Source: an optimization exercise on an open RTL-to-GDS flow (aim: small area, a short achievable clock period and few clock cycles per item). Production flows keep margins and buffers that such runs may drop.
At most, simulation tests tie the RTL to the original design; equivalence was not proved.
Some runs may be left out. An edit can pass the tests and still lose a function that they never use.
No functional check of the RTL was part of runs 2 to 5, 10 and 11.

--- flow/design.v ---
module Exp(
    input clk,
    input rst,
    input [31:0] x,
    input [31:0] n,
    output [31:0] res,
    output done
);
    reg[31:0] xx, nn, y, r;
    reg[31:0] nx, nnn, ny, nr;
    reg[3:0] cs;
    reg[3:0] ns;
    parameter q1 = 4'b0000;
    parameter q2 = 4'b0001;
    parameter q3 = 4'b0011;
    parameter q4 = 4'b0100;
    parameter q5 = 4'b0101;
    parameter q6 = 4'b0110;
    parameter q7 = 4'b0111;
    parameter q8 = 4'b1000;
    parameter q9 = 4'b1001;
    parameter q10 = 4'b1010;
    assign res = r;
    assign done = (cs == q10);
    always @(*) begin
        nx = xx;
        nnn = nn;
        ny = y;
        nr = r;
        case(cs)
            q1: begin
                nr = 32'd0;
                nx = x;
                nnn = n;
                ny = 32'd1;
            end
            q9: begin
                nr = 32'd1;
            end
            q7: begin
                nx = xx * xx;
                nnn = nn / 2;
            end
            q6: begin
                nx = xx * xx;
                nnn = (nn - 1) / 2;
                ny = xx * y;
            end
            q8: begin
                nr = xx * y;
            end
            default: begin
            end
        endcase
    end
    always @(*) begin
        case(cs)
            q1: ns = q2;
            q2:
                if(nn == 0)
                    ns = q9;
                else
                    ns = q3;
            q3: ns = q4;
            q4:
                if(nn > 1)
                    ns = q5;
                else
                    ns = q8;
            q5:
                if((nn & 1) == 0)
                    ns = q7;
                else
                    ns = q6;
            q7: ns = q4;
            q6: ns = q4;
            q8: ns = q10;
            q9: ns = q10;
            q10: ns = q10;
            default: ns = q1;
        endcase
    end
    always @(posedge clk) begin
        xx <= nx;
        nn <= nnn;
        y <= ny;
        r <= nr;
    end
    always @(posedge clk) begin
        cs <= (rst) ? 0 : ns;
    end
endmodule
--- flow/run.sh ---
#!/bin/bash
# synth_recipe.tcl (not shown) runs the flow's synth.tcl, then flattens the netlist and writes it again
# the make line also repeats each setting of config.mk as NAME=value (left out here)
make -C /OpenROAD-flow-scripts/flow DESIGN_CONFIG=/design/flow/config.mk WORK_HOME=/design/flow/orfs CLKGATE_MAP_FILE= SYNTH_SCRIPT=/design/flow/synth_recipe.tcl finish
--- flow/config.mk ---
export PLATFORM = sky130hd
export DESIGN_NAME = Exp
export DESIGN_NICKNAME = Exp
export VERILOG_FILES = /design/flow/design.v
export SDC_FILE = /design/flow/constraint.sdc
export NUM_CORES = 4
export LEC_CHECK = 0
export CAP_MARGIN = 20
export CORE_MARGIN = 2
export CORE_UTILIZATION = 45
export PLACE_DENSITY = 0.6
export SLEW_MARGIN = 20
--- flow/constraint.sdc ---
create_clock -name core_clock -period 10.0 [get_ports {clk}]
set_input_delay 2.0000 -clock core_clock [delete_from_list [all_inputs] [get_ports {clk}]]
set_output_delay 2.0000 -clock core_clock [all_outputs]
set_load 0.01 [all_outputs]
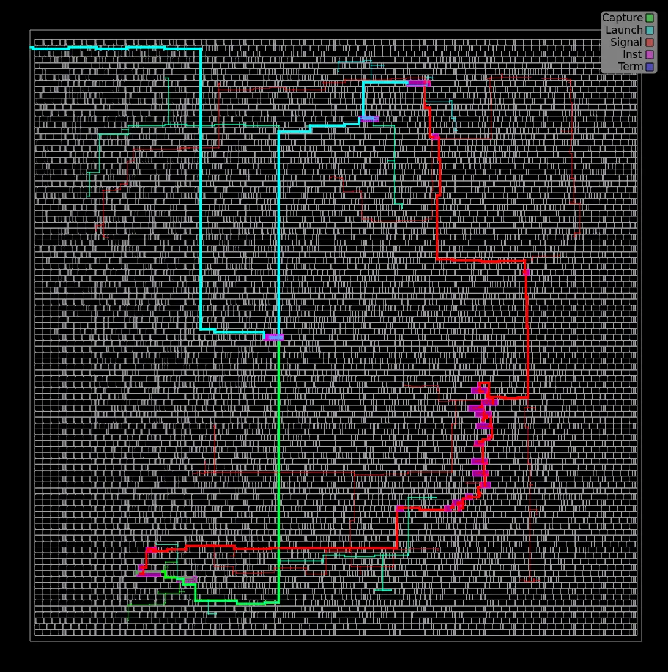
Fig. 1. Critical path on the layout (run 1).
utilization after layout: 49.0%
setup_tns: 0 ps
setup slack after layout: 1620 ps

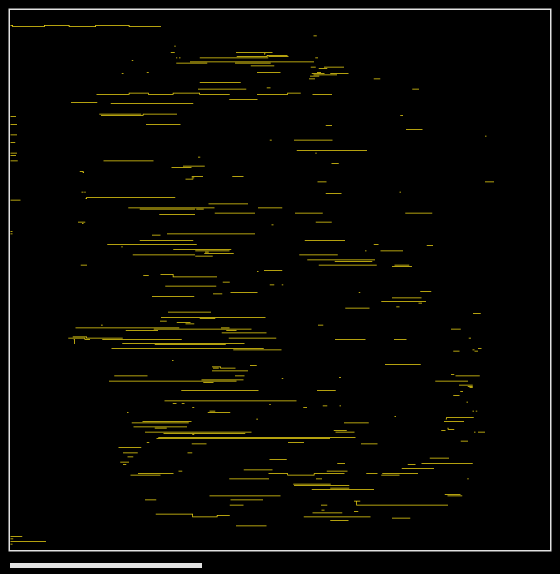
Fig. 2. M3 wires (run 1).
The bar under the picture is 100 um long.
The layer holds 4.2% of the routed length. The longest straight run is 103 um. The layer carries 3720 um of wire. The wires run mostly horizontal. 147 nets have wire on it.

==> impl_metrics.csv, run 1 <==
group,metric,value,unit
timing,timing.final.max_slew_violations,0,
critical_path,critical_path.top_delay_family,"adder cells",
synthesis,synthMuxAreaShare,0.126,%
outcome,status,"no timing/DRC/antenna violations",
timing,grt_setup_unrepaired,"false",
timing,worst_pin_slew,1190,ps
worst_hold_path,worst_hold_startpoint,"nn[0]$_DFFE_PP_",
job,maxCapViolations,0,
synthesis,yosysWarnings,1,
critical_path,worst_path_largest_cell_delay,930,ps
critical_path,critPathSlowestCell,"sky130_fd_sc_hd__edfxtp_1",
floorplanning,design.portCount,99,
critical_path,worst-endpoint-required,10240,ps
route,drt-initial-drc-count,1055,
route,drcViolationCount,0,
critical_path,setup.reg_to_reg.worst_slack,1620,ps
synthesis,synth_top_cell_by_area,"sky130_fd_sc_hd__fa_1",
synthesis,synth.cell_area,34700,um2
synthesis,synthTopCellsByCount,"829 x sky130_fd_sc_hd__inv_1, 772 x sky130_fd_sc_hd__fa_1, 471 x sky130_fd_sc_hd__and2_1, 390 x sky130_fd_sc_hd__nand2_1, 257 x sky130_fd_sc_hd__ha_1",
timing,setup_viol,0,
placed_design,io_buffers,98,
clock_tree,cts.repair.resized,0,
critical_path,critical_path_buf_inv_count,5,
clock_tree,post_cts_buffers,0,
global_route,global_route_wire_length_before_repair,144000,um
finish,area.growth.synth_to_final,7.58,%
critical_path,maximum_fanout_count_along_the_critical_path,30,
clock_tree,number_of_sinks_handled_by_clock_tree_synthesis,132,
synthesis,ys_top_cells_by_area,"sky130_fd_sc_hd__fa_1 45%, sky130_fd_sc_hd__edfxtp_1 11%, sky130_fd_sc_hd__ha_1 9.3%, sky130_fd_sc_hd__inv_1 9.0%, sky130_fd_sc_hd__and2_1 8.5%",
finish,layout_commonest_cell,"sky130_fd_sc_hd__inv_1",
critical_path,launching_point_of_the_worst_reg2reg_path,"xx[2]$_DFFE_PP_",
Testbench counts for the RTL of run 1, summed over its fixed seeds: cycles 19,380, items 384.
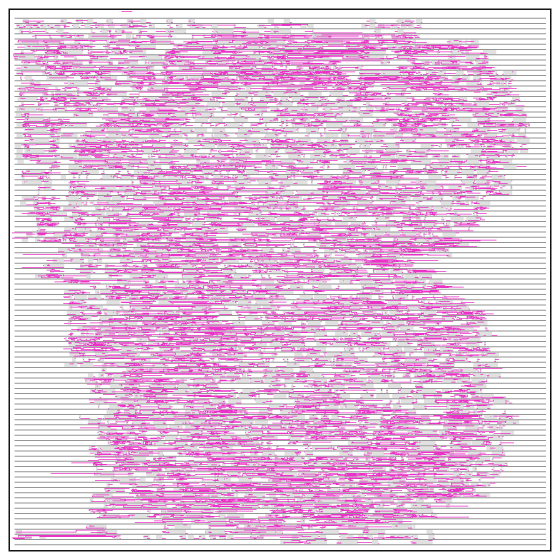
Fig. 3. The metal 1 layer (run 1).
Supply wires on this layer in gray.
4323 nets have wire on it. The layer carries 38.1 mm of wire. The wires run mostly horizontal. The longest straight run is 87.4 um.
met1 capacity usage during global routing: 32.1%
total wirelength of the detailed-routed design: 88700 um
via total after detailed routing: 23500

==> run 1: state kept, by name, indices dropped and copies added (netlist names) <==
signal / cells
y: 32
xx: 32
nn: 32
cs: 4
r: 32
==> run 1: per-stage QoR <==
| stage | hold WS (ps) | cells | utilization (%) | area, um2 |
|---|---|---|---|---|
| global route | 697 | 4655 | 49.0 | 37300 |
| floorplan | 585 | 3613 | - | 34700 |
| CTS | 656 | 4655 | 49.0 | 37300 |
| finish | 648 | 4656 | 49.0 | 37300 |
| detailed placement | 636 | 4623 | 48.3 | 36800 |
| global placement | 629 | 4623 | 48.3 | 36800 |
==> run 1: cell families (layout without fill, tap and decap cells) <==
logic type	count (synthesis)	in the layout
and+or+nand+nor	1052	1052
adders and majority gates	1029	1029
buffers and inverters	1000	1012
AOI/OAI and AO/OA	226	226
xor gates and xnor gates	170	170
DFF	132	132
muxes	4	4
other	0	1
==> run 1: per-layer routing <==
layer	vias up	track usage, %	share of wire [%]
li1	10700	-	-
met1	12200	32.1	43
met2	479	41.2	50
met3	102	3.27	4.2
met4	0	7.04	2.5
met5	-	0	0
==> run 1: worst min-delay path by stage <==
stage / end / slack [ps] / cells after the start
2_1_floorplan: cs[0]$_SDFF_PP0_ / 580 / 3
3_3_place_gp: nn[13]$_DFFE_PP_ / 630 / 2
4_1_cts: cs[0]$_SDFF_PP0_ / 660 / 3
5_1_grt: cs[0]$_SDFF_PP0_ / 700 / 3
6_report: cs[0]$_SDFF_PP0_ / 650 / 3
3_5_place_dp: nn[29]$_DFFE_PP_ / 640 / 2
==> run 1: area by class of cell <==
cell class	instances	share of cell area [%]
clock inverter	15	0.372
clock buffer	17	1.14
timing repair buffer	151	3.73
sequential	132	10.5
antenna	1	0.00670
inverter	829	8.33
multi-input combinational	2481	72.5
tap	1030	3.45
Fig. 4: run 1, routed clock nets over the placement
The bar under the picture is 100 um long.
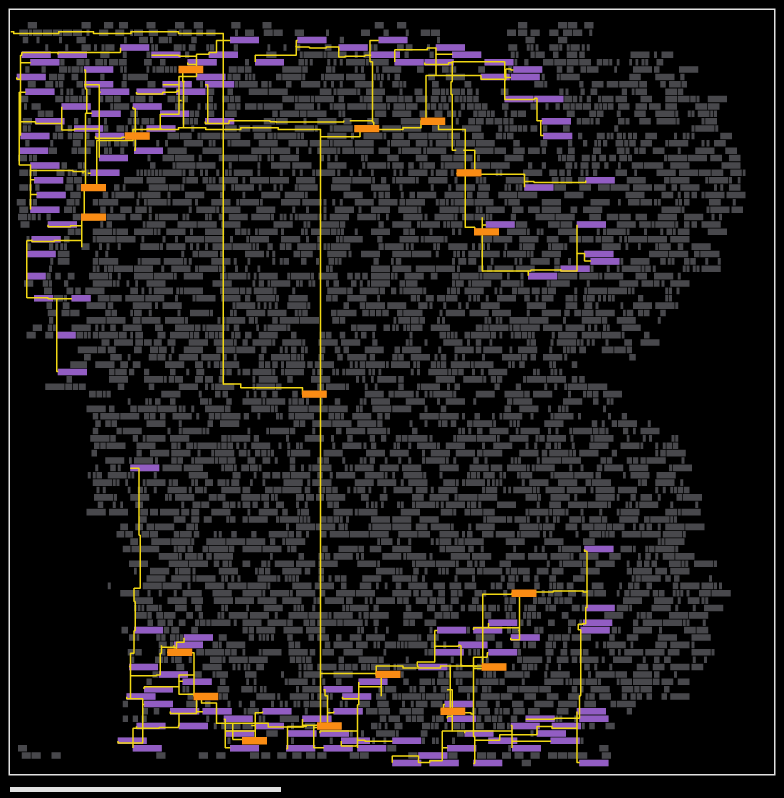

## Run 2: large edit since run 1, in outline
flow/design.v: 92 -> 2279 lines; modules unchanged: 0
  Exp: edited, 92 -> 26 lines
  sq32: new, 746 lines
  mul32: new, 1499 lines
  fa: new, 4 lines
  ha: new, 4 lines
==> module ha as of run 2 <==
module ha(input a, input b, output s, output co);
    assign s = a ^ b;
    assign co = a & b;
endmodule
==> module fa as of run 2 <==
module fa(input a, input b, input c, output s, output co);
    assign s = a ^ b ^ c;
    assign co = (a & b) | (a & c) | (b & c);
endmodule
==> module Exp as of run 2 <==
module Exp(
    input clk,
    input rst,
    input [31:0] x,
    input [31:0] n,
    output [31:0] res,
    output done
);
    reg [31:0] b, r, m;
    wire [31:0] sq_in = rst ? x : b;
    wire [31:0] sq, pr;
    sq32 u_sq (.a(sq_in), .y(sq));
    mul32 u_mul (.a(r), .b(b), .y(pr));
    assign res = r;
    assign done = ~|m;
    always @(posedge clk) begin
        b <= sq;
        if (rst) begin
            r <= n[0] ? x : 32'd1;
            m <= n >> 1;
        end else begin
            if (m[0]) r <= pr;
            m <= m >> 1;
        end
    end
endmodule
--- a/flow/config.mk
+++ b/flow/config.mk
@@ -11,2 +11,3 @@
 export PLACE_DENSITY = 0.6
 export SLEW_MARGIN = 20
+export SYNTH_HIERARCHICAL = 1
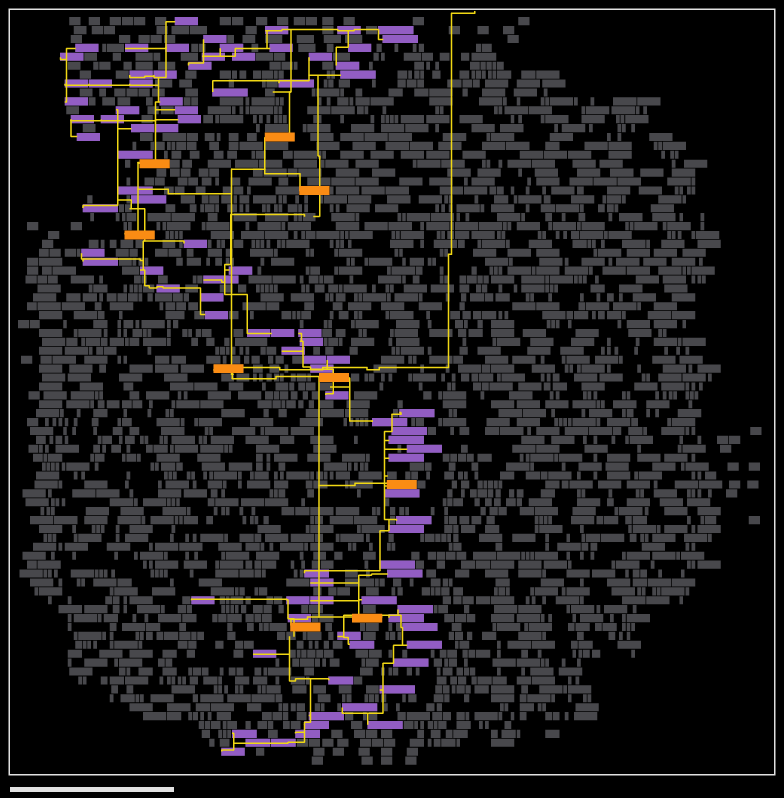
Fig. 5. Routed clock nets over the placement (run 2).
The bar under the picture is 50 um long.
flip-flops: drawn in purple, count 95. clock-net drivers: drawn in orange, count 9. clock wires: drawn in yellow, length 1590 um.
There are 10 routed clock nets.
Post-Route Skew: 17.6 ps
clock latency on the worst-skew pair: 370 ps

==> run 2 against run 1 <==
- final cell count is 33% lower
- maximum frequency grew 13%
- largest cell class unchanged
- highest routed layer is now met5
==> impl_metrics.csv, run 2 <==
group,metric,value,unit
outcome,status,"no timing/DRC/antenna violations",
critical_path,maximum_fanout_count_along_the_critical_path,56,
finish,area.growth.synth_to_final,7.41,%
synthesis,synth.cell_area,23700,um2
floorplanning,well_tap_count,688,
job,maxCapViolations,0,
timing,finalCritPeriodShare,74.5,%
floorplanning,die-area,54400,um2
placed_design,placed_cell_area,25100,um2
synthesis,syn_area_per_cell,9.75,um2
critical_path,launching_point_of_the_worst_reg2reg_path,"r[7]$_DFFE_PP_",
critical_path,critPathSlowestCell,"sky130_fd_sc_hd__mux2_2",
critical_path,worst_path_largest_cell_delay,760,ps
finish,antenna_cells,0,
finish,leading_cell_category_by_total_area,"multi-input combinational cells",
finish,final-clk-cell-share,1.20,%
synthesis,yosysWarnings,7,
global_route,grt_start_max_net_pins,57,
clock_tree,number_of_sinks_handled_by_clock_tree_synthesis,95,
timing,setup_viol,0,
route,drt-initial-drc-count,1441,
finish,layout_commonest_cell,"sky130_fd_sc_hd__nand2_1",
finish,clock_buffers,10,
finish,final.signal_inverter_count,168,
timing,worst_pin_slew,1140,ps
timing,timing.final.max_slew_violations,0,
critical_path,setup.reg_to_reg.worst_slack,2810,ps
critical_path,worst-path-stages,17,
placed_design,numPlacedInstances,3091,
timing,final.setup.worst_slack,2550,ps
route,avgRoutedWirePerCell,24.8,um
finish,finish.instance_area,25400,um2
finish,area_share_nonclk_buffers,4.92,%
finish,most-common-layout-cells,"713 x sky130_fd_sc_hd__nand2_1, 576 x sky130_fd_sc_hd__fa_1, 168 x sky130_fd_sc_hd__inv_1",
route,postRouteWirelength,77000,um
critical_path,critical_path_buf_inv_count,1,
critical_path,critical_path.top_delay_family,"adder cells",
finish,area.share.sequential,8.79,%
finish,final_nets,3170,
global_route,global_route_wire_length_before_repair,118000,um
finish,layout_top_registers,"b x32, r x32, m x31",
finish,finalNonFillerCells,3107,
finish,buffers_non_clock,134,
timing,setup_tns,0,ps
finish,num-multi-input-gates,2006,
placed_design,place_ws,2180,ps
placed_design,io_buffers,98,
clock_tree,post_cts_buffers,0,
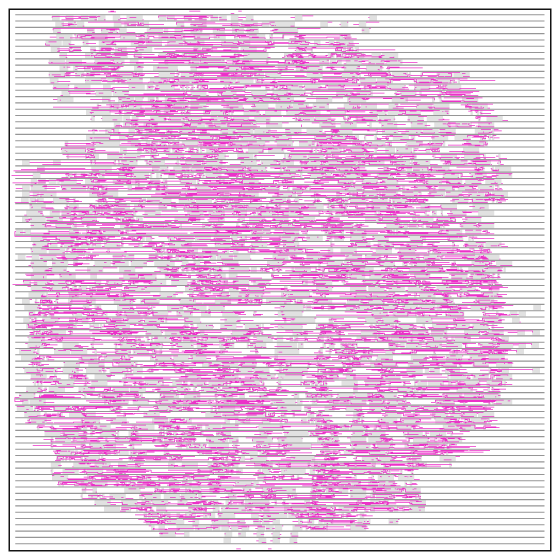
Fig. 6. The metal 1 layer (run 2).
Supply wires on this layer in gray.
The wires run mostly horizontal. The layer carries 30.7 mm of wire. 2887 nets have wire on it.
via total after detailed routing: 17900
met1 capacity usage during global routing: 38.4%

[run 2: cell count changes in the layout (fill, tap and decap cells not counted), moves of 14 or more]
cell / delta
sky130_fd_sc_hd__o21ai_0: -14
sky130_fd_sc_hd__inv_1: -661
sky130_fd_sc_hd__nand2_1: +324
sky130_fd_sc_hd__nor2_1: -61
sky130_fd_sc_hd__ha_1: -143
sky130_fd_sc_hd__buf_4: -15
sky130_fd_sc_hd__mux2_2: +43
sky130_fd_sc_hd__edfxtp_1: -96
sky130_fd_sc_hd__mux2_4: +15
sky130_fd_sc_hd__dfxtp_1: +51
sky130_fd_sc_hd__and2_1: -360
sky130_fd_sc_hd__xor2_1: -27
sky130_fd_sc_hd__fa_1: -196
[run 2: worst min path at each step]
| stage | endpoint | startpoint | slack [ps] | cells past startpoint |
|---|---|---|---|---|
| after CTS | m[28]$_DFF_P_ | m[29]$_DFF_P_ | 490 | 1 |
| after global routing | m[29]$_DFF_P_ | m[30]$_SDFF_PN0_ | 510 | 1 |
| after floorplan | m[13]$_DFF_P_ | m[14]$_DFF_P_ | 460 | 1 |
| after detailed placement | m[9]$_DFF_P_ | m[10]$_DFF_P_ | 470 | 1 |
| final | m[28]$_DFF_P_ | m[29]$_DFF_P_ | 490 | 1 |
| after global placement | m[29]$_DFF_P_ | m[30]$_SDFF_PN0_ | 470 | 1 |
[run 2: per-stage QoR]
stage	util, %	hold slack (ps)
floorplan	-	458
global placement	48.0	466
finish	48.6	490
global route	48.6	507
CTS	48.6	490
detailed placement	48.0	472
[run 2: routing by layer]
layer  vias to the layer above  GRT usage [%]  part of all wire [%]
met5                         -              0                 0.013
met4                         2           13.7                   4.9
met3                       227           4.32                   7.6
met2                       897           48.4                    48
met1                      9275           38.4                    40
li1                       7505              -                     -
Fig. 7: run 2, critical path on the layout
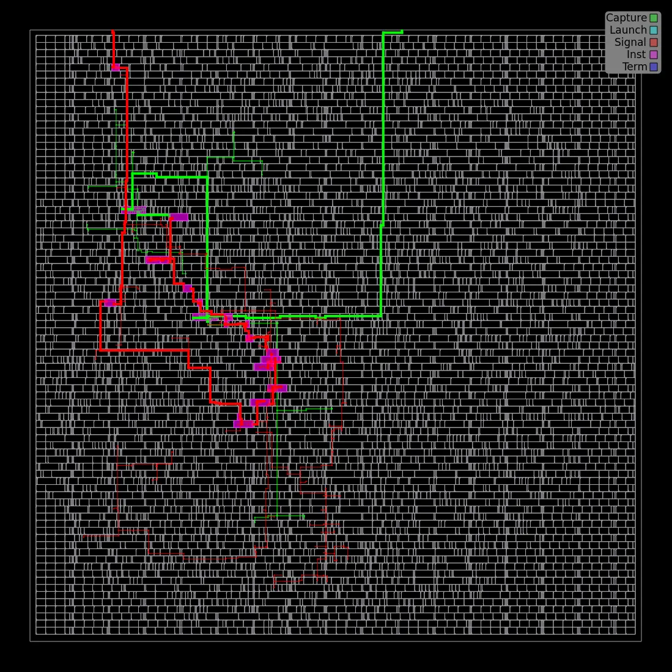

--- run 3 (diff from run 2) ---
--- a/flow/config.mk
+++ b/flow/config.mk
@@ -9,5 +9,6 @@
 export CORE_MARGIN = 2
 export CORE_UTILIZATION = 45
 export PLACE_DENSITY = 0.6
+export SETUP_SLACK_MARGIN = 3
 export SLEW_MARGIN = 20
 export SYNTH_HIERARCHICAL = 1
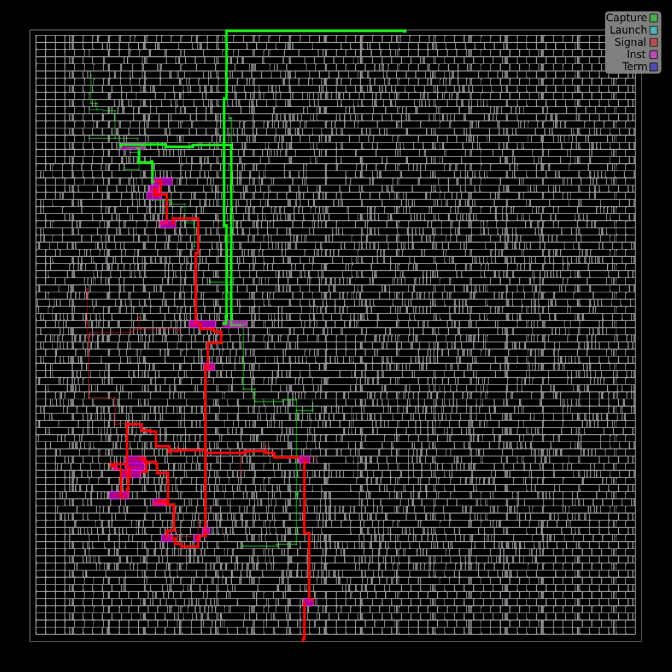
Fig. 8. Critical path on the layout (run 3).
utilization after layout: 49.7%
setup slack after layout: 3140 ps
time the final worst path needs with I/O delays and setup: 6860 ps

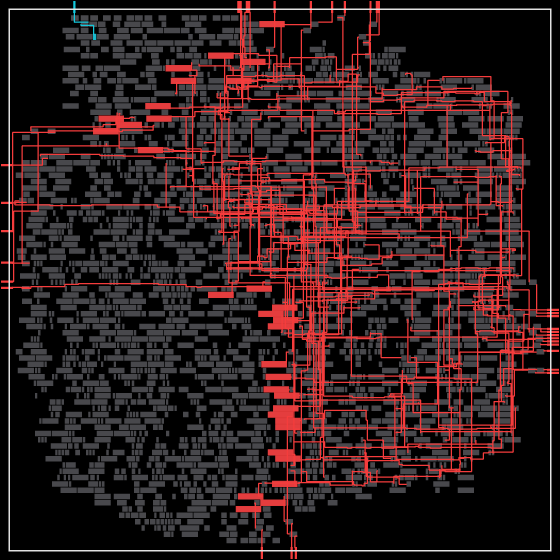
Fig. 9. Wires at chosen ports, followed through buffers (run 3).
`res`: drawn in red, bits 32, direction output, edge 12 right, 11 top, 6 left, 3 bottom, end cells 32, buffers 48, wire 11200 um. `done`: drawn in cyan, bits 1, direction output, edge top, end cells 1, buffers 1, wire 20.9 um.

==> run 3 against run 2 <==
- non-clock buffer count increased by 37
- via count increased by 2.7%
- still clean
- first-iteration DRC count increased by 17%
- global-route usage increased by 1.0 points
- clock skew decreased by 7.7 ps
==> impl_metrics.csv, run 3 <==
group,metric,value,unit
finish,ff_latch_area,2240,um2
timing,timing.final.max_slew_violations,0,
route,drcViolationCount,0,
placed_design,io_buffers,98,
finish,layout_top_registers,"b x32, r x32, m x31",
clock_tree,cts_buffer_depth,2,
global_route,busiest_layer,"met2",
clock_tree,number_of_sinks_handled_by_clock_tree_synthesis,95,
clock_tree,clkSlewWorstSetupHoldPaths,70,ps
timing,worst_pin_slew,1180,ps
route,postRouteWirelength,80600,um
synthesis,yosysWarnings,7,
finish,most-common-layout-cells,"713 x sky130_fd_sc_hd__nand2_1, 576 x sky130_fd_sc_hd__fa_1, 166 x sky130_fd_sc_hd__inv_1",
route,num_vias,18400,
timing,finalCritPeriodShare,68.6,%
timing,setup_viol,0,
timing,setup_tns,0,ps
finish,area.growth.synth_to_final,9.87,%
global_route,grt_start_max_net_pins,52,
synthesis,syn_area_per_cell,9.75,um2
finish,layout_commonest_cell,"sky130_fd_sc_hd__nand2_1",
route,highest-signal-layer,"met5",
route,wl_met1,31100,um
global_route,global_route_wire_length_before_repair,122000,um
route,dr_wl_met2,39300,um
outcome,status,"no timing/DRC/antenna violations",
route,drt-initial-drc-count,1690,
finish,multi_input_area,20300,um2
job,maxCapViolations,0,
finish,fillCellCount,4816,
finish,final_nets,3213,
route,avgRoutedWirePerCell,25.6,um
route,dr_wl_met3,6350,um
floorplanning,die-area,54400,um2
global_route,grt_util_met1,39.0,%
timing,skew,9.95,ps
global_route,grtUsageMet2,51.5,%
floorplanning,design.portCount,99,
clock_tree,worstSkewPairLatency,360,ps
critical_path,critPathCaptureType,"flip-flop",
synthesis,synth.cell_area,23700,um2
global_route,grt_util_met3,4.24,%
critical_path,maximum_fanout_count_along_the_critical_path,16,
-- run 3: critical path, stage by stage --
cell and delay, ps:
sky130_fd_sc_hd__clkdlybuf4s50_1 540, sky130_fd_sc_hd__mux2_2 460, sky130_fd_sc_hd__nand2_1 140, sky130_fd_sc_hd__fa_1 480, sky130_fd_sc_hd__fa_1 430, sky130_fd_sc_hd__fa_1 540
sky130_fd_sc_hd__fa_1 450, sky130_fd_sc_hd__ha_1 360, sky130_fd_sc_hd__and4_4 230, sky130_fd_sc_hd__and2_1 150, sky130_fd_sc_hd__a22oi_1 360, sky130_fd_sc_hd__and3_4 290
sky130_fd_sc_hd__o41ai_4 90, sky130_fd_sc_hd__a41oi_2 310, sky130_fd_sc_hd__nor3_2 70, sky130_fd_sc_hd__a311oi_2 230
-- run 3: final timing paths --
path	cells past startpoint	to	from	slack (ps)
setup / recovery	16	b[30]$_DFF_P_	x[14]	3140
hold / removal	1	m[25]$_DFF_P_	m[26]$_DFF_P_	490
setup reg to reg	18	r[31]$_DFFE_PP_	r[16]$_DFFE_PP_	3180
hold reg to reg	1	m[25]$_DFF_P_	m[26]$_DFF_P_	490
-- run 3: repair_timing --
item,in CTS,in global routing
endpoints found under the setup margin,6,11
resized for setup,19,25
setup buffers,7,26
cloned,2,5
pin swaps,0,1
hold buffers,0,0
-- run 3: final cells by class --
class                   count  share of cell area, %
clock inverters             6                  0.231
multi-input cells        2012                   78.1
clock buffers              10                  0.963
inverters                 168                   2.44
diodes                      1                0.00963
flip-flops and latches     95                   8.61
well taps                 688                   3.31
repair buffers            171                   6.32
-- run 3: stage by stage --
step | instances | setup slack (ps) | instance area (um2) | hold slack [ps]
2_1_floorplan | 2426 | 3010 | 23700 | 458
3_3_place_gp | 3094 | 2260 | 25100 | 466
3_5_place_dp | 3094 | 2190 | 25100 | 473
4_1_cts | 3119 | 2990 | 25600 | 488
5_1_grt | 3150 | 2990 | 26000 | 504
6_report | 3151 | 3140 | 26000 | 487
Fig. 10: run 3, the metal 1 layer
Supply wires on this layer in gray.
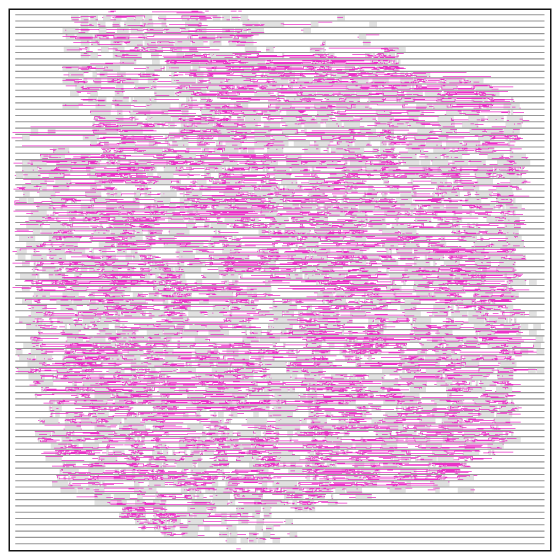

--- run 4 (diff from run 3) ---
--- a/flow/config.mk
+++ b/flow/config.mk
@@ -9,6 +9,6 @@
 export CORE_MARGIN = 2
 export CORE_UTILIZATION = 45
 export PLACE_DENSITY = 0.6
-export SETUP_SLACK_MARGIN = 3
+export SETUP_SLACK_MARGIN = 4.5
 export SLEW_MARGIN = 20
 export SYNTH_HIERARCHICAL = 1
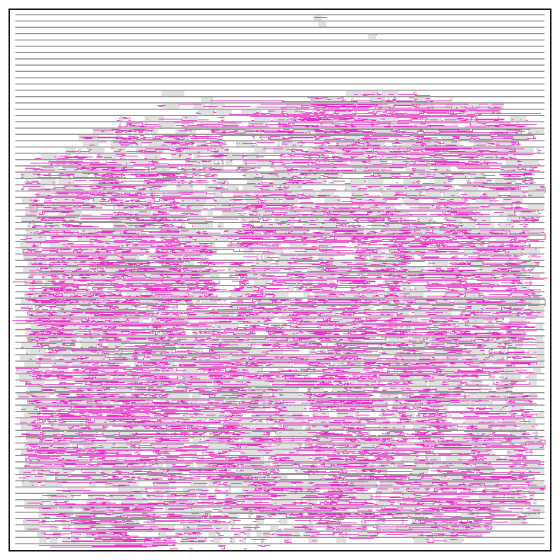
Fig. 11. The metal 1 layer (run 4).
Supply wires on this layer in gray.
3111 nets have wire on it. The layer holds 37% of the routed length.

==> run 4 against run 3 <==
- global-route usage increased by 3.7 points
- critical path type unchanged
- sequential share of layout area decreased by 0.93 points
- still clean on timing, DRC and antenna
- count of clock-buffer cells in the layout increased by 1
- via count increased by 8.7%
- first-iteration DRC count increased by 39%
- utilization increased by 6.3 points
- highest routed layer unchanged
==> impl_metrics.csv, run 4 <==
group,metric,value,unit
timing,worst_pin_slew,863,ps
job,maxCapViolations,0,
timing,timing.final.max_slew_violations,0,
timing,setup_viol,0,
finish,fillCellCount,4411,
global_route,global_route_wire_length_before_repair,135000,um
global_route,grt_start_max_net_pins,36,
placed_design,io_buffers,98,
critical_path,setup.reg_to_reg.worst_slack,3970,ps
clock_tree,cts_buffer_depth,2,
critical_path,rr_worst_depth,22,
finish,layout_commonest_cell,"sky130_fd_sc_hd__nand2_1",
critical_path,maximum_fanout_count_along_the_critical_path,6,
critical_path,critical_path.top_delay_family,"adder cells",
route,drt-initial-drc-count,2353,
timing,min_period,6390,ps
finish,area.growth.synth_to_final,23.7,%
route,avgRoutedWirePerCell,27.5,um
clock_tree,root_buf_cell,"sky130_fd_sc_hd__clkbuf_16",
clock_tree,clkSlewWorstSetupHoldPaths,70,ps
outcome,status,"no timing/DRC/antenna violations",
floorplanning,design.portCount,99,
worst_hold_path,min_path_cells,1,
clock_tree,number_of_sinks_handled_by_clock_tree_synthesis,95,
finish,layout_top_registers,"b x32, r x32, m x31",
route,drcViolationCount,0,
finish,antenna_cells,0,
timing,finalCritPeriodShare,63.9,%
critical_path,worst-path-stages,19,
worst_hold_path,timing.hold.worst_endpoint,"m[28]$_DFF_P_",
route,post_drt_via_cell_ratio,5.99,
worst_hold_path,worst_hold_startpoint,"m[29]$_DFF_P_",
critical_path,worst_path_largest_cell_delay,550,ps
critical_path,critPathSlowestCell,"sky130_fd_sc_hd__fa_1",
timing,setup_tns,0,ps
route,num_vias,20000,
critical_path,reg2reg_to,"r[31]$_DFFE_PP_",
synthesis,syn_area_per_cell,9.75,um2
critical_path,crit_top_cell,"sky130_fd_sc_hd__fa_1",
critical_path,timing.critical_path.from,"rst",
finish,most-common-layout-cells,"694 x sky130_fd_sc_hd__nand2_1, 535 x sky130_fd_sc_hd__fa_1, 165 x sky130_fd_sc_hd__buf_4",
synthesis,synth.cell_area,23700,um2
critical_path,worstPathCellList,"buf_16 > buf_6 > mux2_4 > buf_4 > nand2_1 > fa_1 > fa_1 > fa_2 > fa_1 > fa_1 > ha_4 > o21a_1 > nor2_2 > nor2_1 > a221oi_2 > o21ai_1 > a211o_1 > a221oi_2 > xnor2_1",
critical_path,critPathCaptureType,"flip-flop",
timing,timing.hold.ws,492,ps
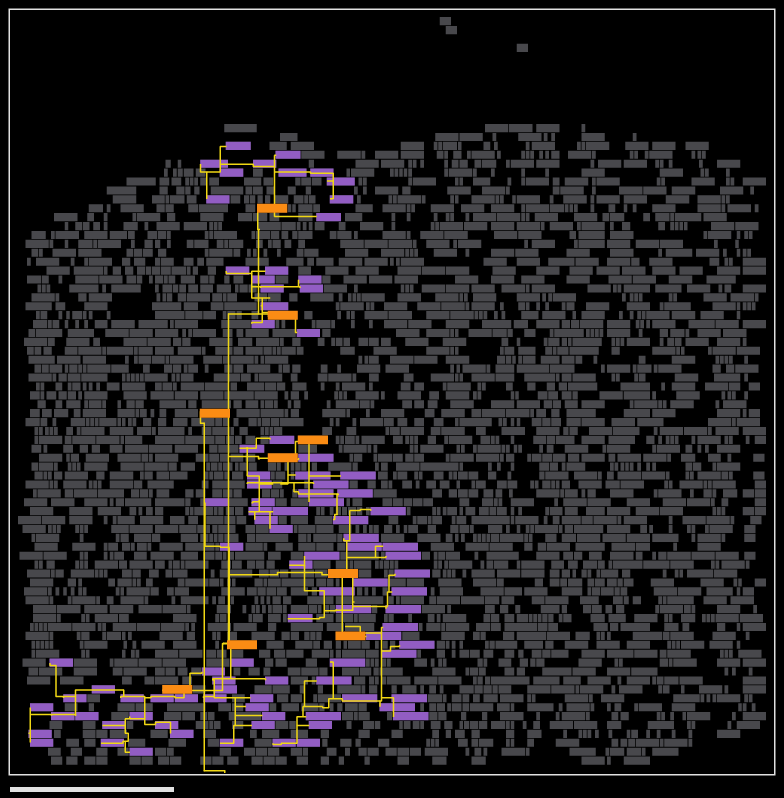
Fig. 12. Routed clock nets over the placement (run 4).
The bar under the picture is 50 um long.
flip-flops: drawn in purple, count 95. clock-net drivers: drawn in orange, count 9. clock wires: drawn in yellow, length 1270 um.
There are 10 routed clock nets.
Post-Route Skew: 11.7 ps
clock latency on the worst-skew pair: 360 ps

-- run 4: worst reg2reg max path: stages (launching register included) --
cell and delay [ps]:
sky130_fd_sc_hd__edfxtp_1 500, sky130_fd_sc_hd__buf_12 190, sky130_fd_sc_hd__buf_12 120, sky130_fd_sc_hd__and2_4 160, sky130_fd_sc_hd__ha_4 250, sky130_fd_sc_hd__inv_2 30
sky130_fd_sc_hd__fa_1 460, sky130_fd_sc_hd__fa_1 510, sky130_fd_sc_hd__fa_1 460, sky130_fd_sc_hd__fa_2 360, sky130_fd_sc_hd__fa_1 500, sky130_fd_sc_hd__fa_1 550
sky130_fd_sc_hd__ha_4 210, sky130_fd_sc_hd__a21o_1 180, sky130_fd_sc_hd__a21o_1 190, sky130_fd_sc_hd__a21oi_2 150, sky130_fd_sc_hd__nor2_1 70, sky130_fd_sc_hd__a21oi_2 180
sky130_fd_sc_hd__o311ai_4 150, sky130_fd_sc_hd__a41oi_2 270, sky130_fd_sc_hd__xnor2_1 110, sky130_fd_sc_hd__inv_1 110, sky130_fd_sc_hd__o21ai_1 70
-- run 4: metal layers --
layer | vias to the layer above | track usage (%) | share of wire (%)
met5 | - | 0 | 0.038
met4 | 6 | 18.9 | 6.8
met3 | 378 | 8.67 | 11
met2 | 1434 | 53.9 | 45
met1 | 10200 | 42.7 | 37
li1 | 8017 | - | -
-- run 4: area by class of cell --
class                      instances  area, um2  area share (%)
tap                              688        861            2.94
sequential                        95       2250            7.68
clock buffer                      11        275           0.941
multi-input combinational       2023      21600            73.7
timing repair buffer             347       3620            12.4
inverter                         168        642            2.19
clock inverter                     5       53.8           0.184
-- run 4: timing repair --
item,in CTS,in global routing
setup buffers,162,37
gates resized for setup,326,137
cloned,24,4
hold buffers,0,0
pin swaps,110,91
setup endpoints to repair,39,36
-- run 4: metrics by stage --
stage          instance area, um2  setup WS, ps  instances  util [%]
2_1_floorplan               24100          3240       2426         -
3_3_place_gp                25400          2470       3094      48.6
3_5_place_dp                25400          2380       3094      48.6
4_1_cts                     28500          3630       3296      54.5
5_1_grt                     29300          3540       3337      56.0
6_report                    29300          3610       3337      56.0
Fig. 13: run 4, critical path on the layout
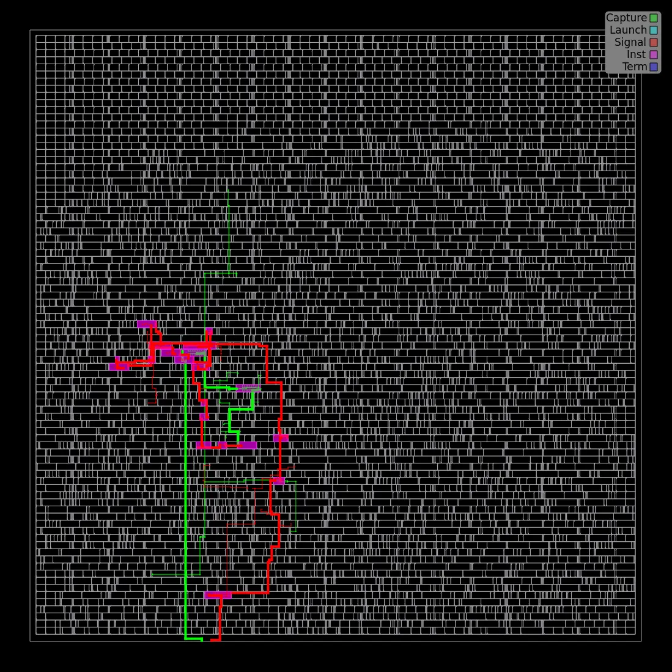

--- run 5: outline of the changes from run 4 ---
flow/design.v: 2279 -> 1664 lines; modules unchanged: 3
  Exp: edited, 26 -> 27 lines
  mul32: edited, 1499 -> 883 lines
==> module Exp as of run 5 <==
module Exp(
    input clk,
    input rst,
    input [31:0] x,
    input [31:0] n,
    output [31:0] res,
    output done
);
    reg [31:0] b, r, m;
    wire [31:0] bq = {b[31:2], 1'b0, b[0]};
    wire [31:0] sq_in = rst ? x : bq;
    wire [31:0] sq, pr;
    sq32 u_sq (.a(sq_in), .y(sq));
    mul32 u_mul (.a(r), .b(bq), .y(pr));
    assign res = r;
    assign done = ~|m;
    always @(posedge clk) begin
        b <= sq;
        if (rst) begin
            r <= n[0] ? x : 32'd1;
            m <= n >> 1;
        end else begin
            if (m[0]) r <= pr;
            m <= m >> 1;
        end
    end
endmodule
--- a/flow/config.mk
+++ b/flow/config.mk
@@ -10,5 +10,5 @@
 export CORE_UTILIZATION = 45
 export PLACE_DENSITY = 0.6
-export SETUP_SLACK_MARGIN = 4.5
+export SETUP_SLACK_MARGIN = 3
 export SLEW_MARGIN = 20
 export SYNTH_HIERARCHICAL = 1
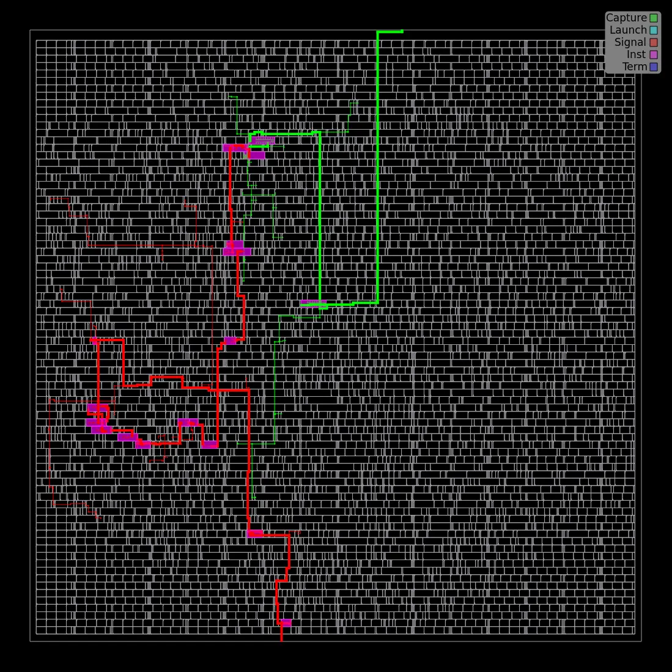
Fig. 14. Critical path on the layout (run 5).
number of non-filler instances in the completed layout: 2956
time the final worst path needs with I/O delays and setup: 6880 ps
utilization after layout: 50.3%
setup slack after layout: 3120 ps

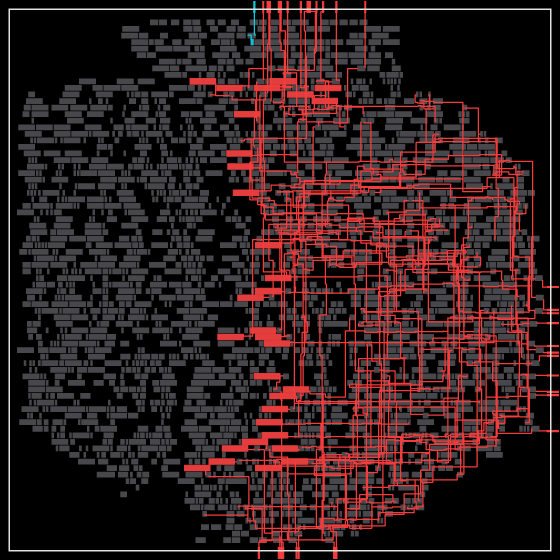
Fig. 15. Wires at chosen ports, followed through buffers (run 5).
`res`: drawn in red, bits 32, direction output, edge 13 top, 11 right, 8 bottom, end cells 32, buffers 48, wire 9580 um. `done`: drawn in cyan, bits 1, direction output, edge top, end cells 1, buffers 1, wire 14.1 um.
Port-buffer cells: 98
Ports: 99

==> run 5 against run 4 <==
- still clean on timing, DRC and antenna
- synthesized cell count fell by 4.5%
- area after synthesis down 7.8%
- first-iteration DRC count shrank 31%
- hold slack worse by 4.7 ps
- die area shrank 7.7%
- via count fell by 12%
- utilization is 5.8 points lower
- worst setup slack worse by 490 ps
- global-route usage fell by 5.6 points
==> impl_metrics.csv, run 5 <==
group,metric,value,unit
outcome,status,"no timing/DRC/antenna violations",
critical_path,critical_path.top_delay_family,"adder cells",
synthesis,syn_area_per_cell,9.41,um2
critical_path,worstPathCellList,"clkdlybuf4s50_1 > mux2_4 > inv_1 > fa_1 > fa_1 > fa_1 > fa_1 > ha_2 > and4_4 > and4_1 > o221ai_2 > and3_4 > o41ai_4 > a41oi_2 > nor3_2 > a311oi_2",
timing,finalCritPeriodShare,68.8,%
finish,layout_top_registers,"r x32, b x31, m x31",
finish,ff_latch_area,2200,um2
finish,regMostFlops,"r",
route,avgRoutedWirePerCell,24.2,um
clock_tree,root_buf_cell,"sky130_fd_sc_hd__clkbuf_16",
timing,skew,15.7,ps
floorplanning,die-width,224,um
finish,fillCellCount,4408,
job,maxCapViolations,0,
timing,worst_pin_slew,956,ps
route,drcViolationCount,0,
route,dr_wl_met2,33500,um
finish,most-common-layout-cells,"366 x sky130_fd_sc_hd__fa_1, 315 x sky130_fd_sc_hd__nand2_1, 200 x sky130_fd_sc_hd__xnor2_1",
finish,layout_commonest_cell,"sky130_fd_sc_hd__fa_1",
route,highest-signal-layer,"met4",
synthesis,synth.cell_area,21800,um2
timing,setup_tns,0,ps
route,dr_wl_met3,5600,um
critical_path,critPathCaptureType,"flip-flop",
timing,setup_viol,0,
finish,multi_input_area,18400,um2
route,drt-initial-drc-count,1628,
critical_path,maximum_fanout_count_along_the_critical_path,23,
route,post_drt_via_cell_ratio,5.95,
clock_tree,ctsHoldBuffers,0,
global_route,grt_start_max_net_pins,62,
route,num_vias,17600,
critical_path,critPathSlowestCell,"sky130_fd_sc_hd__clkdlybuf4s50_1",
clock_tree,clkSlewWorstSetupHoldPaths,70,ps
finish,finish.instance_area,24000,um2
timing,timing.final.max_slew_violations,0,
finish,antenna_cells,0,
placed_design,place_ws,2200,ps
critical_path,criticalPathCategory,"input port to flip-flop",
floorplanning,design.core.area,47700,um2
route,wl_met1,30000,um
clock_tree,number_of_sinks_handled_by_clock_tree_synthesis,94,
timing,timing.hold.ws,487,ps
critical_path,worst_path_largest_cell_delay,550,ps
clock_tree,worstSkewPairLatency,360,ps
route,antenna_violating_nets_post_route,0,
placed_design,placed_cell_area,23200,um2
critical_path,crit_top_cell,"sky130_fd_sc_hd__fa_1",
global_route,global_route_wire_length_before_repair,109000,um
floorplanning,initial_core_util,45.7,%
finish,area.growth.synth_to_final,10.1,%
-- run 5: timing repair --
item                       in CTS  in global routing
resized for setup              21                 23
cloned                          1                  4
buffers inserted                6                 26
setup endpoints to repair       6                  8
pin swaps                       0                  2
-- run 5: metal layers --
metal  track usage (%)  up-vias
li1                  -     7698
met4              9.48        0
met1              38.8     8932
met5                 0        -
met2              46.4      823
met3              4.75      137
-- run 5: worst register-to-register path, stage by stage (launching register included) --
cell and delay, ps:
sky130_fd_sc_hd__dfxtp_1 400, sky130_fd_sc_hd__ha_1 860, sky130_fd_sc_hd__a22oi_1 260, sky130_fd_sc_hd__xnor2_1 240, sky130_fd_sc_hd__fa_1 470, sky130_fd_sc_hd__fa_1 500
sky130_fd_sc_hd__fa_1 430, sky130_fd_sc_hd__fa_1 520, sky130_fd_sc_hd__fa_1 430, sky130_fd_sc_hd__ha_1 400, sky130_fd_sc_hd__a21o_1 240, sky130_fd_sc_hd__a21o_1 180
sky130_fd_sc_hd__a21o_1 210, sky130_fd_sc_hd__a2111oi_4 460, sky130_fd_sc_hd__o21bai_2 220, sky130_fd_sc_hd__a2111oi_2 420, sky130_fd_sc_hd__a311oi_1 100, sky130_fd_sc_hd__inv_1 120
sky130_fd_sc_hd__o21ai_0 90
-- run 5: area by class of cell --
cell class | count | share of cell area (%)
timing repair buffer | 180 | 6.95
clock inverter | 6 | 0.261
multi-input combinational | 1874 | 76.6
sequential | 94 | 9.19
inverter | 177 | 2.81
clock buffer | 10 | 0.996
tap | 615 | 3.21
-- run 5: per-stage QoR --
step	std cells	utilization (%)
floorplan	2318	-
global placement	2903	48.6
detailed placement	2903	48.6
CTS	2926	49.5
global route	2956	50.3
finish	2956	50.3
-- run 5: worst paths after layout --
check,from,end,slack (ps),cells past startpoint
max,x[7],b[30]$_DFF_P_,3120,16
min,m[1]$_DFF_P_,m[0]$_DFF_P_,490,1
max reg2reg,b[7]$_DFF_P_,r[29]$_DFFE_PP_,3190,18
min reg2reg,m[1]$_DFF_P_,m[0]$_DFF_P_,490,1
Fig. 16: run 5, routed clock nets over the placement
The bar under the picture is 50 um long.
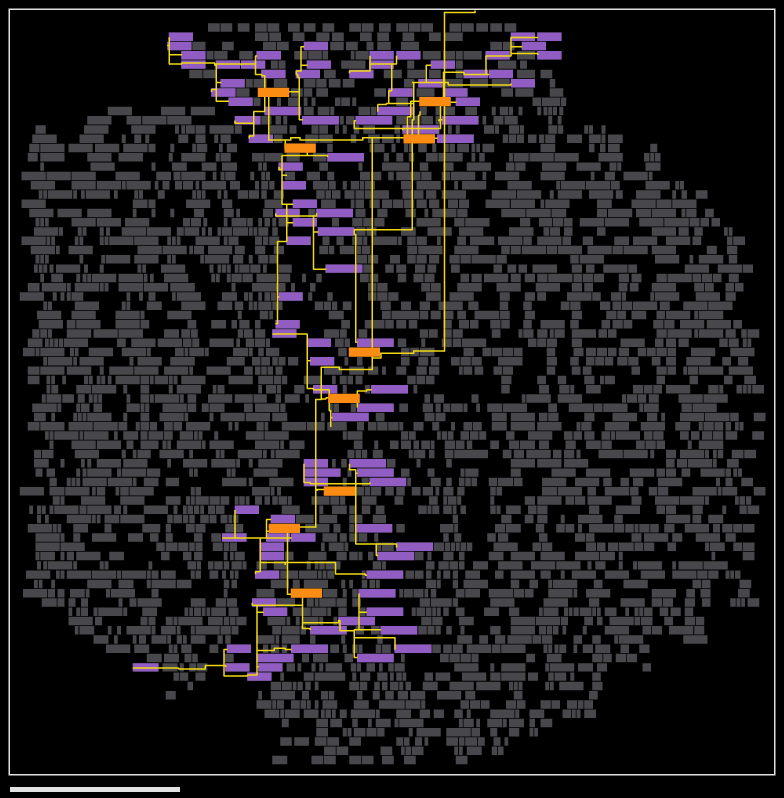

--- run 6 (diff from run 5) ---
--- a/flow/design.v
+++ b/flow/design.v
@@ -11,7 +11,8 @@
     wire [31:0] sq_in = rst ? x : bq;
     wire [31:0] sq, pr;
     sq32 u_sq (.a(sq_in), .y(sq));
-    mul32 u_mul (.a(r), .b(bq), .y(pr));
+    wire [31:0] bm = m[0] ? bq : 32'd1;
+    mul32 u_mul (.a(r), .b(bm), .y(pr));
     assign res = r;
     assign done = ~|m;
     always @(posedge clk) begin
@@ -20,7 +21,7 @@
             r <= n[0] ? x : 32'd1;
             m <= n >> 1;
         end else begin
-            if (m[0]) r <= pr;
+            r <= pr;
             m <= m >> 1;
         end
     end
--- a/flow/config.mk
+++ b/flow/config.mk
@@ -5,6 +5,7 @@
 export SDC_FILE = /design/flow/constraint.sdc
 export NUM_CORES = 4
 export LEC_CHECK = 0
+export ABC_CLOCK_PERIOD_IN_PS = 2500
 export CAP_MARGIN = 20
 export CORE_MARGIN = 2
 export CORE_UTILIZATION = 45
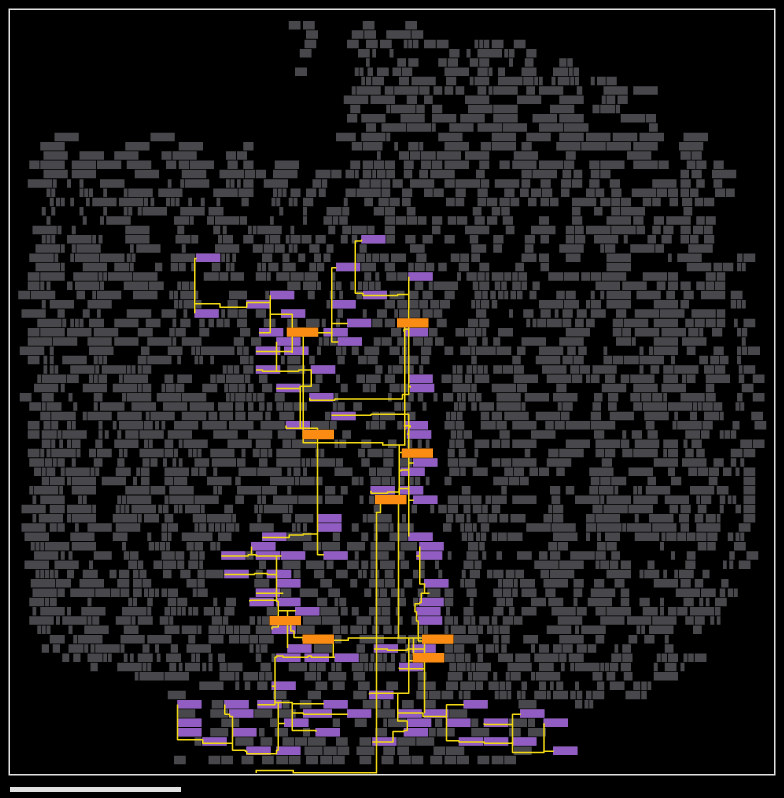
Fig. 17. Routed clock nets over the placement (run 6).
The bar under the picture is 50 um long.
clock wires: drawn in yellow, length 1270 um. clock-net drivers: drawn in orange, count 9. flip-flops: drawn in purple, count 94.
There are 10 routed clock nets.
clock latency on the worst-skew pair: 350 ps
Post-Route Skew: 9.12 ps

==> run 6 against run 5 <==
- synthesized cell count up 0.95%
- critical endpoint is now b[31]$_DFF_P_
- final area shrank 1.2%
- clock skew decreased by 6.6 ps
- worst setup slack better by 16 ps
==> impl_metrics.csv, run 6 <==
group,metric,value,unit
critical_path,criticalPathCategory,"input port to flip-flop",
clock_tree,number_of_sinks_handled_by_clock_tree_synthesis,94,
clock_tree,clkSlewWorstSetupHoldPaths,80,ps
timing,setup_tns,0,ps
critical_path,worst-path-stages,16,
floorplanning,design.portCount,99,
placed_design,numPlacedInstances,2905,
route,antenna_violating_nets_post_route,0,
finish,layout_top_registers,"r x32, b x31, m x31",
finish,multi_input_area,18600,um2
route,avgRoutedWirePerCell,24.4,um
synthesis,syn_area_per_cell,9.26,um2
timing,timing.final.max_slew_violations,0,
route,drt-initial-drc-count,1457,
placed_design,io_buffers,98,
finish,finalNonFillerCells,2960,
outcome,status,"no timing/DRC/antenna violations",
timing,worst_pin_slew,1220,ps
critical_path,critPathCaptureType,"flip-flop",
synthesis,synth.cell_area,21700,um2
critical_path,critPathCapture,"b[31]$_DFF_P_",
critical_path,crit_top_cell,"sky130_fd_sc_hd__fa_1",
critical_path,rr_worst_depth,20,
critical_path,timing.critical_path.from,"x[22]",
floorplanning,design.core.area,47600,um2
job,maxCapViolations,0,
finish,layout_commonest_cell,"sky130_fd_sc_hd__fa_1",
critical_path,launching_point_of_the_worst_reg2reg_path,"m[0]$_DFF_P_",
timing,finalCritPeriodShare,68.6,%
critical_path,critical_path.top_delay_family,"adder cells",
critical_path,critPathSlowestCell,"sky130_fd_sc_hd__clkdlybuf4s50_1",
floorplanning,initial_core_util,45.5,%
finish,regMostFlops,"r",
critical_path,worstPathCellList,"clkdlybuf4s50_1 > mux2_2 > nand2_1 > fa_1 > fa_1 > fa_1 > fa_1 > fa_1 > ha_1 > nand2_1 > nor2_1 > a221oi_2 > o21ai_1 > a211o_1 > a221oi_2 > xnor2_1",
finish,most-common-layout-cells,"366 x sky130_fd_sc_hd__fa_1, 312 x sky130_fd_sc_hd__nand2_1, 204 x sky130_fd_sc_hd__xnor2_1",
route,num_vias,17600,
floorplanning,die-width,223,um
finish,area.growth.synth_to_final,9.45,%
finish,fillCellCount,4564,
Testbench counts for the RTL of run 6, summed over its fixed seeds: cycles 6,076, items 384.
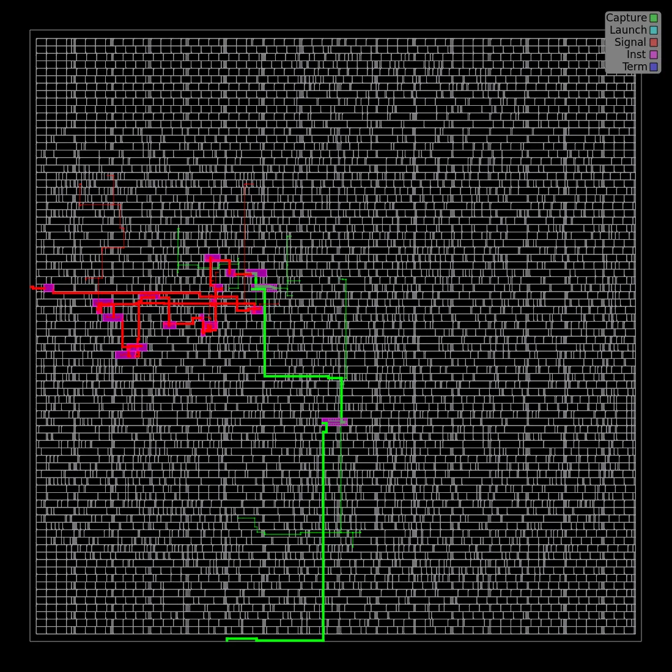
Fig. 18. Critical path on the layout (run 6).
setup slack after layout: 3140 ps
time the final worst path needs with I/O delays and setup: 6860 ps

==> run 6: area by class of cell <==
cell class	instances	share of cell area, %
flip-flops and latches	94	7.96
repair buffers	163	6.47
clock inverters	7	0.317
diodes	2	0.0211
multi-input cells	1899	78.3
inverters	171	2.74
clock buffers	9	0.950
well taps	615	3.24
==> run 6: per-layer routing <==
metal | vias to the layer above | share of wire [%] | global-route usage (%)
met5 | - | 0.011 | 0
met4 | 2 | 4.1 | 11.5
met3 | 174 | 8.2 | 5.69
met2 | 886 | 46 | 46.3
met1 | 8861 | 42 | 38.6
li1 | 7682 | - | -
==> run 6: what timing repair did <==
action	4_1_cts	5_1_grt
buffers inserted	1	30
resized for setup	20	26
pin swaps	1	2
endpoints found under the setup margin	20	14
cloned	0	6
==> run 6: how the worst min path moves through the flow <==
stage                             start       endpoint  slack [ps]  depth (start not counted)
after detailed placement   m[2]$_DFF_P_   m[1]$_DFF_P_         470                          1
final                     m[19]$_DFF_P_  m[18]$_DFF_P_         490                          1
after global routing      m[19]$_DFF_P_  m[18]$_DFF_P_         510                          1
after floorplan            m[2]$_DFF_P_   m[1]$_DFF_P_         460                          1
after CTS                 m[19]$_DFF_P_  m[18]$_DFF_P_         490                          1
after global placement    m[25]$_DFF_P_  m[24]$_DFF_P_         470                          1
==> run 6: through the flow <==
stage / instance area [um2] / utilization [%] / worst slack, ps / hold slack [ps]
2_1_floorplan: 21700 / - / 3010 / 459
3_3_place_gp: 22900 / 48.1 / 1870 / 467
3_5_place_dp: 22900 / 48.1 / 2180 / 468
4_1_cts: 23300 / 48.9 / 3000 / 488
5_1_grt: 23700 / 49.8 / 3020 / 507
6_report: 23700 / 49.8 / 3140 / 486
--- run 7 (diff from run 6) ---
--- a/flow/config.mk
+++ b/flow/config.mk
@@ -5,7 +5,6 @@
 export SDC_FILE = /design/flow/constraint.sdc
 export NUM_CORES = 4
 export LEC_CHECK = 0
-export ABC_CLOCK_PERIOD_IN_PS = 2500
 export CAP_MARGIN = 20
 export CORE_MARGIN = 2
 export CORE_UTILIZATION = 45
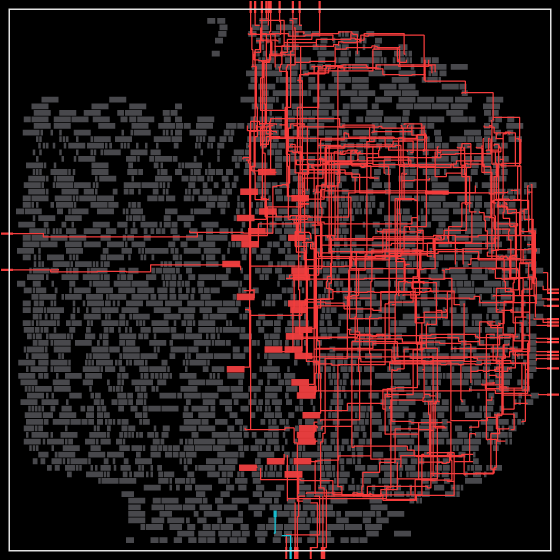
Fig. 19. Wires at chosen ports, followed through buffers (run 7).
`done`: drawn in cyan, bits 1, direction output, edge bottom, end cells 1, buffers 1, wire 16.9 um. `res`: drawn in red, bits 32, direction output, edge 14 right, 10 top, 6 bottom, 2 left, end cells 32, buffers 43, wire 11400 um.

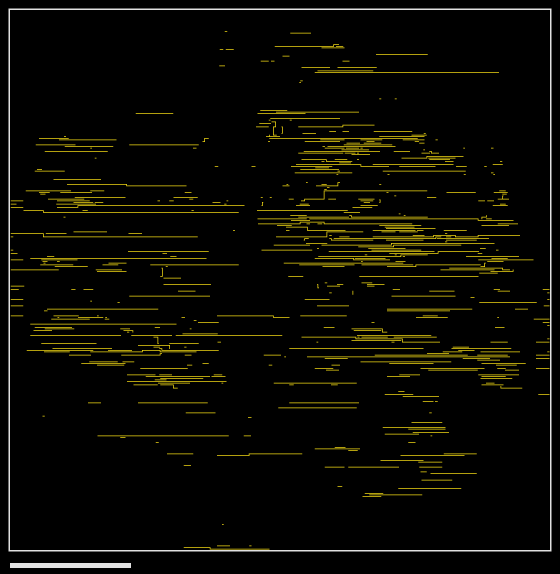
Fig. 20. M3 wires (run 7).
The bar under the picture is 50 um long.
The layer carries 5900 um of wire. 271 nets have wire on it. The wires run mostly horizontal.

==> run 7 against run 6 <==
- final cell count is the same
- routed wire length did not move
- largest cell class unchanged
- final area did not move
- die area unchanged
- global-route usage stayed put
- highest routed layer unchanged
- critical path type unchanged
- area after synthesis stayed put
- maximum frequency unchanged
- flip-flop and latch count is the same
- synthesized cell count is the same
- count of clock-buffer cells in the layout is the same
==> impl_metrics.csv, run 7 <==
group,metric,value,unit
finish,post-route-util,49.8,%
route,drt-initial-drc-count,1457,
finish,multi_input_area,18600,um2
finish,layout_top_registers,"r x32, b x31, m x31",
timing,setup_tns,0,ps
clock_tree,worstSkewPairLatency,350,ps
timing,timing.final.max_slew_violations,0,
route,num_vias,17600,
critical_path,critPathCaptureType,"flip-flop",
finish,regMostFlops,"r",
outcome,status,"no timing/DRC/antenna violations",
finish,area.growth.synth_to_final,9.45,%
timing,finalCritPeriodShare,68.6,%
global_route,grt_util_met3,5.69,%
route,avgRoutedWirePerCell,24.4,um
timing,min_period,6860,ps
finish,most-common-layout-cells,"366 x sky130_fd_sc_hd__fa_1, 312 x sky130_fd_sc_hd__nand2_1, 204 x sky130_fd_sc_hd__xnor2_1",
placed_design,io_buffers,98,
global_route,grt_util_met1,38.6,%
finish,fillCellCount,4564,
route,antenna_violating_nets_post_route,0,
critical_path,critPathSlowestCell,"sky130_fd_sc_hd__clkdlybuf4s50_1",
global_route,busiest_layer,"met2",
timing,skew,9.12,ps
synthesis,synth.cell_area,21700,um2
synthesis,syn_area_per_cell,9.26,um2
critical_path,criticalPathCategory,"input port to flip-flop",
==> run 7: final timing paths <==
path / endpoint / cells past startpoint / startpoint
worst min register to register: m[18]$_DFF_P_ / 1 / m[19]$_DFF_P_
worst max register to register: r[29]$_DFF_P_ / 20 / m[0]$_DFF_P_
worst max-delay path: b[31]$_DFF_P_ / 16 / x[22]
worst min-delay path: m[18]$_DFF_P_ / 1 / m[19]$_DFF_P_
==> run 7: cell type report <==
class / count / area share [%]
clock inverters: 7 / 0.317
multi-input cells: 1899 / 78.3
well taps: 615 / 3.24
clock buffers: 9 / 0.950
flip-flops and latches: 94 / 7.96
diodes: 2 / 0.0211
repair buffers: 163 / 6.47
inverters: 171 / 2.74
==> run 7: through the flow <==
stage	hold slack, ps	std cells	area, um2	setup WS, ps
after floorplan	459	2340	21700	3010
after global placement	467	2905	22900	1870
after detailed placement	468	2905	22900	2180
after CTS	488	2922	23300	3000
after global routing	507	2960	23700	3020
final	486	2960	23700	3140
==> run 7: per-layer routing <==
metal,vias up,wire length [um]
met5,-,8
met1,8861,30100
met4,2,2950
met2,886,33300
li1,7682,-
met3,174,5900
==> run 7: repair_timing <==
item	CTS	global route
pin swaps	1	2
buffers inserted	1	30
resized for setup	20	26
cloned	0	6
endpoints found under the setup margin	20	14
hold endpoints to repair	0	0
Fig. 21: run 7, the metal 1 layer
Supply wires on this layer in gray.
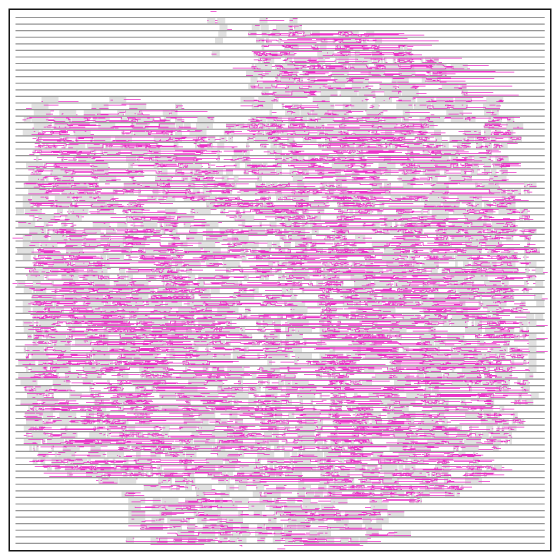

--- run 8 (diff from run 7) ---
--- a/flow/config.mk
+++ b/flow/config.mk
@@ -9,6 +9,6 @@
 export CORE_MARGIN = 2
 export CORE_UTILIZATION = 45
 export PLACE_DENSITY = 0.6
-export SETUP_SLACK_MARGIN = 3
+export SETUP_SLACK_MARGIN = 3.5
 export SLEW_MARGIN = 20
 export SYNTH_HIERARCHICAL = 1
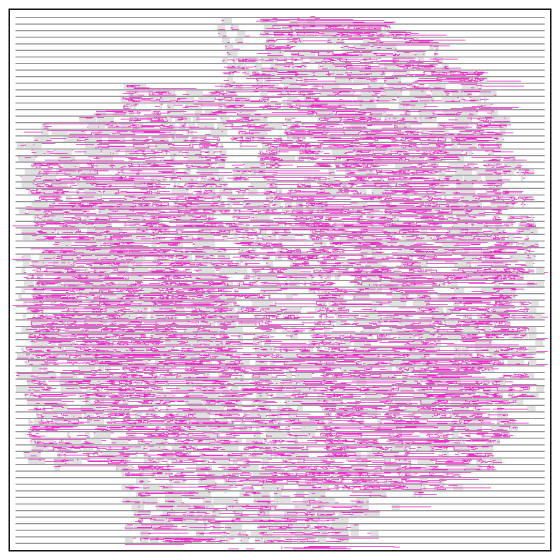
Fig. 22. The metal 1 layer (run 8).
Supply wires on this layer in gray.
2754 nets have wire on it. The layer holds 40% of the routed length.

==> run 8 against run 7 <==
- hold slack better by 1.0 ps
- routed wire length up 6.2%
- critical path depth up 3
- final cell count up 3.3%
- non-clock buffer count up 85
- largest cell class unchanged
- highest routed layer unchanged
==> impl_metrics.csv, run 8 <==
group,metric,value,unit
outcome,status,"no timing/DRC/antenna violations",
timing,finalCritPeriodShare,65.3,%
placed_design,io_buffers,98,
worst_hold_path,timing.hold.worst_endpoint,"m[20]$_DFF_P_",
timing,timing.final.max_slew_violations,0,
synthesis,postSynthCellCount,2340,
finish,fillCellCount,4398,
clock_tree,worstSkewPairLatency,360,ps
finish,finish.instance_area,24800,um2
critical_path,reg2reg_to,"r[30]$_DFF_P_",
critical_path,rr_worst_depth,20,
timing,setup_tns,0,ps
synthesis,syn_area_per_cell,9.26,um2
timing,final.setup.worst_slack,3470,ps
critical_path,launching_point_of_the_worst_reg2reg_path,"m[0]$_DFF_P_",
placed_design,place_ws,2170,ps
critical_path,critPathCaptureType,"flip-flop",
synthesis,synth.cell_area,21700,um2
finish,regMostFlops,"r",
route,avgRoutedWirePerCell,25.1,um
worst_hold_path,min_path_cells,1,
critical_path,worstPathCellList,"buf_16 > buf_4 > mux2_4 > and2_1 > ha_1 > inv_2 > fa_2 > fa_1 > fa_1 > fa_1 > ha_4 > o21a_1 > nor2_2 > nor2_1 > a221oi_2 > o21ai_2 > a211o_1 > a221oi_4 > xnor2_1",
floorplanning,dieHeight,223,um
critical_path,criticalPathCategory,"input port to flip-flop",
route,drt-initial-drc-count,1944,
timing,skew,9.94,ps
finish,area.growth.synth_to_final,14.6,%
critical_path,critPathSlowestCell,"sky130_fd_sc_hd__fa_1",
timing,min_period,6530,ps
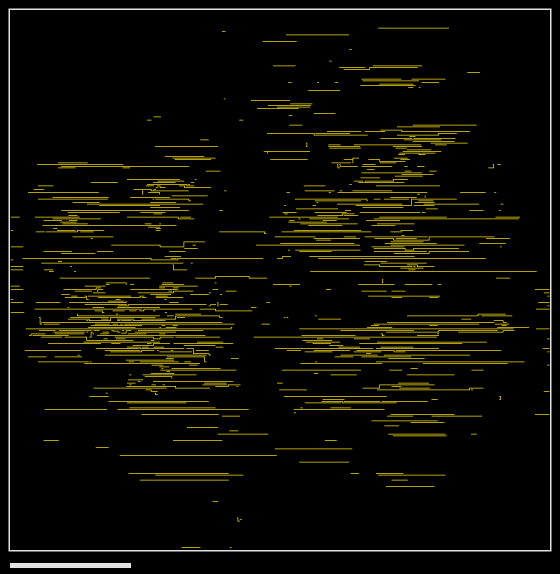
Fig. 23. M3 wires (run 8).
The bar under the picture is 50 um long.
The layer carries 7900 um of wire. The layer holds 10% of the routed length. 346 nets have wire on it.
met3 Usage GRT: 7.44%
total wirelength of the detailed-routed design: 76700 um
via total after detailed routing: 18300

-- run 8: cell count changes in the layout (fill, tap and decap cells not counted), moves of 6 or more --
cell	previous run	this run
sky130_fd_sc_hd__nand2_1	312	306
sky130_fd_sc_hd__buf_4	61	134
sky130_fd_sc_hd__mux2_4	46	52
sky130_fd_sc_hd__ha_1	125	111
sky130_fd_sc_hd__buf_6	0	6
sky130_fd_sc_hd__fa_1	366	355
sky130_fd_sc_hd__clkdlybuf4s50_1	97	72
sky130_fd_sc_hd__dlygate4sd2_1	0	6
sky130_fd_sc_hd__fa_2	0	11
sky130_fd_sc_hd__clkbuf_2	0	11
sky130_fd_sc_hd__ha_4	0	10
-- run 8: stage by stage --
step                cells  utilization, %  hold slack (ps)
floorplan            2340               -              459
global route         3057            52.1              505
detailed placement   2909            48.4              473
CTS                  3009            51.1              491
global placement     2909            48.4              466
finish               3059            52.1              487
-- run 8: cell type report --
type                    count  area [um2]  share of cell area [%]
clock inverters             7        67.6                   0.272
well taps                 615         769                    3.10
multi-input cells        1911       19000                    76.5
inverters                 171         658                    2.65
repair buffers            248        2210                    8.89
clock buffers               9         225                   0.907
diodes                      4        10.0                  0.0403
flip-flops and latches     94        1890                    7.60
-- run 8: worst max path at each step --
stage / depth (start not counted) / slack (ps) / start / endpoint
CTS: 18 / 3420 / m[0]$_DFF_P_ / r[30]$_DFF_P_
global placement: 18 / 2300 / m[0]$_DFF_P_ / r[30]$_DFF_P_
global route: 19 / 3350 / rst / b[31]$_DFF_P_
finish: 19 / 3470 / rst / b[31]$_DFF_P_
detailed placement: 18 / 2170 / m[0]$_DFF_P_ / r[30]$_DFF_P_
floorplan: 20 / 3240 / rst / b[31]$_DFF_P_
-- run 8: repair_timing --
item | in CTS | in global routing
pin swaps | 9 | 29
setup endpoints to repair | 30 | 15
gates cloned | 18 | 2
buffers inserted | 66 | 44
gates resized for setup | 84 | 76
hold endpoints to repair | 0 | 0
-- run 8: metal layers --
metal,up-vias,track usage (%),part of all wire [%]
met5,-,0,0.017
met4,2,13.4,4.7
met3,228,7.44,10
met2,1059,49.5,45
met1,9065,40.3,40
li1,7909,-,-
Fig. 24: run 8, wires at chosen ports, followed through buffers
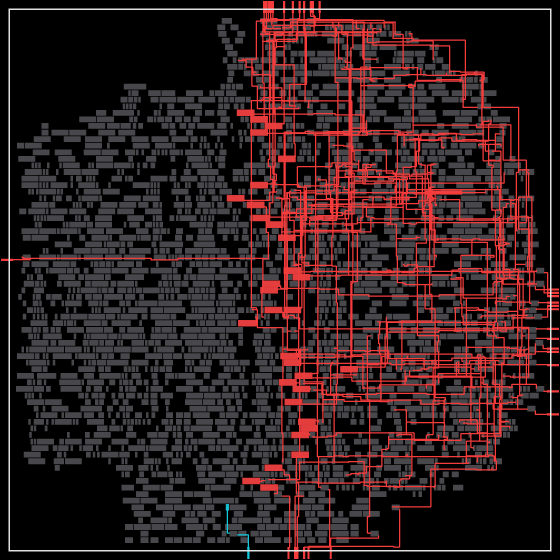

## Run 9: large edit since run 8, in outline
flow/design.v: 1665 -> 1609 lines; modules unchanged: 3
  sq32: edited, 746 -> 719 lines
  mul32: edited, 883 -> 854 lines
==> flow/flow/run.sh (new file) <==
#!/bin/bash
# The standard layout, with plain buffers (instead of the resizer's default
# pick) on the ports.
set -euo pipefail
export BUFFER_PORTS_ARGS="-buffer_cell sky130_fd_sc_hd__buf_1"
bash standard.sh > orfs_make.log 2>&1
==> flow/standard.sh (new file) <==
#!/bin/bash
# synth_recipe.tcl (not shown) runs the flow's synth.tcl, then flattens the netlist and writes it again
# the make line also repeats each setting of config.mk as NAME=value (left out here)
make -C /OpenROAD-flow-scripts/flow DESIGN_CONFIG=/design/flow/config.mk WORK_HOME=/design/flow/orfs CLKGATE_MAP_FILE= SYNTH_SCRIPT=/design/flow/synth_recipe.tcl "${@:-finish}"
removed: flow/run.sh
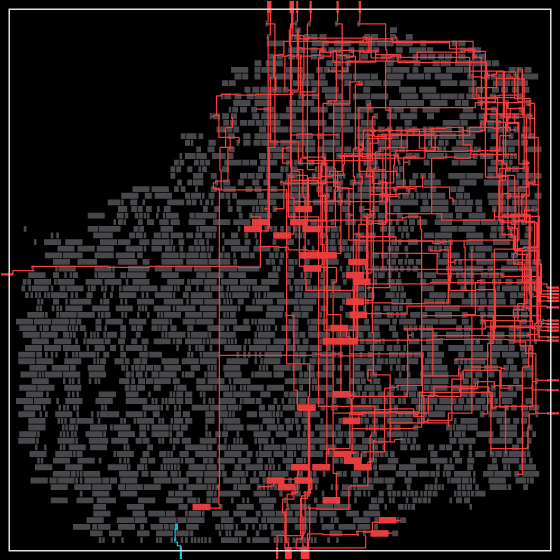
Fig. 25. Wires at chosen ports, followed through buffers (run 9).
`done`: drawn in cyan, bits 1, direction output, edge bottom, end cells 1, buffers 1, wire 10.4 um. `res`: drawn in red, bits 32, direction output, edge 15 right, 8 bottom, 8 top, 1 left, end cells 32, buffers 40, wire 9150 um.

==> run 9 against run 8 <==
- hold slack better by 4.9 ps
- utilization down 0.89 points
- critical path depth down 2
==> impl_metrics.csv, run 9 <==
group,metric,value,unit
outcome,status,"no timing/DRC/antenna violations",
critical_path,critPathSlowestCell,"sky130_fd_sc_hd__fa_1",
critical_path,worstPathCellList,"clkbuf_16 > mux2_4 > buf_4 > nand2_1 > fa_1 > fa_1 > fa_1 > fa_1 > ha_2 > nand4_1 > or3_1 > o21bai_1 > o21bai_4 > a31oi_4 > a21o_1 > a21oi_1 > xor2_1",
global_route,grt-ovfl-total,0,
critical_path,arrival,6660,ps
finish,area.growth.synth_to_final,11.9,%
floorplanning,dieHeight,222,um
route,avgRoutedWirePerCell,26.1,um
critical_path,startpoint_type,"input port",
critical_path,criticalPathCategory,"input port to flip-flop",
route,num_vias,18100,
finish,antenna_cells,0,
floorplanning,initial_core_util,45.8,%
synthesis,postSynthCellCount,2253,
route,drtPass1Iterations,18,
timing,min_period,6410,ps
critical_path,maximum_fanout_count_along_the_critical_path,11,
route,drt-initial-drc-count,1759,
finish,regMostFlops,"r",
global_route,grt_start_max_net_pins,60,
timing,setup_tns,0,ps
placed_design,place_ws,2240,ps
synthesis,synth.cell_area,21300,um2
synthesis,syn_area_per_cell,9.48,um2
critical_path,critPathCaptureType,"flip-flop",
floorplanning,placement_rows,79,
floorplanning,design.core.area,46700,um2
clock_tree,root_buf_cell,"sky130_fd_sc_hd__clkbuf_16",
critical_path,critical_path.top_delay_family,"adder cells",
route,postRouteWirelength,76700,um
timing,timing.final.max_slew_violations,0,
finish,most-common-layout-cells,"378 x sky130_fd_sc_hd__fa_1, 345 x sky130_fd_sc_hd__nand2_1, 275 x sky130_fd_sc_hd__xnor2_1",
global_route,global_route_wire_length_before_repair,115000,um
clock_tree,worstSkewPairLatency,360,ps
timing,finalCritPeriodShare,64.1,%
timing,skew,14.3,ps
clock_tree,cts_buffer_depth,2,
finish,final_nets,2887,
placed_design,io_buffers,98,
timing,final.setup.worst_slack,3590,ps
Testbench counts for the RTL of run 9, summed over its fixed seeds: cycles 6,076, items 384.
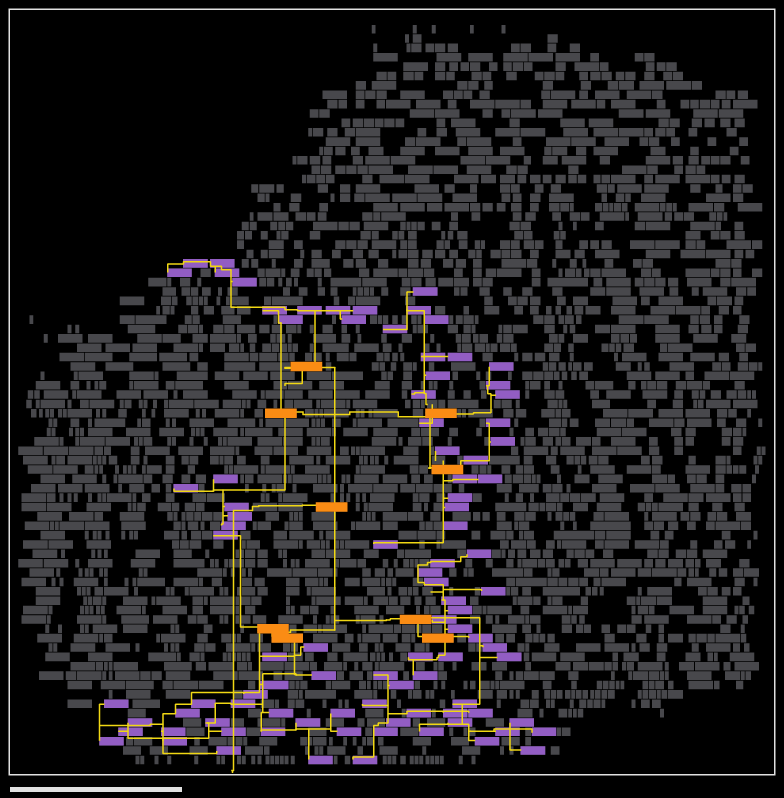
Fig. 26. Routed clock nets over the placement (run 9).
The bar under the picture is 50 um long.
clock wires: drawn in yellow, length 1330 um. clock-net drivers: drawn in orange, count 9. flip-flops: drawn in purple, count 94.
There are 10 routed clock nets.

==> run 9: final timing paths <==
| path | from | end | slack, ps | cells past startpoint |
|---|---|---|---|---|
| min reg2reg | m[10]$_DFF_P_ | m[9]$_DFF_P_ | 490 | 1 |
| max | rst | b[27]$_DFF_P_ | 3590 | 17 |
| max reg2reg | m[0]$_DFF_P_ | r[28]$_DFF_P_ | 3650 | 22 |
| min | m[10]$_DFF_P_ | m[9]$_DFF_P_ | 490 | 1 |
==> run 9: cell type report <==
class | count | area, um2
Clock buffer | 9 | 225
Tap cell | 607 | 759
Inverter | 76 | 348
Fill cell | 4329 | 22800
Clock inverter | 7 | 75.1
Multi-Input combinational cell | 1941 | 19100
Timing Repair inverter | 1 | 8.76
Timing Repair Buffer | 205 | 1470
Sequential cell | 94 | 1890
==> run 9: timing repair <==
item | 4_1_cts | 5_1_grt
setup endpoints to repair | 29 | 7
resized for setup | 60 | 66
pin swaps | 7 | 20
buffers inserted | 32 | 35
hold endpoints to repair | 0 | 0
gates cloned | 13 | 8
==> run 9: routing by layer <==
metal  wire length [um]  track usage, %
met4               3310            12.5
met5                  0               0
met3               7460            5.80
met2              35600            49.4
met1              30300            40.2
==> run 9: through the flow <==
stage / utilization, % / instances / instance area, um2 / hold slack [ps]
finish: 51.2 / 2940 / 23900 / 492
global route: 51.2 / 2940 / 23900 / 505
CTS: 49.8 / 2897 / 23200 / 495
detailed placement: 47.6 / 2836 / 22200 / 476
global placement: 47.6 / 2836 / 22200 / 464
floorplan: - / 2279 / 21800 / 459
Fig. 27: run 9, critical path on the layout
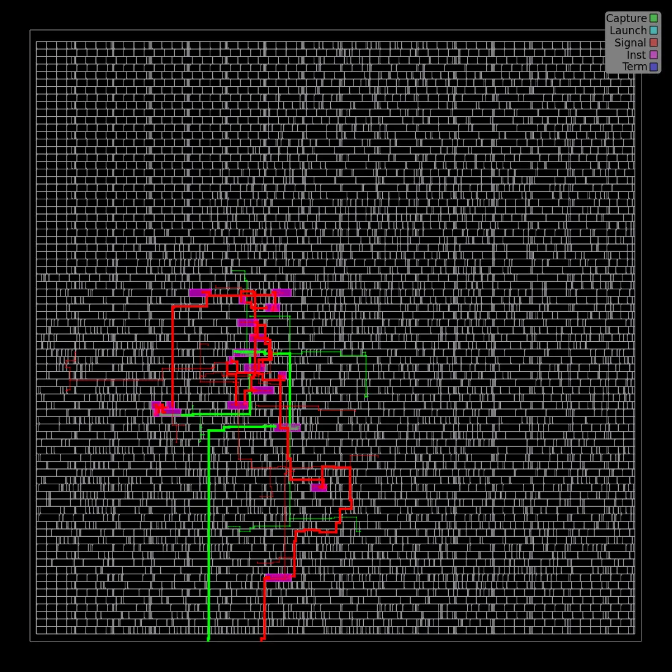

## Run 10: large edit since run 9, in outline
flow/design.v: 1609 -> 1669 lines; modules unchanged: 2
  Exp: edited, 28 -> 28 lines
  sq32: edited, 719 -> 746 lines
  mul32: edited, 854 -> 887 lines
==> module Exp as of run 10 <==
module Exp(
    input clk,
    input rst,
    input [31:0] x,
    input [31:0] n,
    output [31:0] res,
    output done
);
    reg [31:0] b, r, m;
    wire [31:0] bq = b;
    wire [31:0] sq, pr;
    sq32 u_sq (.a(b), .y(sq));
    wire [31:0] bm = m[0] ? bq : 32'd1;
    mul32 u_mul (.a(r), .b(bm), .y(pr));
    assign res = r;
    assign done = ~|m;
    always @(posedge clk) begin
        if (rst) begin
            b <= x;
            r <= 32'd1;
            m <= n;
        end else begin
            b <= sq;
            r <= pr;
            m <= m >> 1;
        end
    end
endmodule
==> flow/run.sh (new file) <==
#!/bin/bash
# synth_recipe.tcl (not shown) runs the flow's synth.tcl, then flattens the netlist and writes it again
# the make line also repeats each setting of config.mk as NAME=value (left out here)
make -C /OpenROAD-flow-scripts/flow DESIGN_CONFIG=/design/flow/config.mk WORK_HOME=/design/flow/orfs CLKGATE_MAP_FILE= SYNTH_SCRIPT=/design/flow/synth_recipe.tcl finish
removed: flow/flow/run.sh
removed: flow/standard.sh
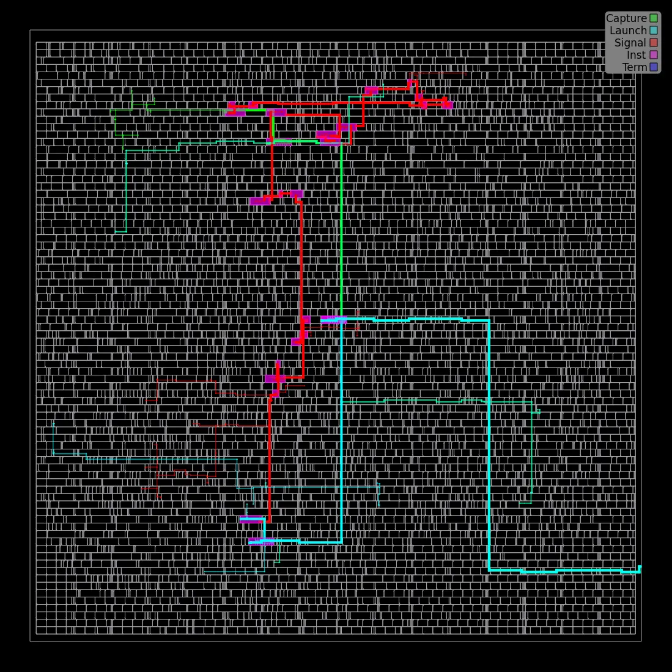
Fig. 28. Critical path on the layout (run 10).
number of non-filler instances in the completed layout: 2985
time the final worst path needs with I/O delays and setup: 6230 ps
utilization after layout: 50.3%

==> run 10 against run 9 <==
- flip-flop and latch count grew 2
- final cell count grew 1.5%
- first-iteration DRC count shrank 2.6%
- critical path depth grew 4
- area after synthesis grew 2.8%
==> impl_metrics.csv, run 10 <==
group,metric,value,unit
finish,multi_input_area,18900,um2
finish,final_nets,2926,
finish,antenna_cells,0,
clock_tree,worstSkewPairLatency,410,ps
critical_path,setup.reg_to_reg.worst_slack,3770,ps
clock_tree,root_buf_cell,"sky130_fd_sc_hd__clkbuf_16",
synthesis,postSynthCellCount,2364,
worst_hold_path,worst_hold_startpoint,"m[1]$_DFF_P_",
finish,finish.instance_area,24100,um2
timing,timing.final.max_slew_violations,0,
timing,timing.hold.ws,483,ps
worst_hold_path,timing.hold.worst_endpoint,"m[0]$_DFF_P_",
route,drtPass1Iterations,6,
critical_path,arrival,6490,ps
timing,finalCritPeriodShare,62.3,%
floorplanning,placement_rows,80,
outcome,status,"no timing/DRC/antenna violations",
finish,most-common-layout-cells,"365 x sky130_fd_sc_hd__fa_1, 282 x sky130_fd_sc_hd__nand2_1, 227 x sky130_fd_sc_hd__a22oi_1",
global_route,grt-ovfl-total,0,
synthesis,syn_area_per_cell,9.28,um2
finish,area.growth.synth_to_final,9.92,%
global_route,grt_start_max_net_pins,65,
critical_path,launching_point_of_the_worst_reg2reg_path,"b[12]$_DFF_P_",
critical_path,critical_path.top_delay_family,"adder cells",
timing,final.setup.worst_slack,3770,ps
critical_path,worstPathCellList,"and2_1 > nand2_1 > o22ai_4 > buf_4 > a22oi_1 > xnor2_1 > ha_1 > inv_1 > fa_1 > fa_1 > fa_1 > fa_1 > fa_1 > ha_1 > inv_1 > o21ai_0 > a21o_1 > nor3_1 > a21oi_1 > xnor2_1 > nor2b_1",
timing,skew,20.2,ps
critical_path,maximum_fanout_count_along_the_critical_path,20,
placed_design,place_ws,2480,ps
clock_tree,cts_buffer_depth,2,
floorplanning,initial_core_util,45.8,%
floorplanning,dieHeight,225,um
placed_design,placed_cell_area,23400,um2
route,drt-initial-drc-count,1713,
critical_path,rr_worst_depth,21,
synthesis,synth.cell_area,21900,um2
worst_hold_path,min_path_cells,1,
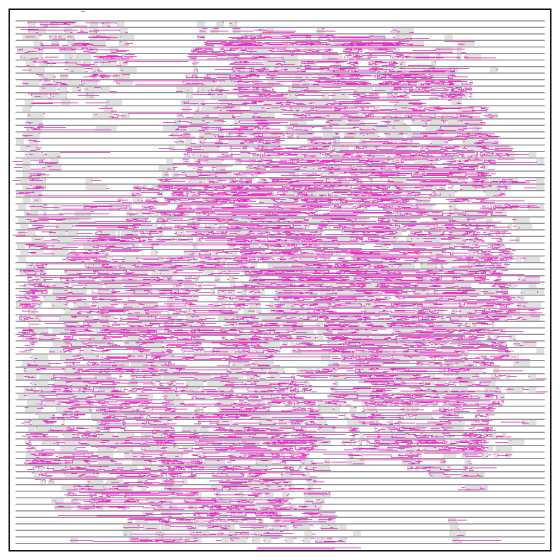
Fig. 29. The metal 1 layer (run 10).
Supply wires on this layer in gray.
The layer holds 42% of the routed length. The wires run mostly horizontal. 2669 nets have wire on it. The longest straight run is 69.0 um. The layer carries 28.7 mm of wire.
met1 capacity usage during global routing: 36.4%
via total after detailed routing: 17800
total wirelength of the detailed-routed design: 67900 um

## run 10: cell count changes in the layout (fill, tap and decap cells not counted), sizes merged, moves of 22 or more
cell / before / now
a21oi: 42 / 64
a22oi: 196 / 227
buf: 189 / 77
clkdlybuf4s50: 0 / 97
conb: 27 / 1
fa: 393 / 365
ha: 100 / 130
inv: 76 / 147
nand2: 352 / 283
nor2b: 11 / 47
o21ai: 88 / 59
xnor2: 275 / 211
xor2: 42 / 133
## run 10: final cells by class
type                            instances  share of cell area (%)
Clock buffer                            9                   0.934
Clock inverter                          7                   0.301
Inverter                              147                    2.33
Multi-Input combinational cell       1936                    78.3
Sequential cell                        96                    8.01
Tap cell                              615                    3.19
Timing Repair Buffer                  175                    6.90
## run 10: kinds of logic (layout without fill, tap and decap cells)
| logic type | count (synthesis) | count (layout) | share of synthesized area (%) |
|---|---|---|---|
| buf+inv | 333 | 338 | 5.99 |
| simple gates | 580 | 581 | 12.7 |
| xor+xnor | 344 | 344 | 13.7 |
| other cells | 1 | 1 | 0.0171 |
| flops | 96 | 96 | 8.76 |
| mux | 82 | 82 | 4.24 |
| fa+ha+maj | 495 | 495 | 40.7 |
| compound gates | 433 | 433 | 13.9 |
## run 10: layer usage
metal	vias up	share of wire (%)	GRT usage, %	wire, um
met3	140	7.3	4.56	4960
met4	0	3.2	10.4	2190
li1	7835	-	-	-
met2	754	47	45.2	32100
met1	9074	42	36.4	28700
met5	-	0	0	0
## run 10: how the worst max path moves through the flow
| stage | from | end | slack, ps | depth (start not counted) |
|---|---|---|---|---|
| 2_1_floorplan | m[0]$_DFF_P_ | r[31]$_SDFF_PP0_ | 3850 | 23 |
| 3_3_place_gp | b[13]$_DFF_P_ | r[30]$_SDFF_PP0_ | 2510 | 20 |
| 3_5_place_dp | b[13]$_DFF_P_ | r[30]$_SDFF_PP0_ | 2480 | 20 |
| 4_1_cts | m[0]$_DFF_P_ | r[30]$_SDFF_PP0_ | 3490 | 22 |
| 5_1_grt | b[8]$_DFF_P_ | r[30]$_SDFF_PP0_ | 3430 | 23 |
| 6_report | b[12]$_DFF_P_ | r[31]$_SDFF_PP0_ | 3770 | 21 |
## run 10: repair_timing
action | 4_1_cts | 5_1_grt
hold buffers | 0 | 0
cloned | 0 | 1
gates resized for setup | 18 | 39
setup buffers | 1 | 18
pin swaps | 1 | 3
setup endpoints to repair | 14 | 9
Fig. 30: run 10, M3 wires
The bar under the picture is 50 um long.
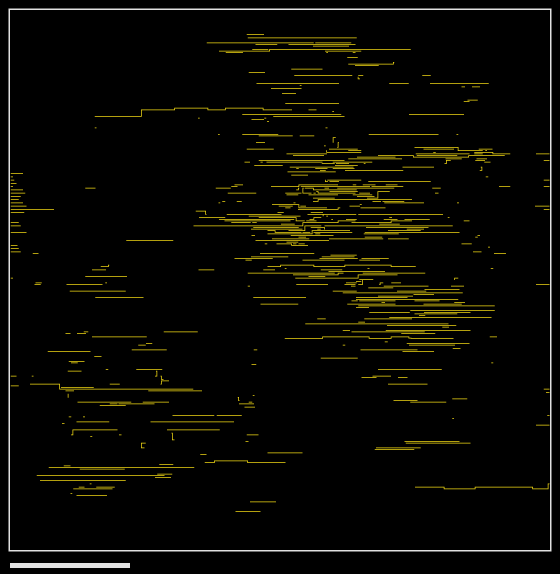

--- run 11 (diff from run 10) ---
--- a/flow/config.mk
+++ b/flow/config.mk
@@ -9,6 +9,6 @@
 export CORE_MARGIN = 2
 export CORE_UTILIZATION = 45
 export PLACE_DENSITY = 0.6
-export SETUP_SLACK_MARGIN = 3.5
+export SETUP_SLACK_MARGIN = 4
 export SLEW_MARGIN = 20
 export SYNTH_HIERARCHICAL = 1
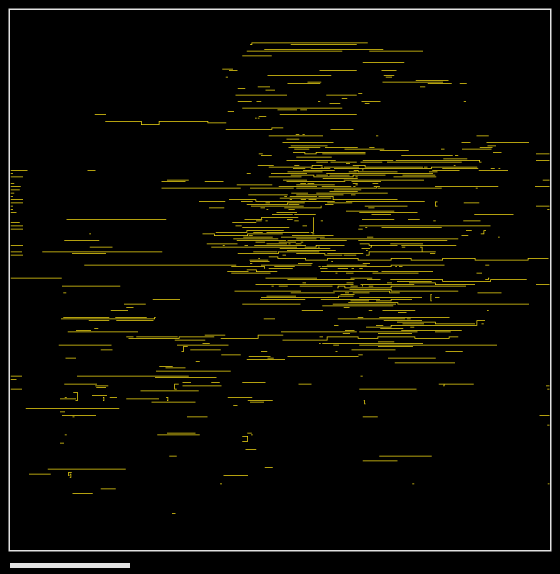
Fig. 31. M3 wires (run 11).
The bar under the picture is 50 um long.
The layer holds 8.4% of the routed length. The longest straight run is 63.0 um. The layer carries 6060 um of wire.
met3 Usage GRT: 5.43%
total wirelength of the detailed-routed design: 72000 um

==> run 11 against run 10 <==
- first-iteration DRC count increased by 22%
- hold slack got worse by 2.1 ps
- maximum frequency increased by 5.2%
- global-route usage increased by 0.40 points
- die area unchanged
- routed wire length increased by 6.0%
- via count increased by 3.1%
- clock skew increased by 4.1 ps
- worst setup slack improved by 310 ps
- critical path type unchanged
- critical endpoint is now r[30]$_SDFF_PP0_
==> impl_metrics.csv, run 11 <==
group,metric,value,unit
synthesis,postSynthCellCount,2364,
synthesis,synthTopCellsByCount,"365 x sky130_fd_sc_hd__fa_1, 282 x sky130_fd_sc_hd__nand2_1, 227 x sky130_fd_sc_hd__a22oi_1, 211 x sky130_fd_sc_hd__xnor2_1, 145 x sky130_fd_sc_hd__clkbuf_1",
clock_tree,worstSkewPairLatency,420,ps
route,avgRoutedWirePerCell,23.6,um
route,num_vias,18400,
synthesis,netlist.area_leader.share,33.3,%
floorplanning,initial_core_util,45.8,%
timing,achievable-frequency,0.169,GHz
global_route,grt-ovfl-total,0,
clock_tree,cts_made_buffers,9,
finish,most-common-layout-cells,"349 x sky130_fd_sc_hd__fa_1, 280 x sky130_fd_sc_hd__nand2_1, 220 x sky130_fd_sc_hd__a22oi_1",
finish,final_nets,2995,
worst_hold_path,min_path_cells,1,
timing,min_period,5920,ps
critical_path,worstPathCellList,"buf_12 > and2_4 > buf_12 > ha_4 > buf_12 > a22oi_1 > xor2_1 > fa_1 > fa_1 > fa_1 > fa_1 > fa_1 > ha_2 > a21oi_2 > nor2b_1 > o21ai_1 > nand2_1 > o21ai_2 > a21oi_2 > buf_4 > a311oi_1 > nor2b_1",
timing,timing.final.max_slew_violations,0,
critical_path,rr_worst_depth,22,
synthesis,synth.cell_area,21900,um2
global_route,grt_start_max_net_pins,65,
critical_path,maximum_fanout_count_along_the_critical_path,15,
critical_path,launching_point_of_the_worst_reg2reg_path,"m[0]$_DFF_P_",
clock_tree,ctsHoldBuffers,0,
route,drtPass1Iterations,9,
timing,skew,24.3,ps
outcome,status,"no timing/DRC/antenna violations",
critical_path,critical_path.top_delay_family,"adder cells",
critical_path,critical_path_buf_inv_count,4,
critical_path,arrival,6270,ps
synthesis,syn_area_per_cell,9.28,um2
worst_hold_path,worst_hold_startpoint,"m[27]$_DFF_P_",
floorplanning,die-area,50500,um2
global_route,grt_pass1_vias,19000,
job,maxCapViolations,0,
critical_path,setup.reg_to_reg.worst_slack,4080,ps
route,post_drt_via_cell_ratio,6.01,
route,drt-initial-drc-count,2088,
clock_tree,cts_buffer_depth,2,
finish,area.growth.synth_to_final,16.6,%
floorplanning,placement_rows,80,
timing,finalCritPeriodShare,59.2,%
timing,timing.hold.ws,481,ps
critical_path,criticalPathCategory,"flip-flop to flip-flop",
synthesis,asyncSetResetFlopFracSynth,0,%
worst_hold_path,timing.hold.worst_endpoint,"m[26]$_DFF_P_",
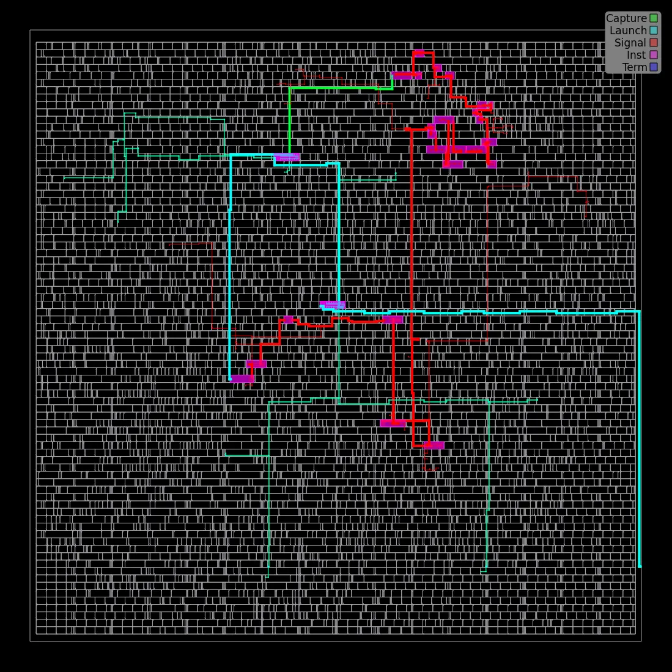
Fig. 32. Critical path on the layout (run 11).
setup slack after layout: 4080 ps
number of non-filler instances in the completed layout: 3055

-- run 11: final cells by class --
type,instances,area [um2],share of cell area [%]
Tap cell,615,769,3.01
Sequential cell,96,1970,7.70
Multi-Input combinational cell,1935,19300,75.6
Clock inverter,7,86.3,0.337
Timing Repair Buffer,245,2620,10.2
Antenna cell,1,2.50,0.00978
Inverter,147,572,2.23
Clock buffer,9,225,0.880
-- run 11: Yosys stat by module, one instance, submodules excluded --
module  cells  flip-flops and latches  area [um2]
sq32      596                       0        3440
fa          1                       0        20.0
Exp       249                      96        3220
mul32    1154                       0        7980
-- run 11: routing by layer --
layer	up-vias	global-route usage (%)	routed length, um
li1	7968	-	-
met1	9320	36.4	28900
met2	886	46.0	34200
met3	184	5.43	6060
met4	0	10.4	2880
met5	-	0	0
-- run 11: what timing repair did --
item,CTS,global route
gates cloned,2,14
pin swaps,11,61
buffers inserted,25,46
setup endpoints to repair,19,11
gates resized for setup,81,157
-- run 11: cells by family (layout without fill, tap and decap cells) --
| family | count (synthesis) | in the layout | synth area share [%] |
|---|---|---|---|
| multiplexers | 82 | 82 | 4.24 |
| flip-flops | 96 | 96 | 8.76 |
| XOR/XNOR | 344 | 344 | 13.7 |
| buffers and inverters | 333 | 408 | 5.99 |
| AO/OA/AOI/OAI | 433 | 433 | 13.9 |
| AND/OR/NAND/NOR | 580 | 580 | 12.7 |
| other | 1 | 2 | 0.0171 |
| adder cells (fa/ha/maj) | 495 | 495 | 40.7 |
-- run 11: per-stage QoR --
stage / util [%] / instance area (um2) / instances / worst slack [ps]
floorplan: - / 22000 / 2364 / 4040
global placement: 48.9 / 23400 / 2951 / 2540
detailed placement: 48.9 / 23400 / 2951 / 2460
CTS: 50.8 / 24300 / 2994 / 4010
global route: 53.4 / 25600 / 3054 / 3820
finish: 53.4 / 25600 / 3055 / 4080
-- run 11: worst max path at each step --
stage | startpoint | endpoint | slack, ps | cells after the start
final | m[0]$_DFF_P_ | r[30]$_SDFF_PP0_ | 4080 | 22
after global routing | m[0]$_DFF_P_ | r[30]$_SDFF_PP0_ | 3820 | 23
after CTS | b[3]$_DFF_P_ | r[30]$_SDFF_PP0_ | 4010 | 22
after detailed placement | b[13]$_DFF_P_ | r[30]$_SDFF_PP0_ | 2460 | 20
after global placement | b[13]$_DFF_P_ | r[30]$_SDFF_PP0_ | 2540 | 20
after floorplan | m[0]$_DFF_P_ | r[31]$_SDFF_PP0_ | 4040 | 23

==> notes/layouts.md <==
Pictures saved along the way, in no particular order.

Wires at chosen ports, followed through buffers.
panel A
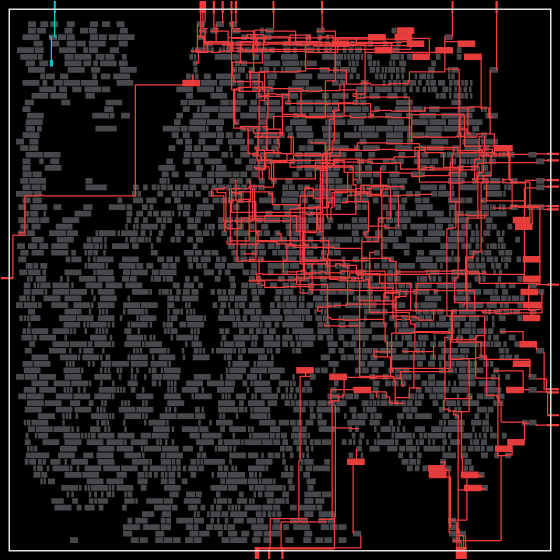
panel B
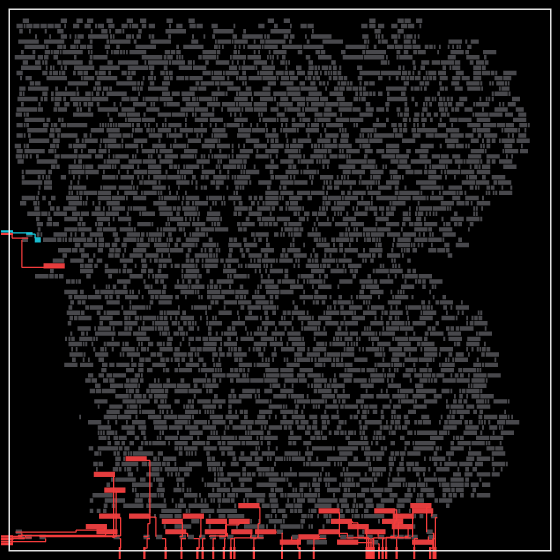
panel C
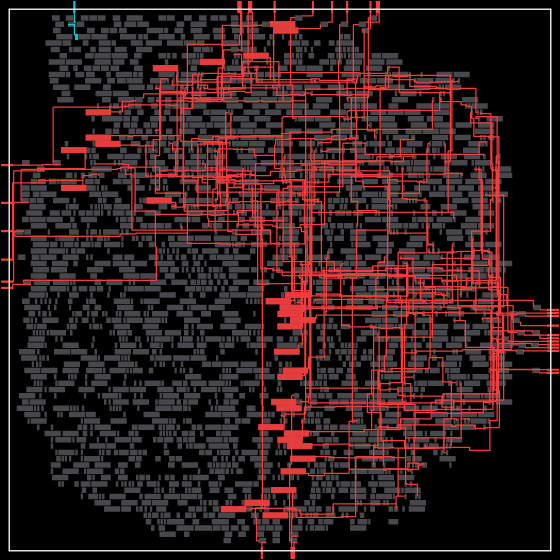
panel D
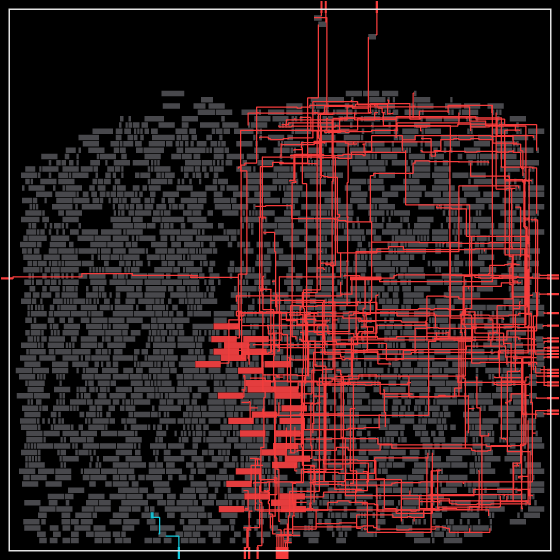
panel A: run 10
panel D: run 4
panel B: run 1
panel C: run 2
The one with the most cells is panel B.

Key to panel D:
`res`: drawn in red, bits 32, direction output, edge 19 right, 9 bottom, 3 top, 1 left, end cells 32, buffers 69, wire 11500 um. `done`: drawn in cyan, bits 1, direction output, edge bottom, end cells 1, buffers 1, wire 22.0 um.


==> notes/layouts.md <==
Pictures saved along the way, in no particular order.

Routed clock nets over the placement.
The bar under the picture is 50 um long.
Plate I
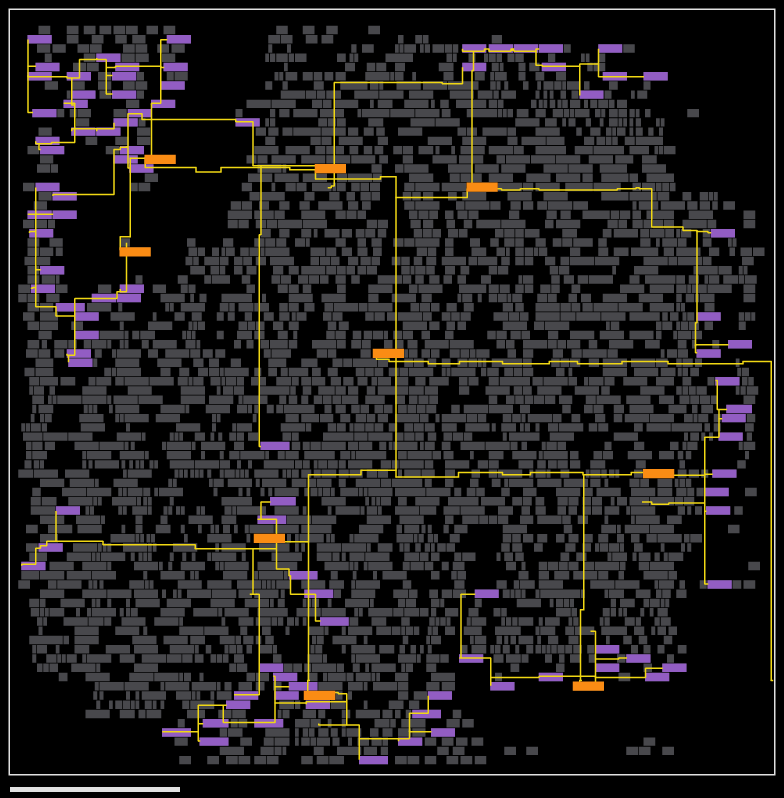
Plate II
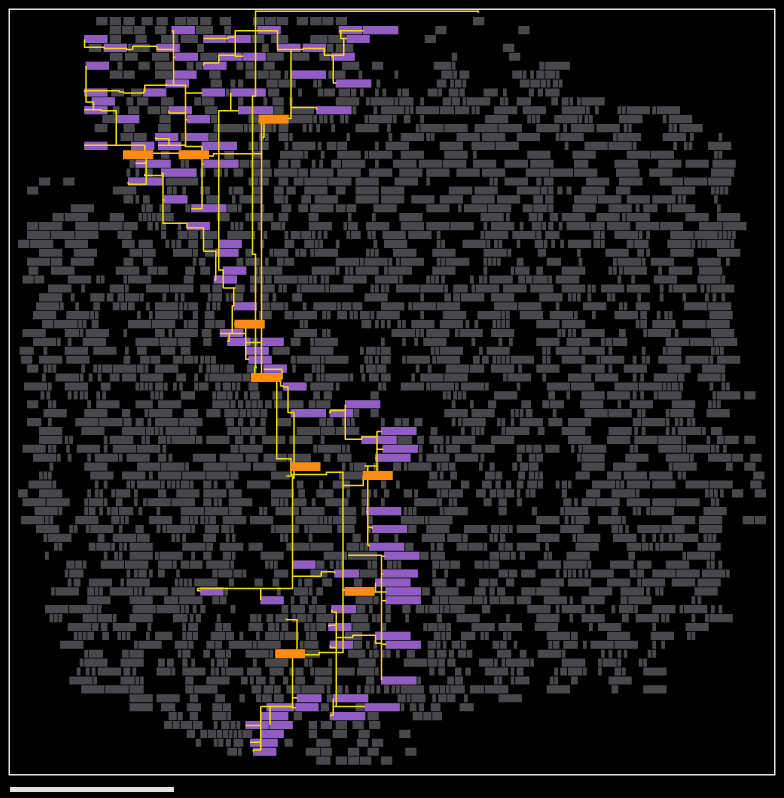
Plate III
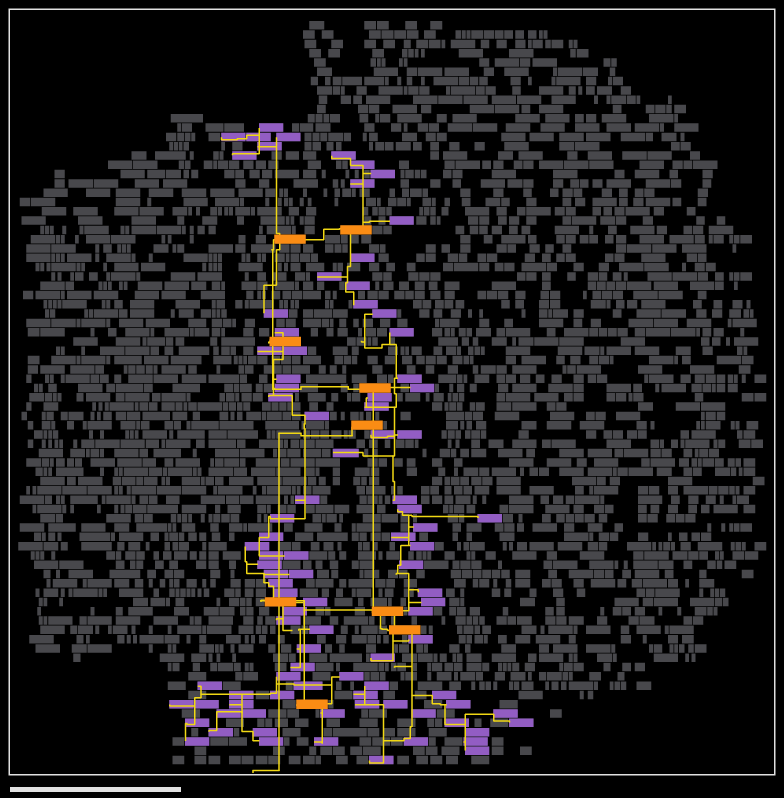
| from | picture |
|---|---|
| run 11 | Plate I |
| run 3 | Plate II |
| run 8 | Plate III |

## static timing again, ports no longer ideal
No port has a modelled driver above. Below, the same layouts with a new extraction and two added sets of constraints.
Step 1 sets driving cells, clkbuf_16 on the clock port and buf_2 on the other inputs (assumed; they add their load-dependent delay and slew).
Step 2 also shifts input and output timing later by t, the mid clock arrival at the registers, as if the neighbouring blocks saw the same clock.
Slacks: ideal ports / drivers / drivers and shift; pairs: ideal ports / drivers.
run	t, ns	setup WS [ns]	slew at the worst register clock pin (ns)
run 1	0.548	1.619 / 1.619 / 1.619	0.08 / 0.08
run 2	0.420	2.554 / 2.575 / 2.155	0.08 / 0.08
run 3	0.410	3.140 / 3.161 / 2.751	0.08 / 0.08
run 4	0.404	3.607 / 3.303 / 2.899	0.08 / 0.08
run 5	0.406	3.119 / 3.135 / 2.729	0.08 / 0.08
run 6	0.389	3.136 / 3.154 / 2.765	0.08 / 0.08
run 7	0.389	3.136 / 3.154 / 2.765	0.08 / 0.08
run 8	0.399	3.474 / 3.248 / 2.849	0.07 / 0.07
run 9	0.399	3.589 / 3.372 / 2.973	0.08 / 0.08
run 10	0.456	3.772 / 3.772 / 3.772	0.09 / 0.09
run 11	0.465	4.080 / 4.080 / 4.080	0.10 / 0.10
After both steps setup and hold are still met in every run listed. The setup slack of run 4, which loses most, moves by -0.304 ns with the drivers and by -0.708 ns with both steps.
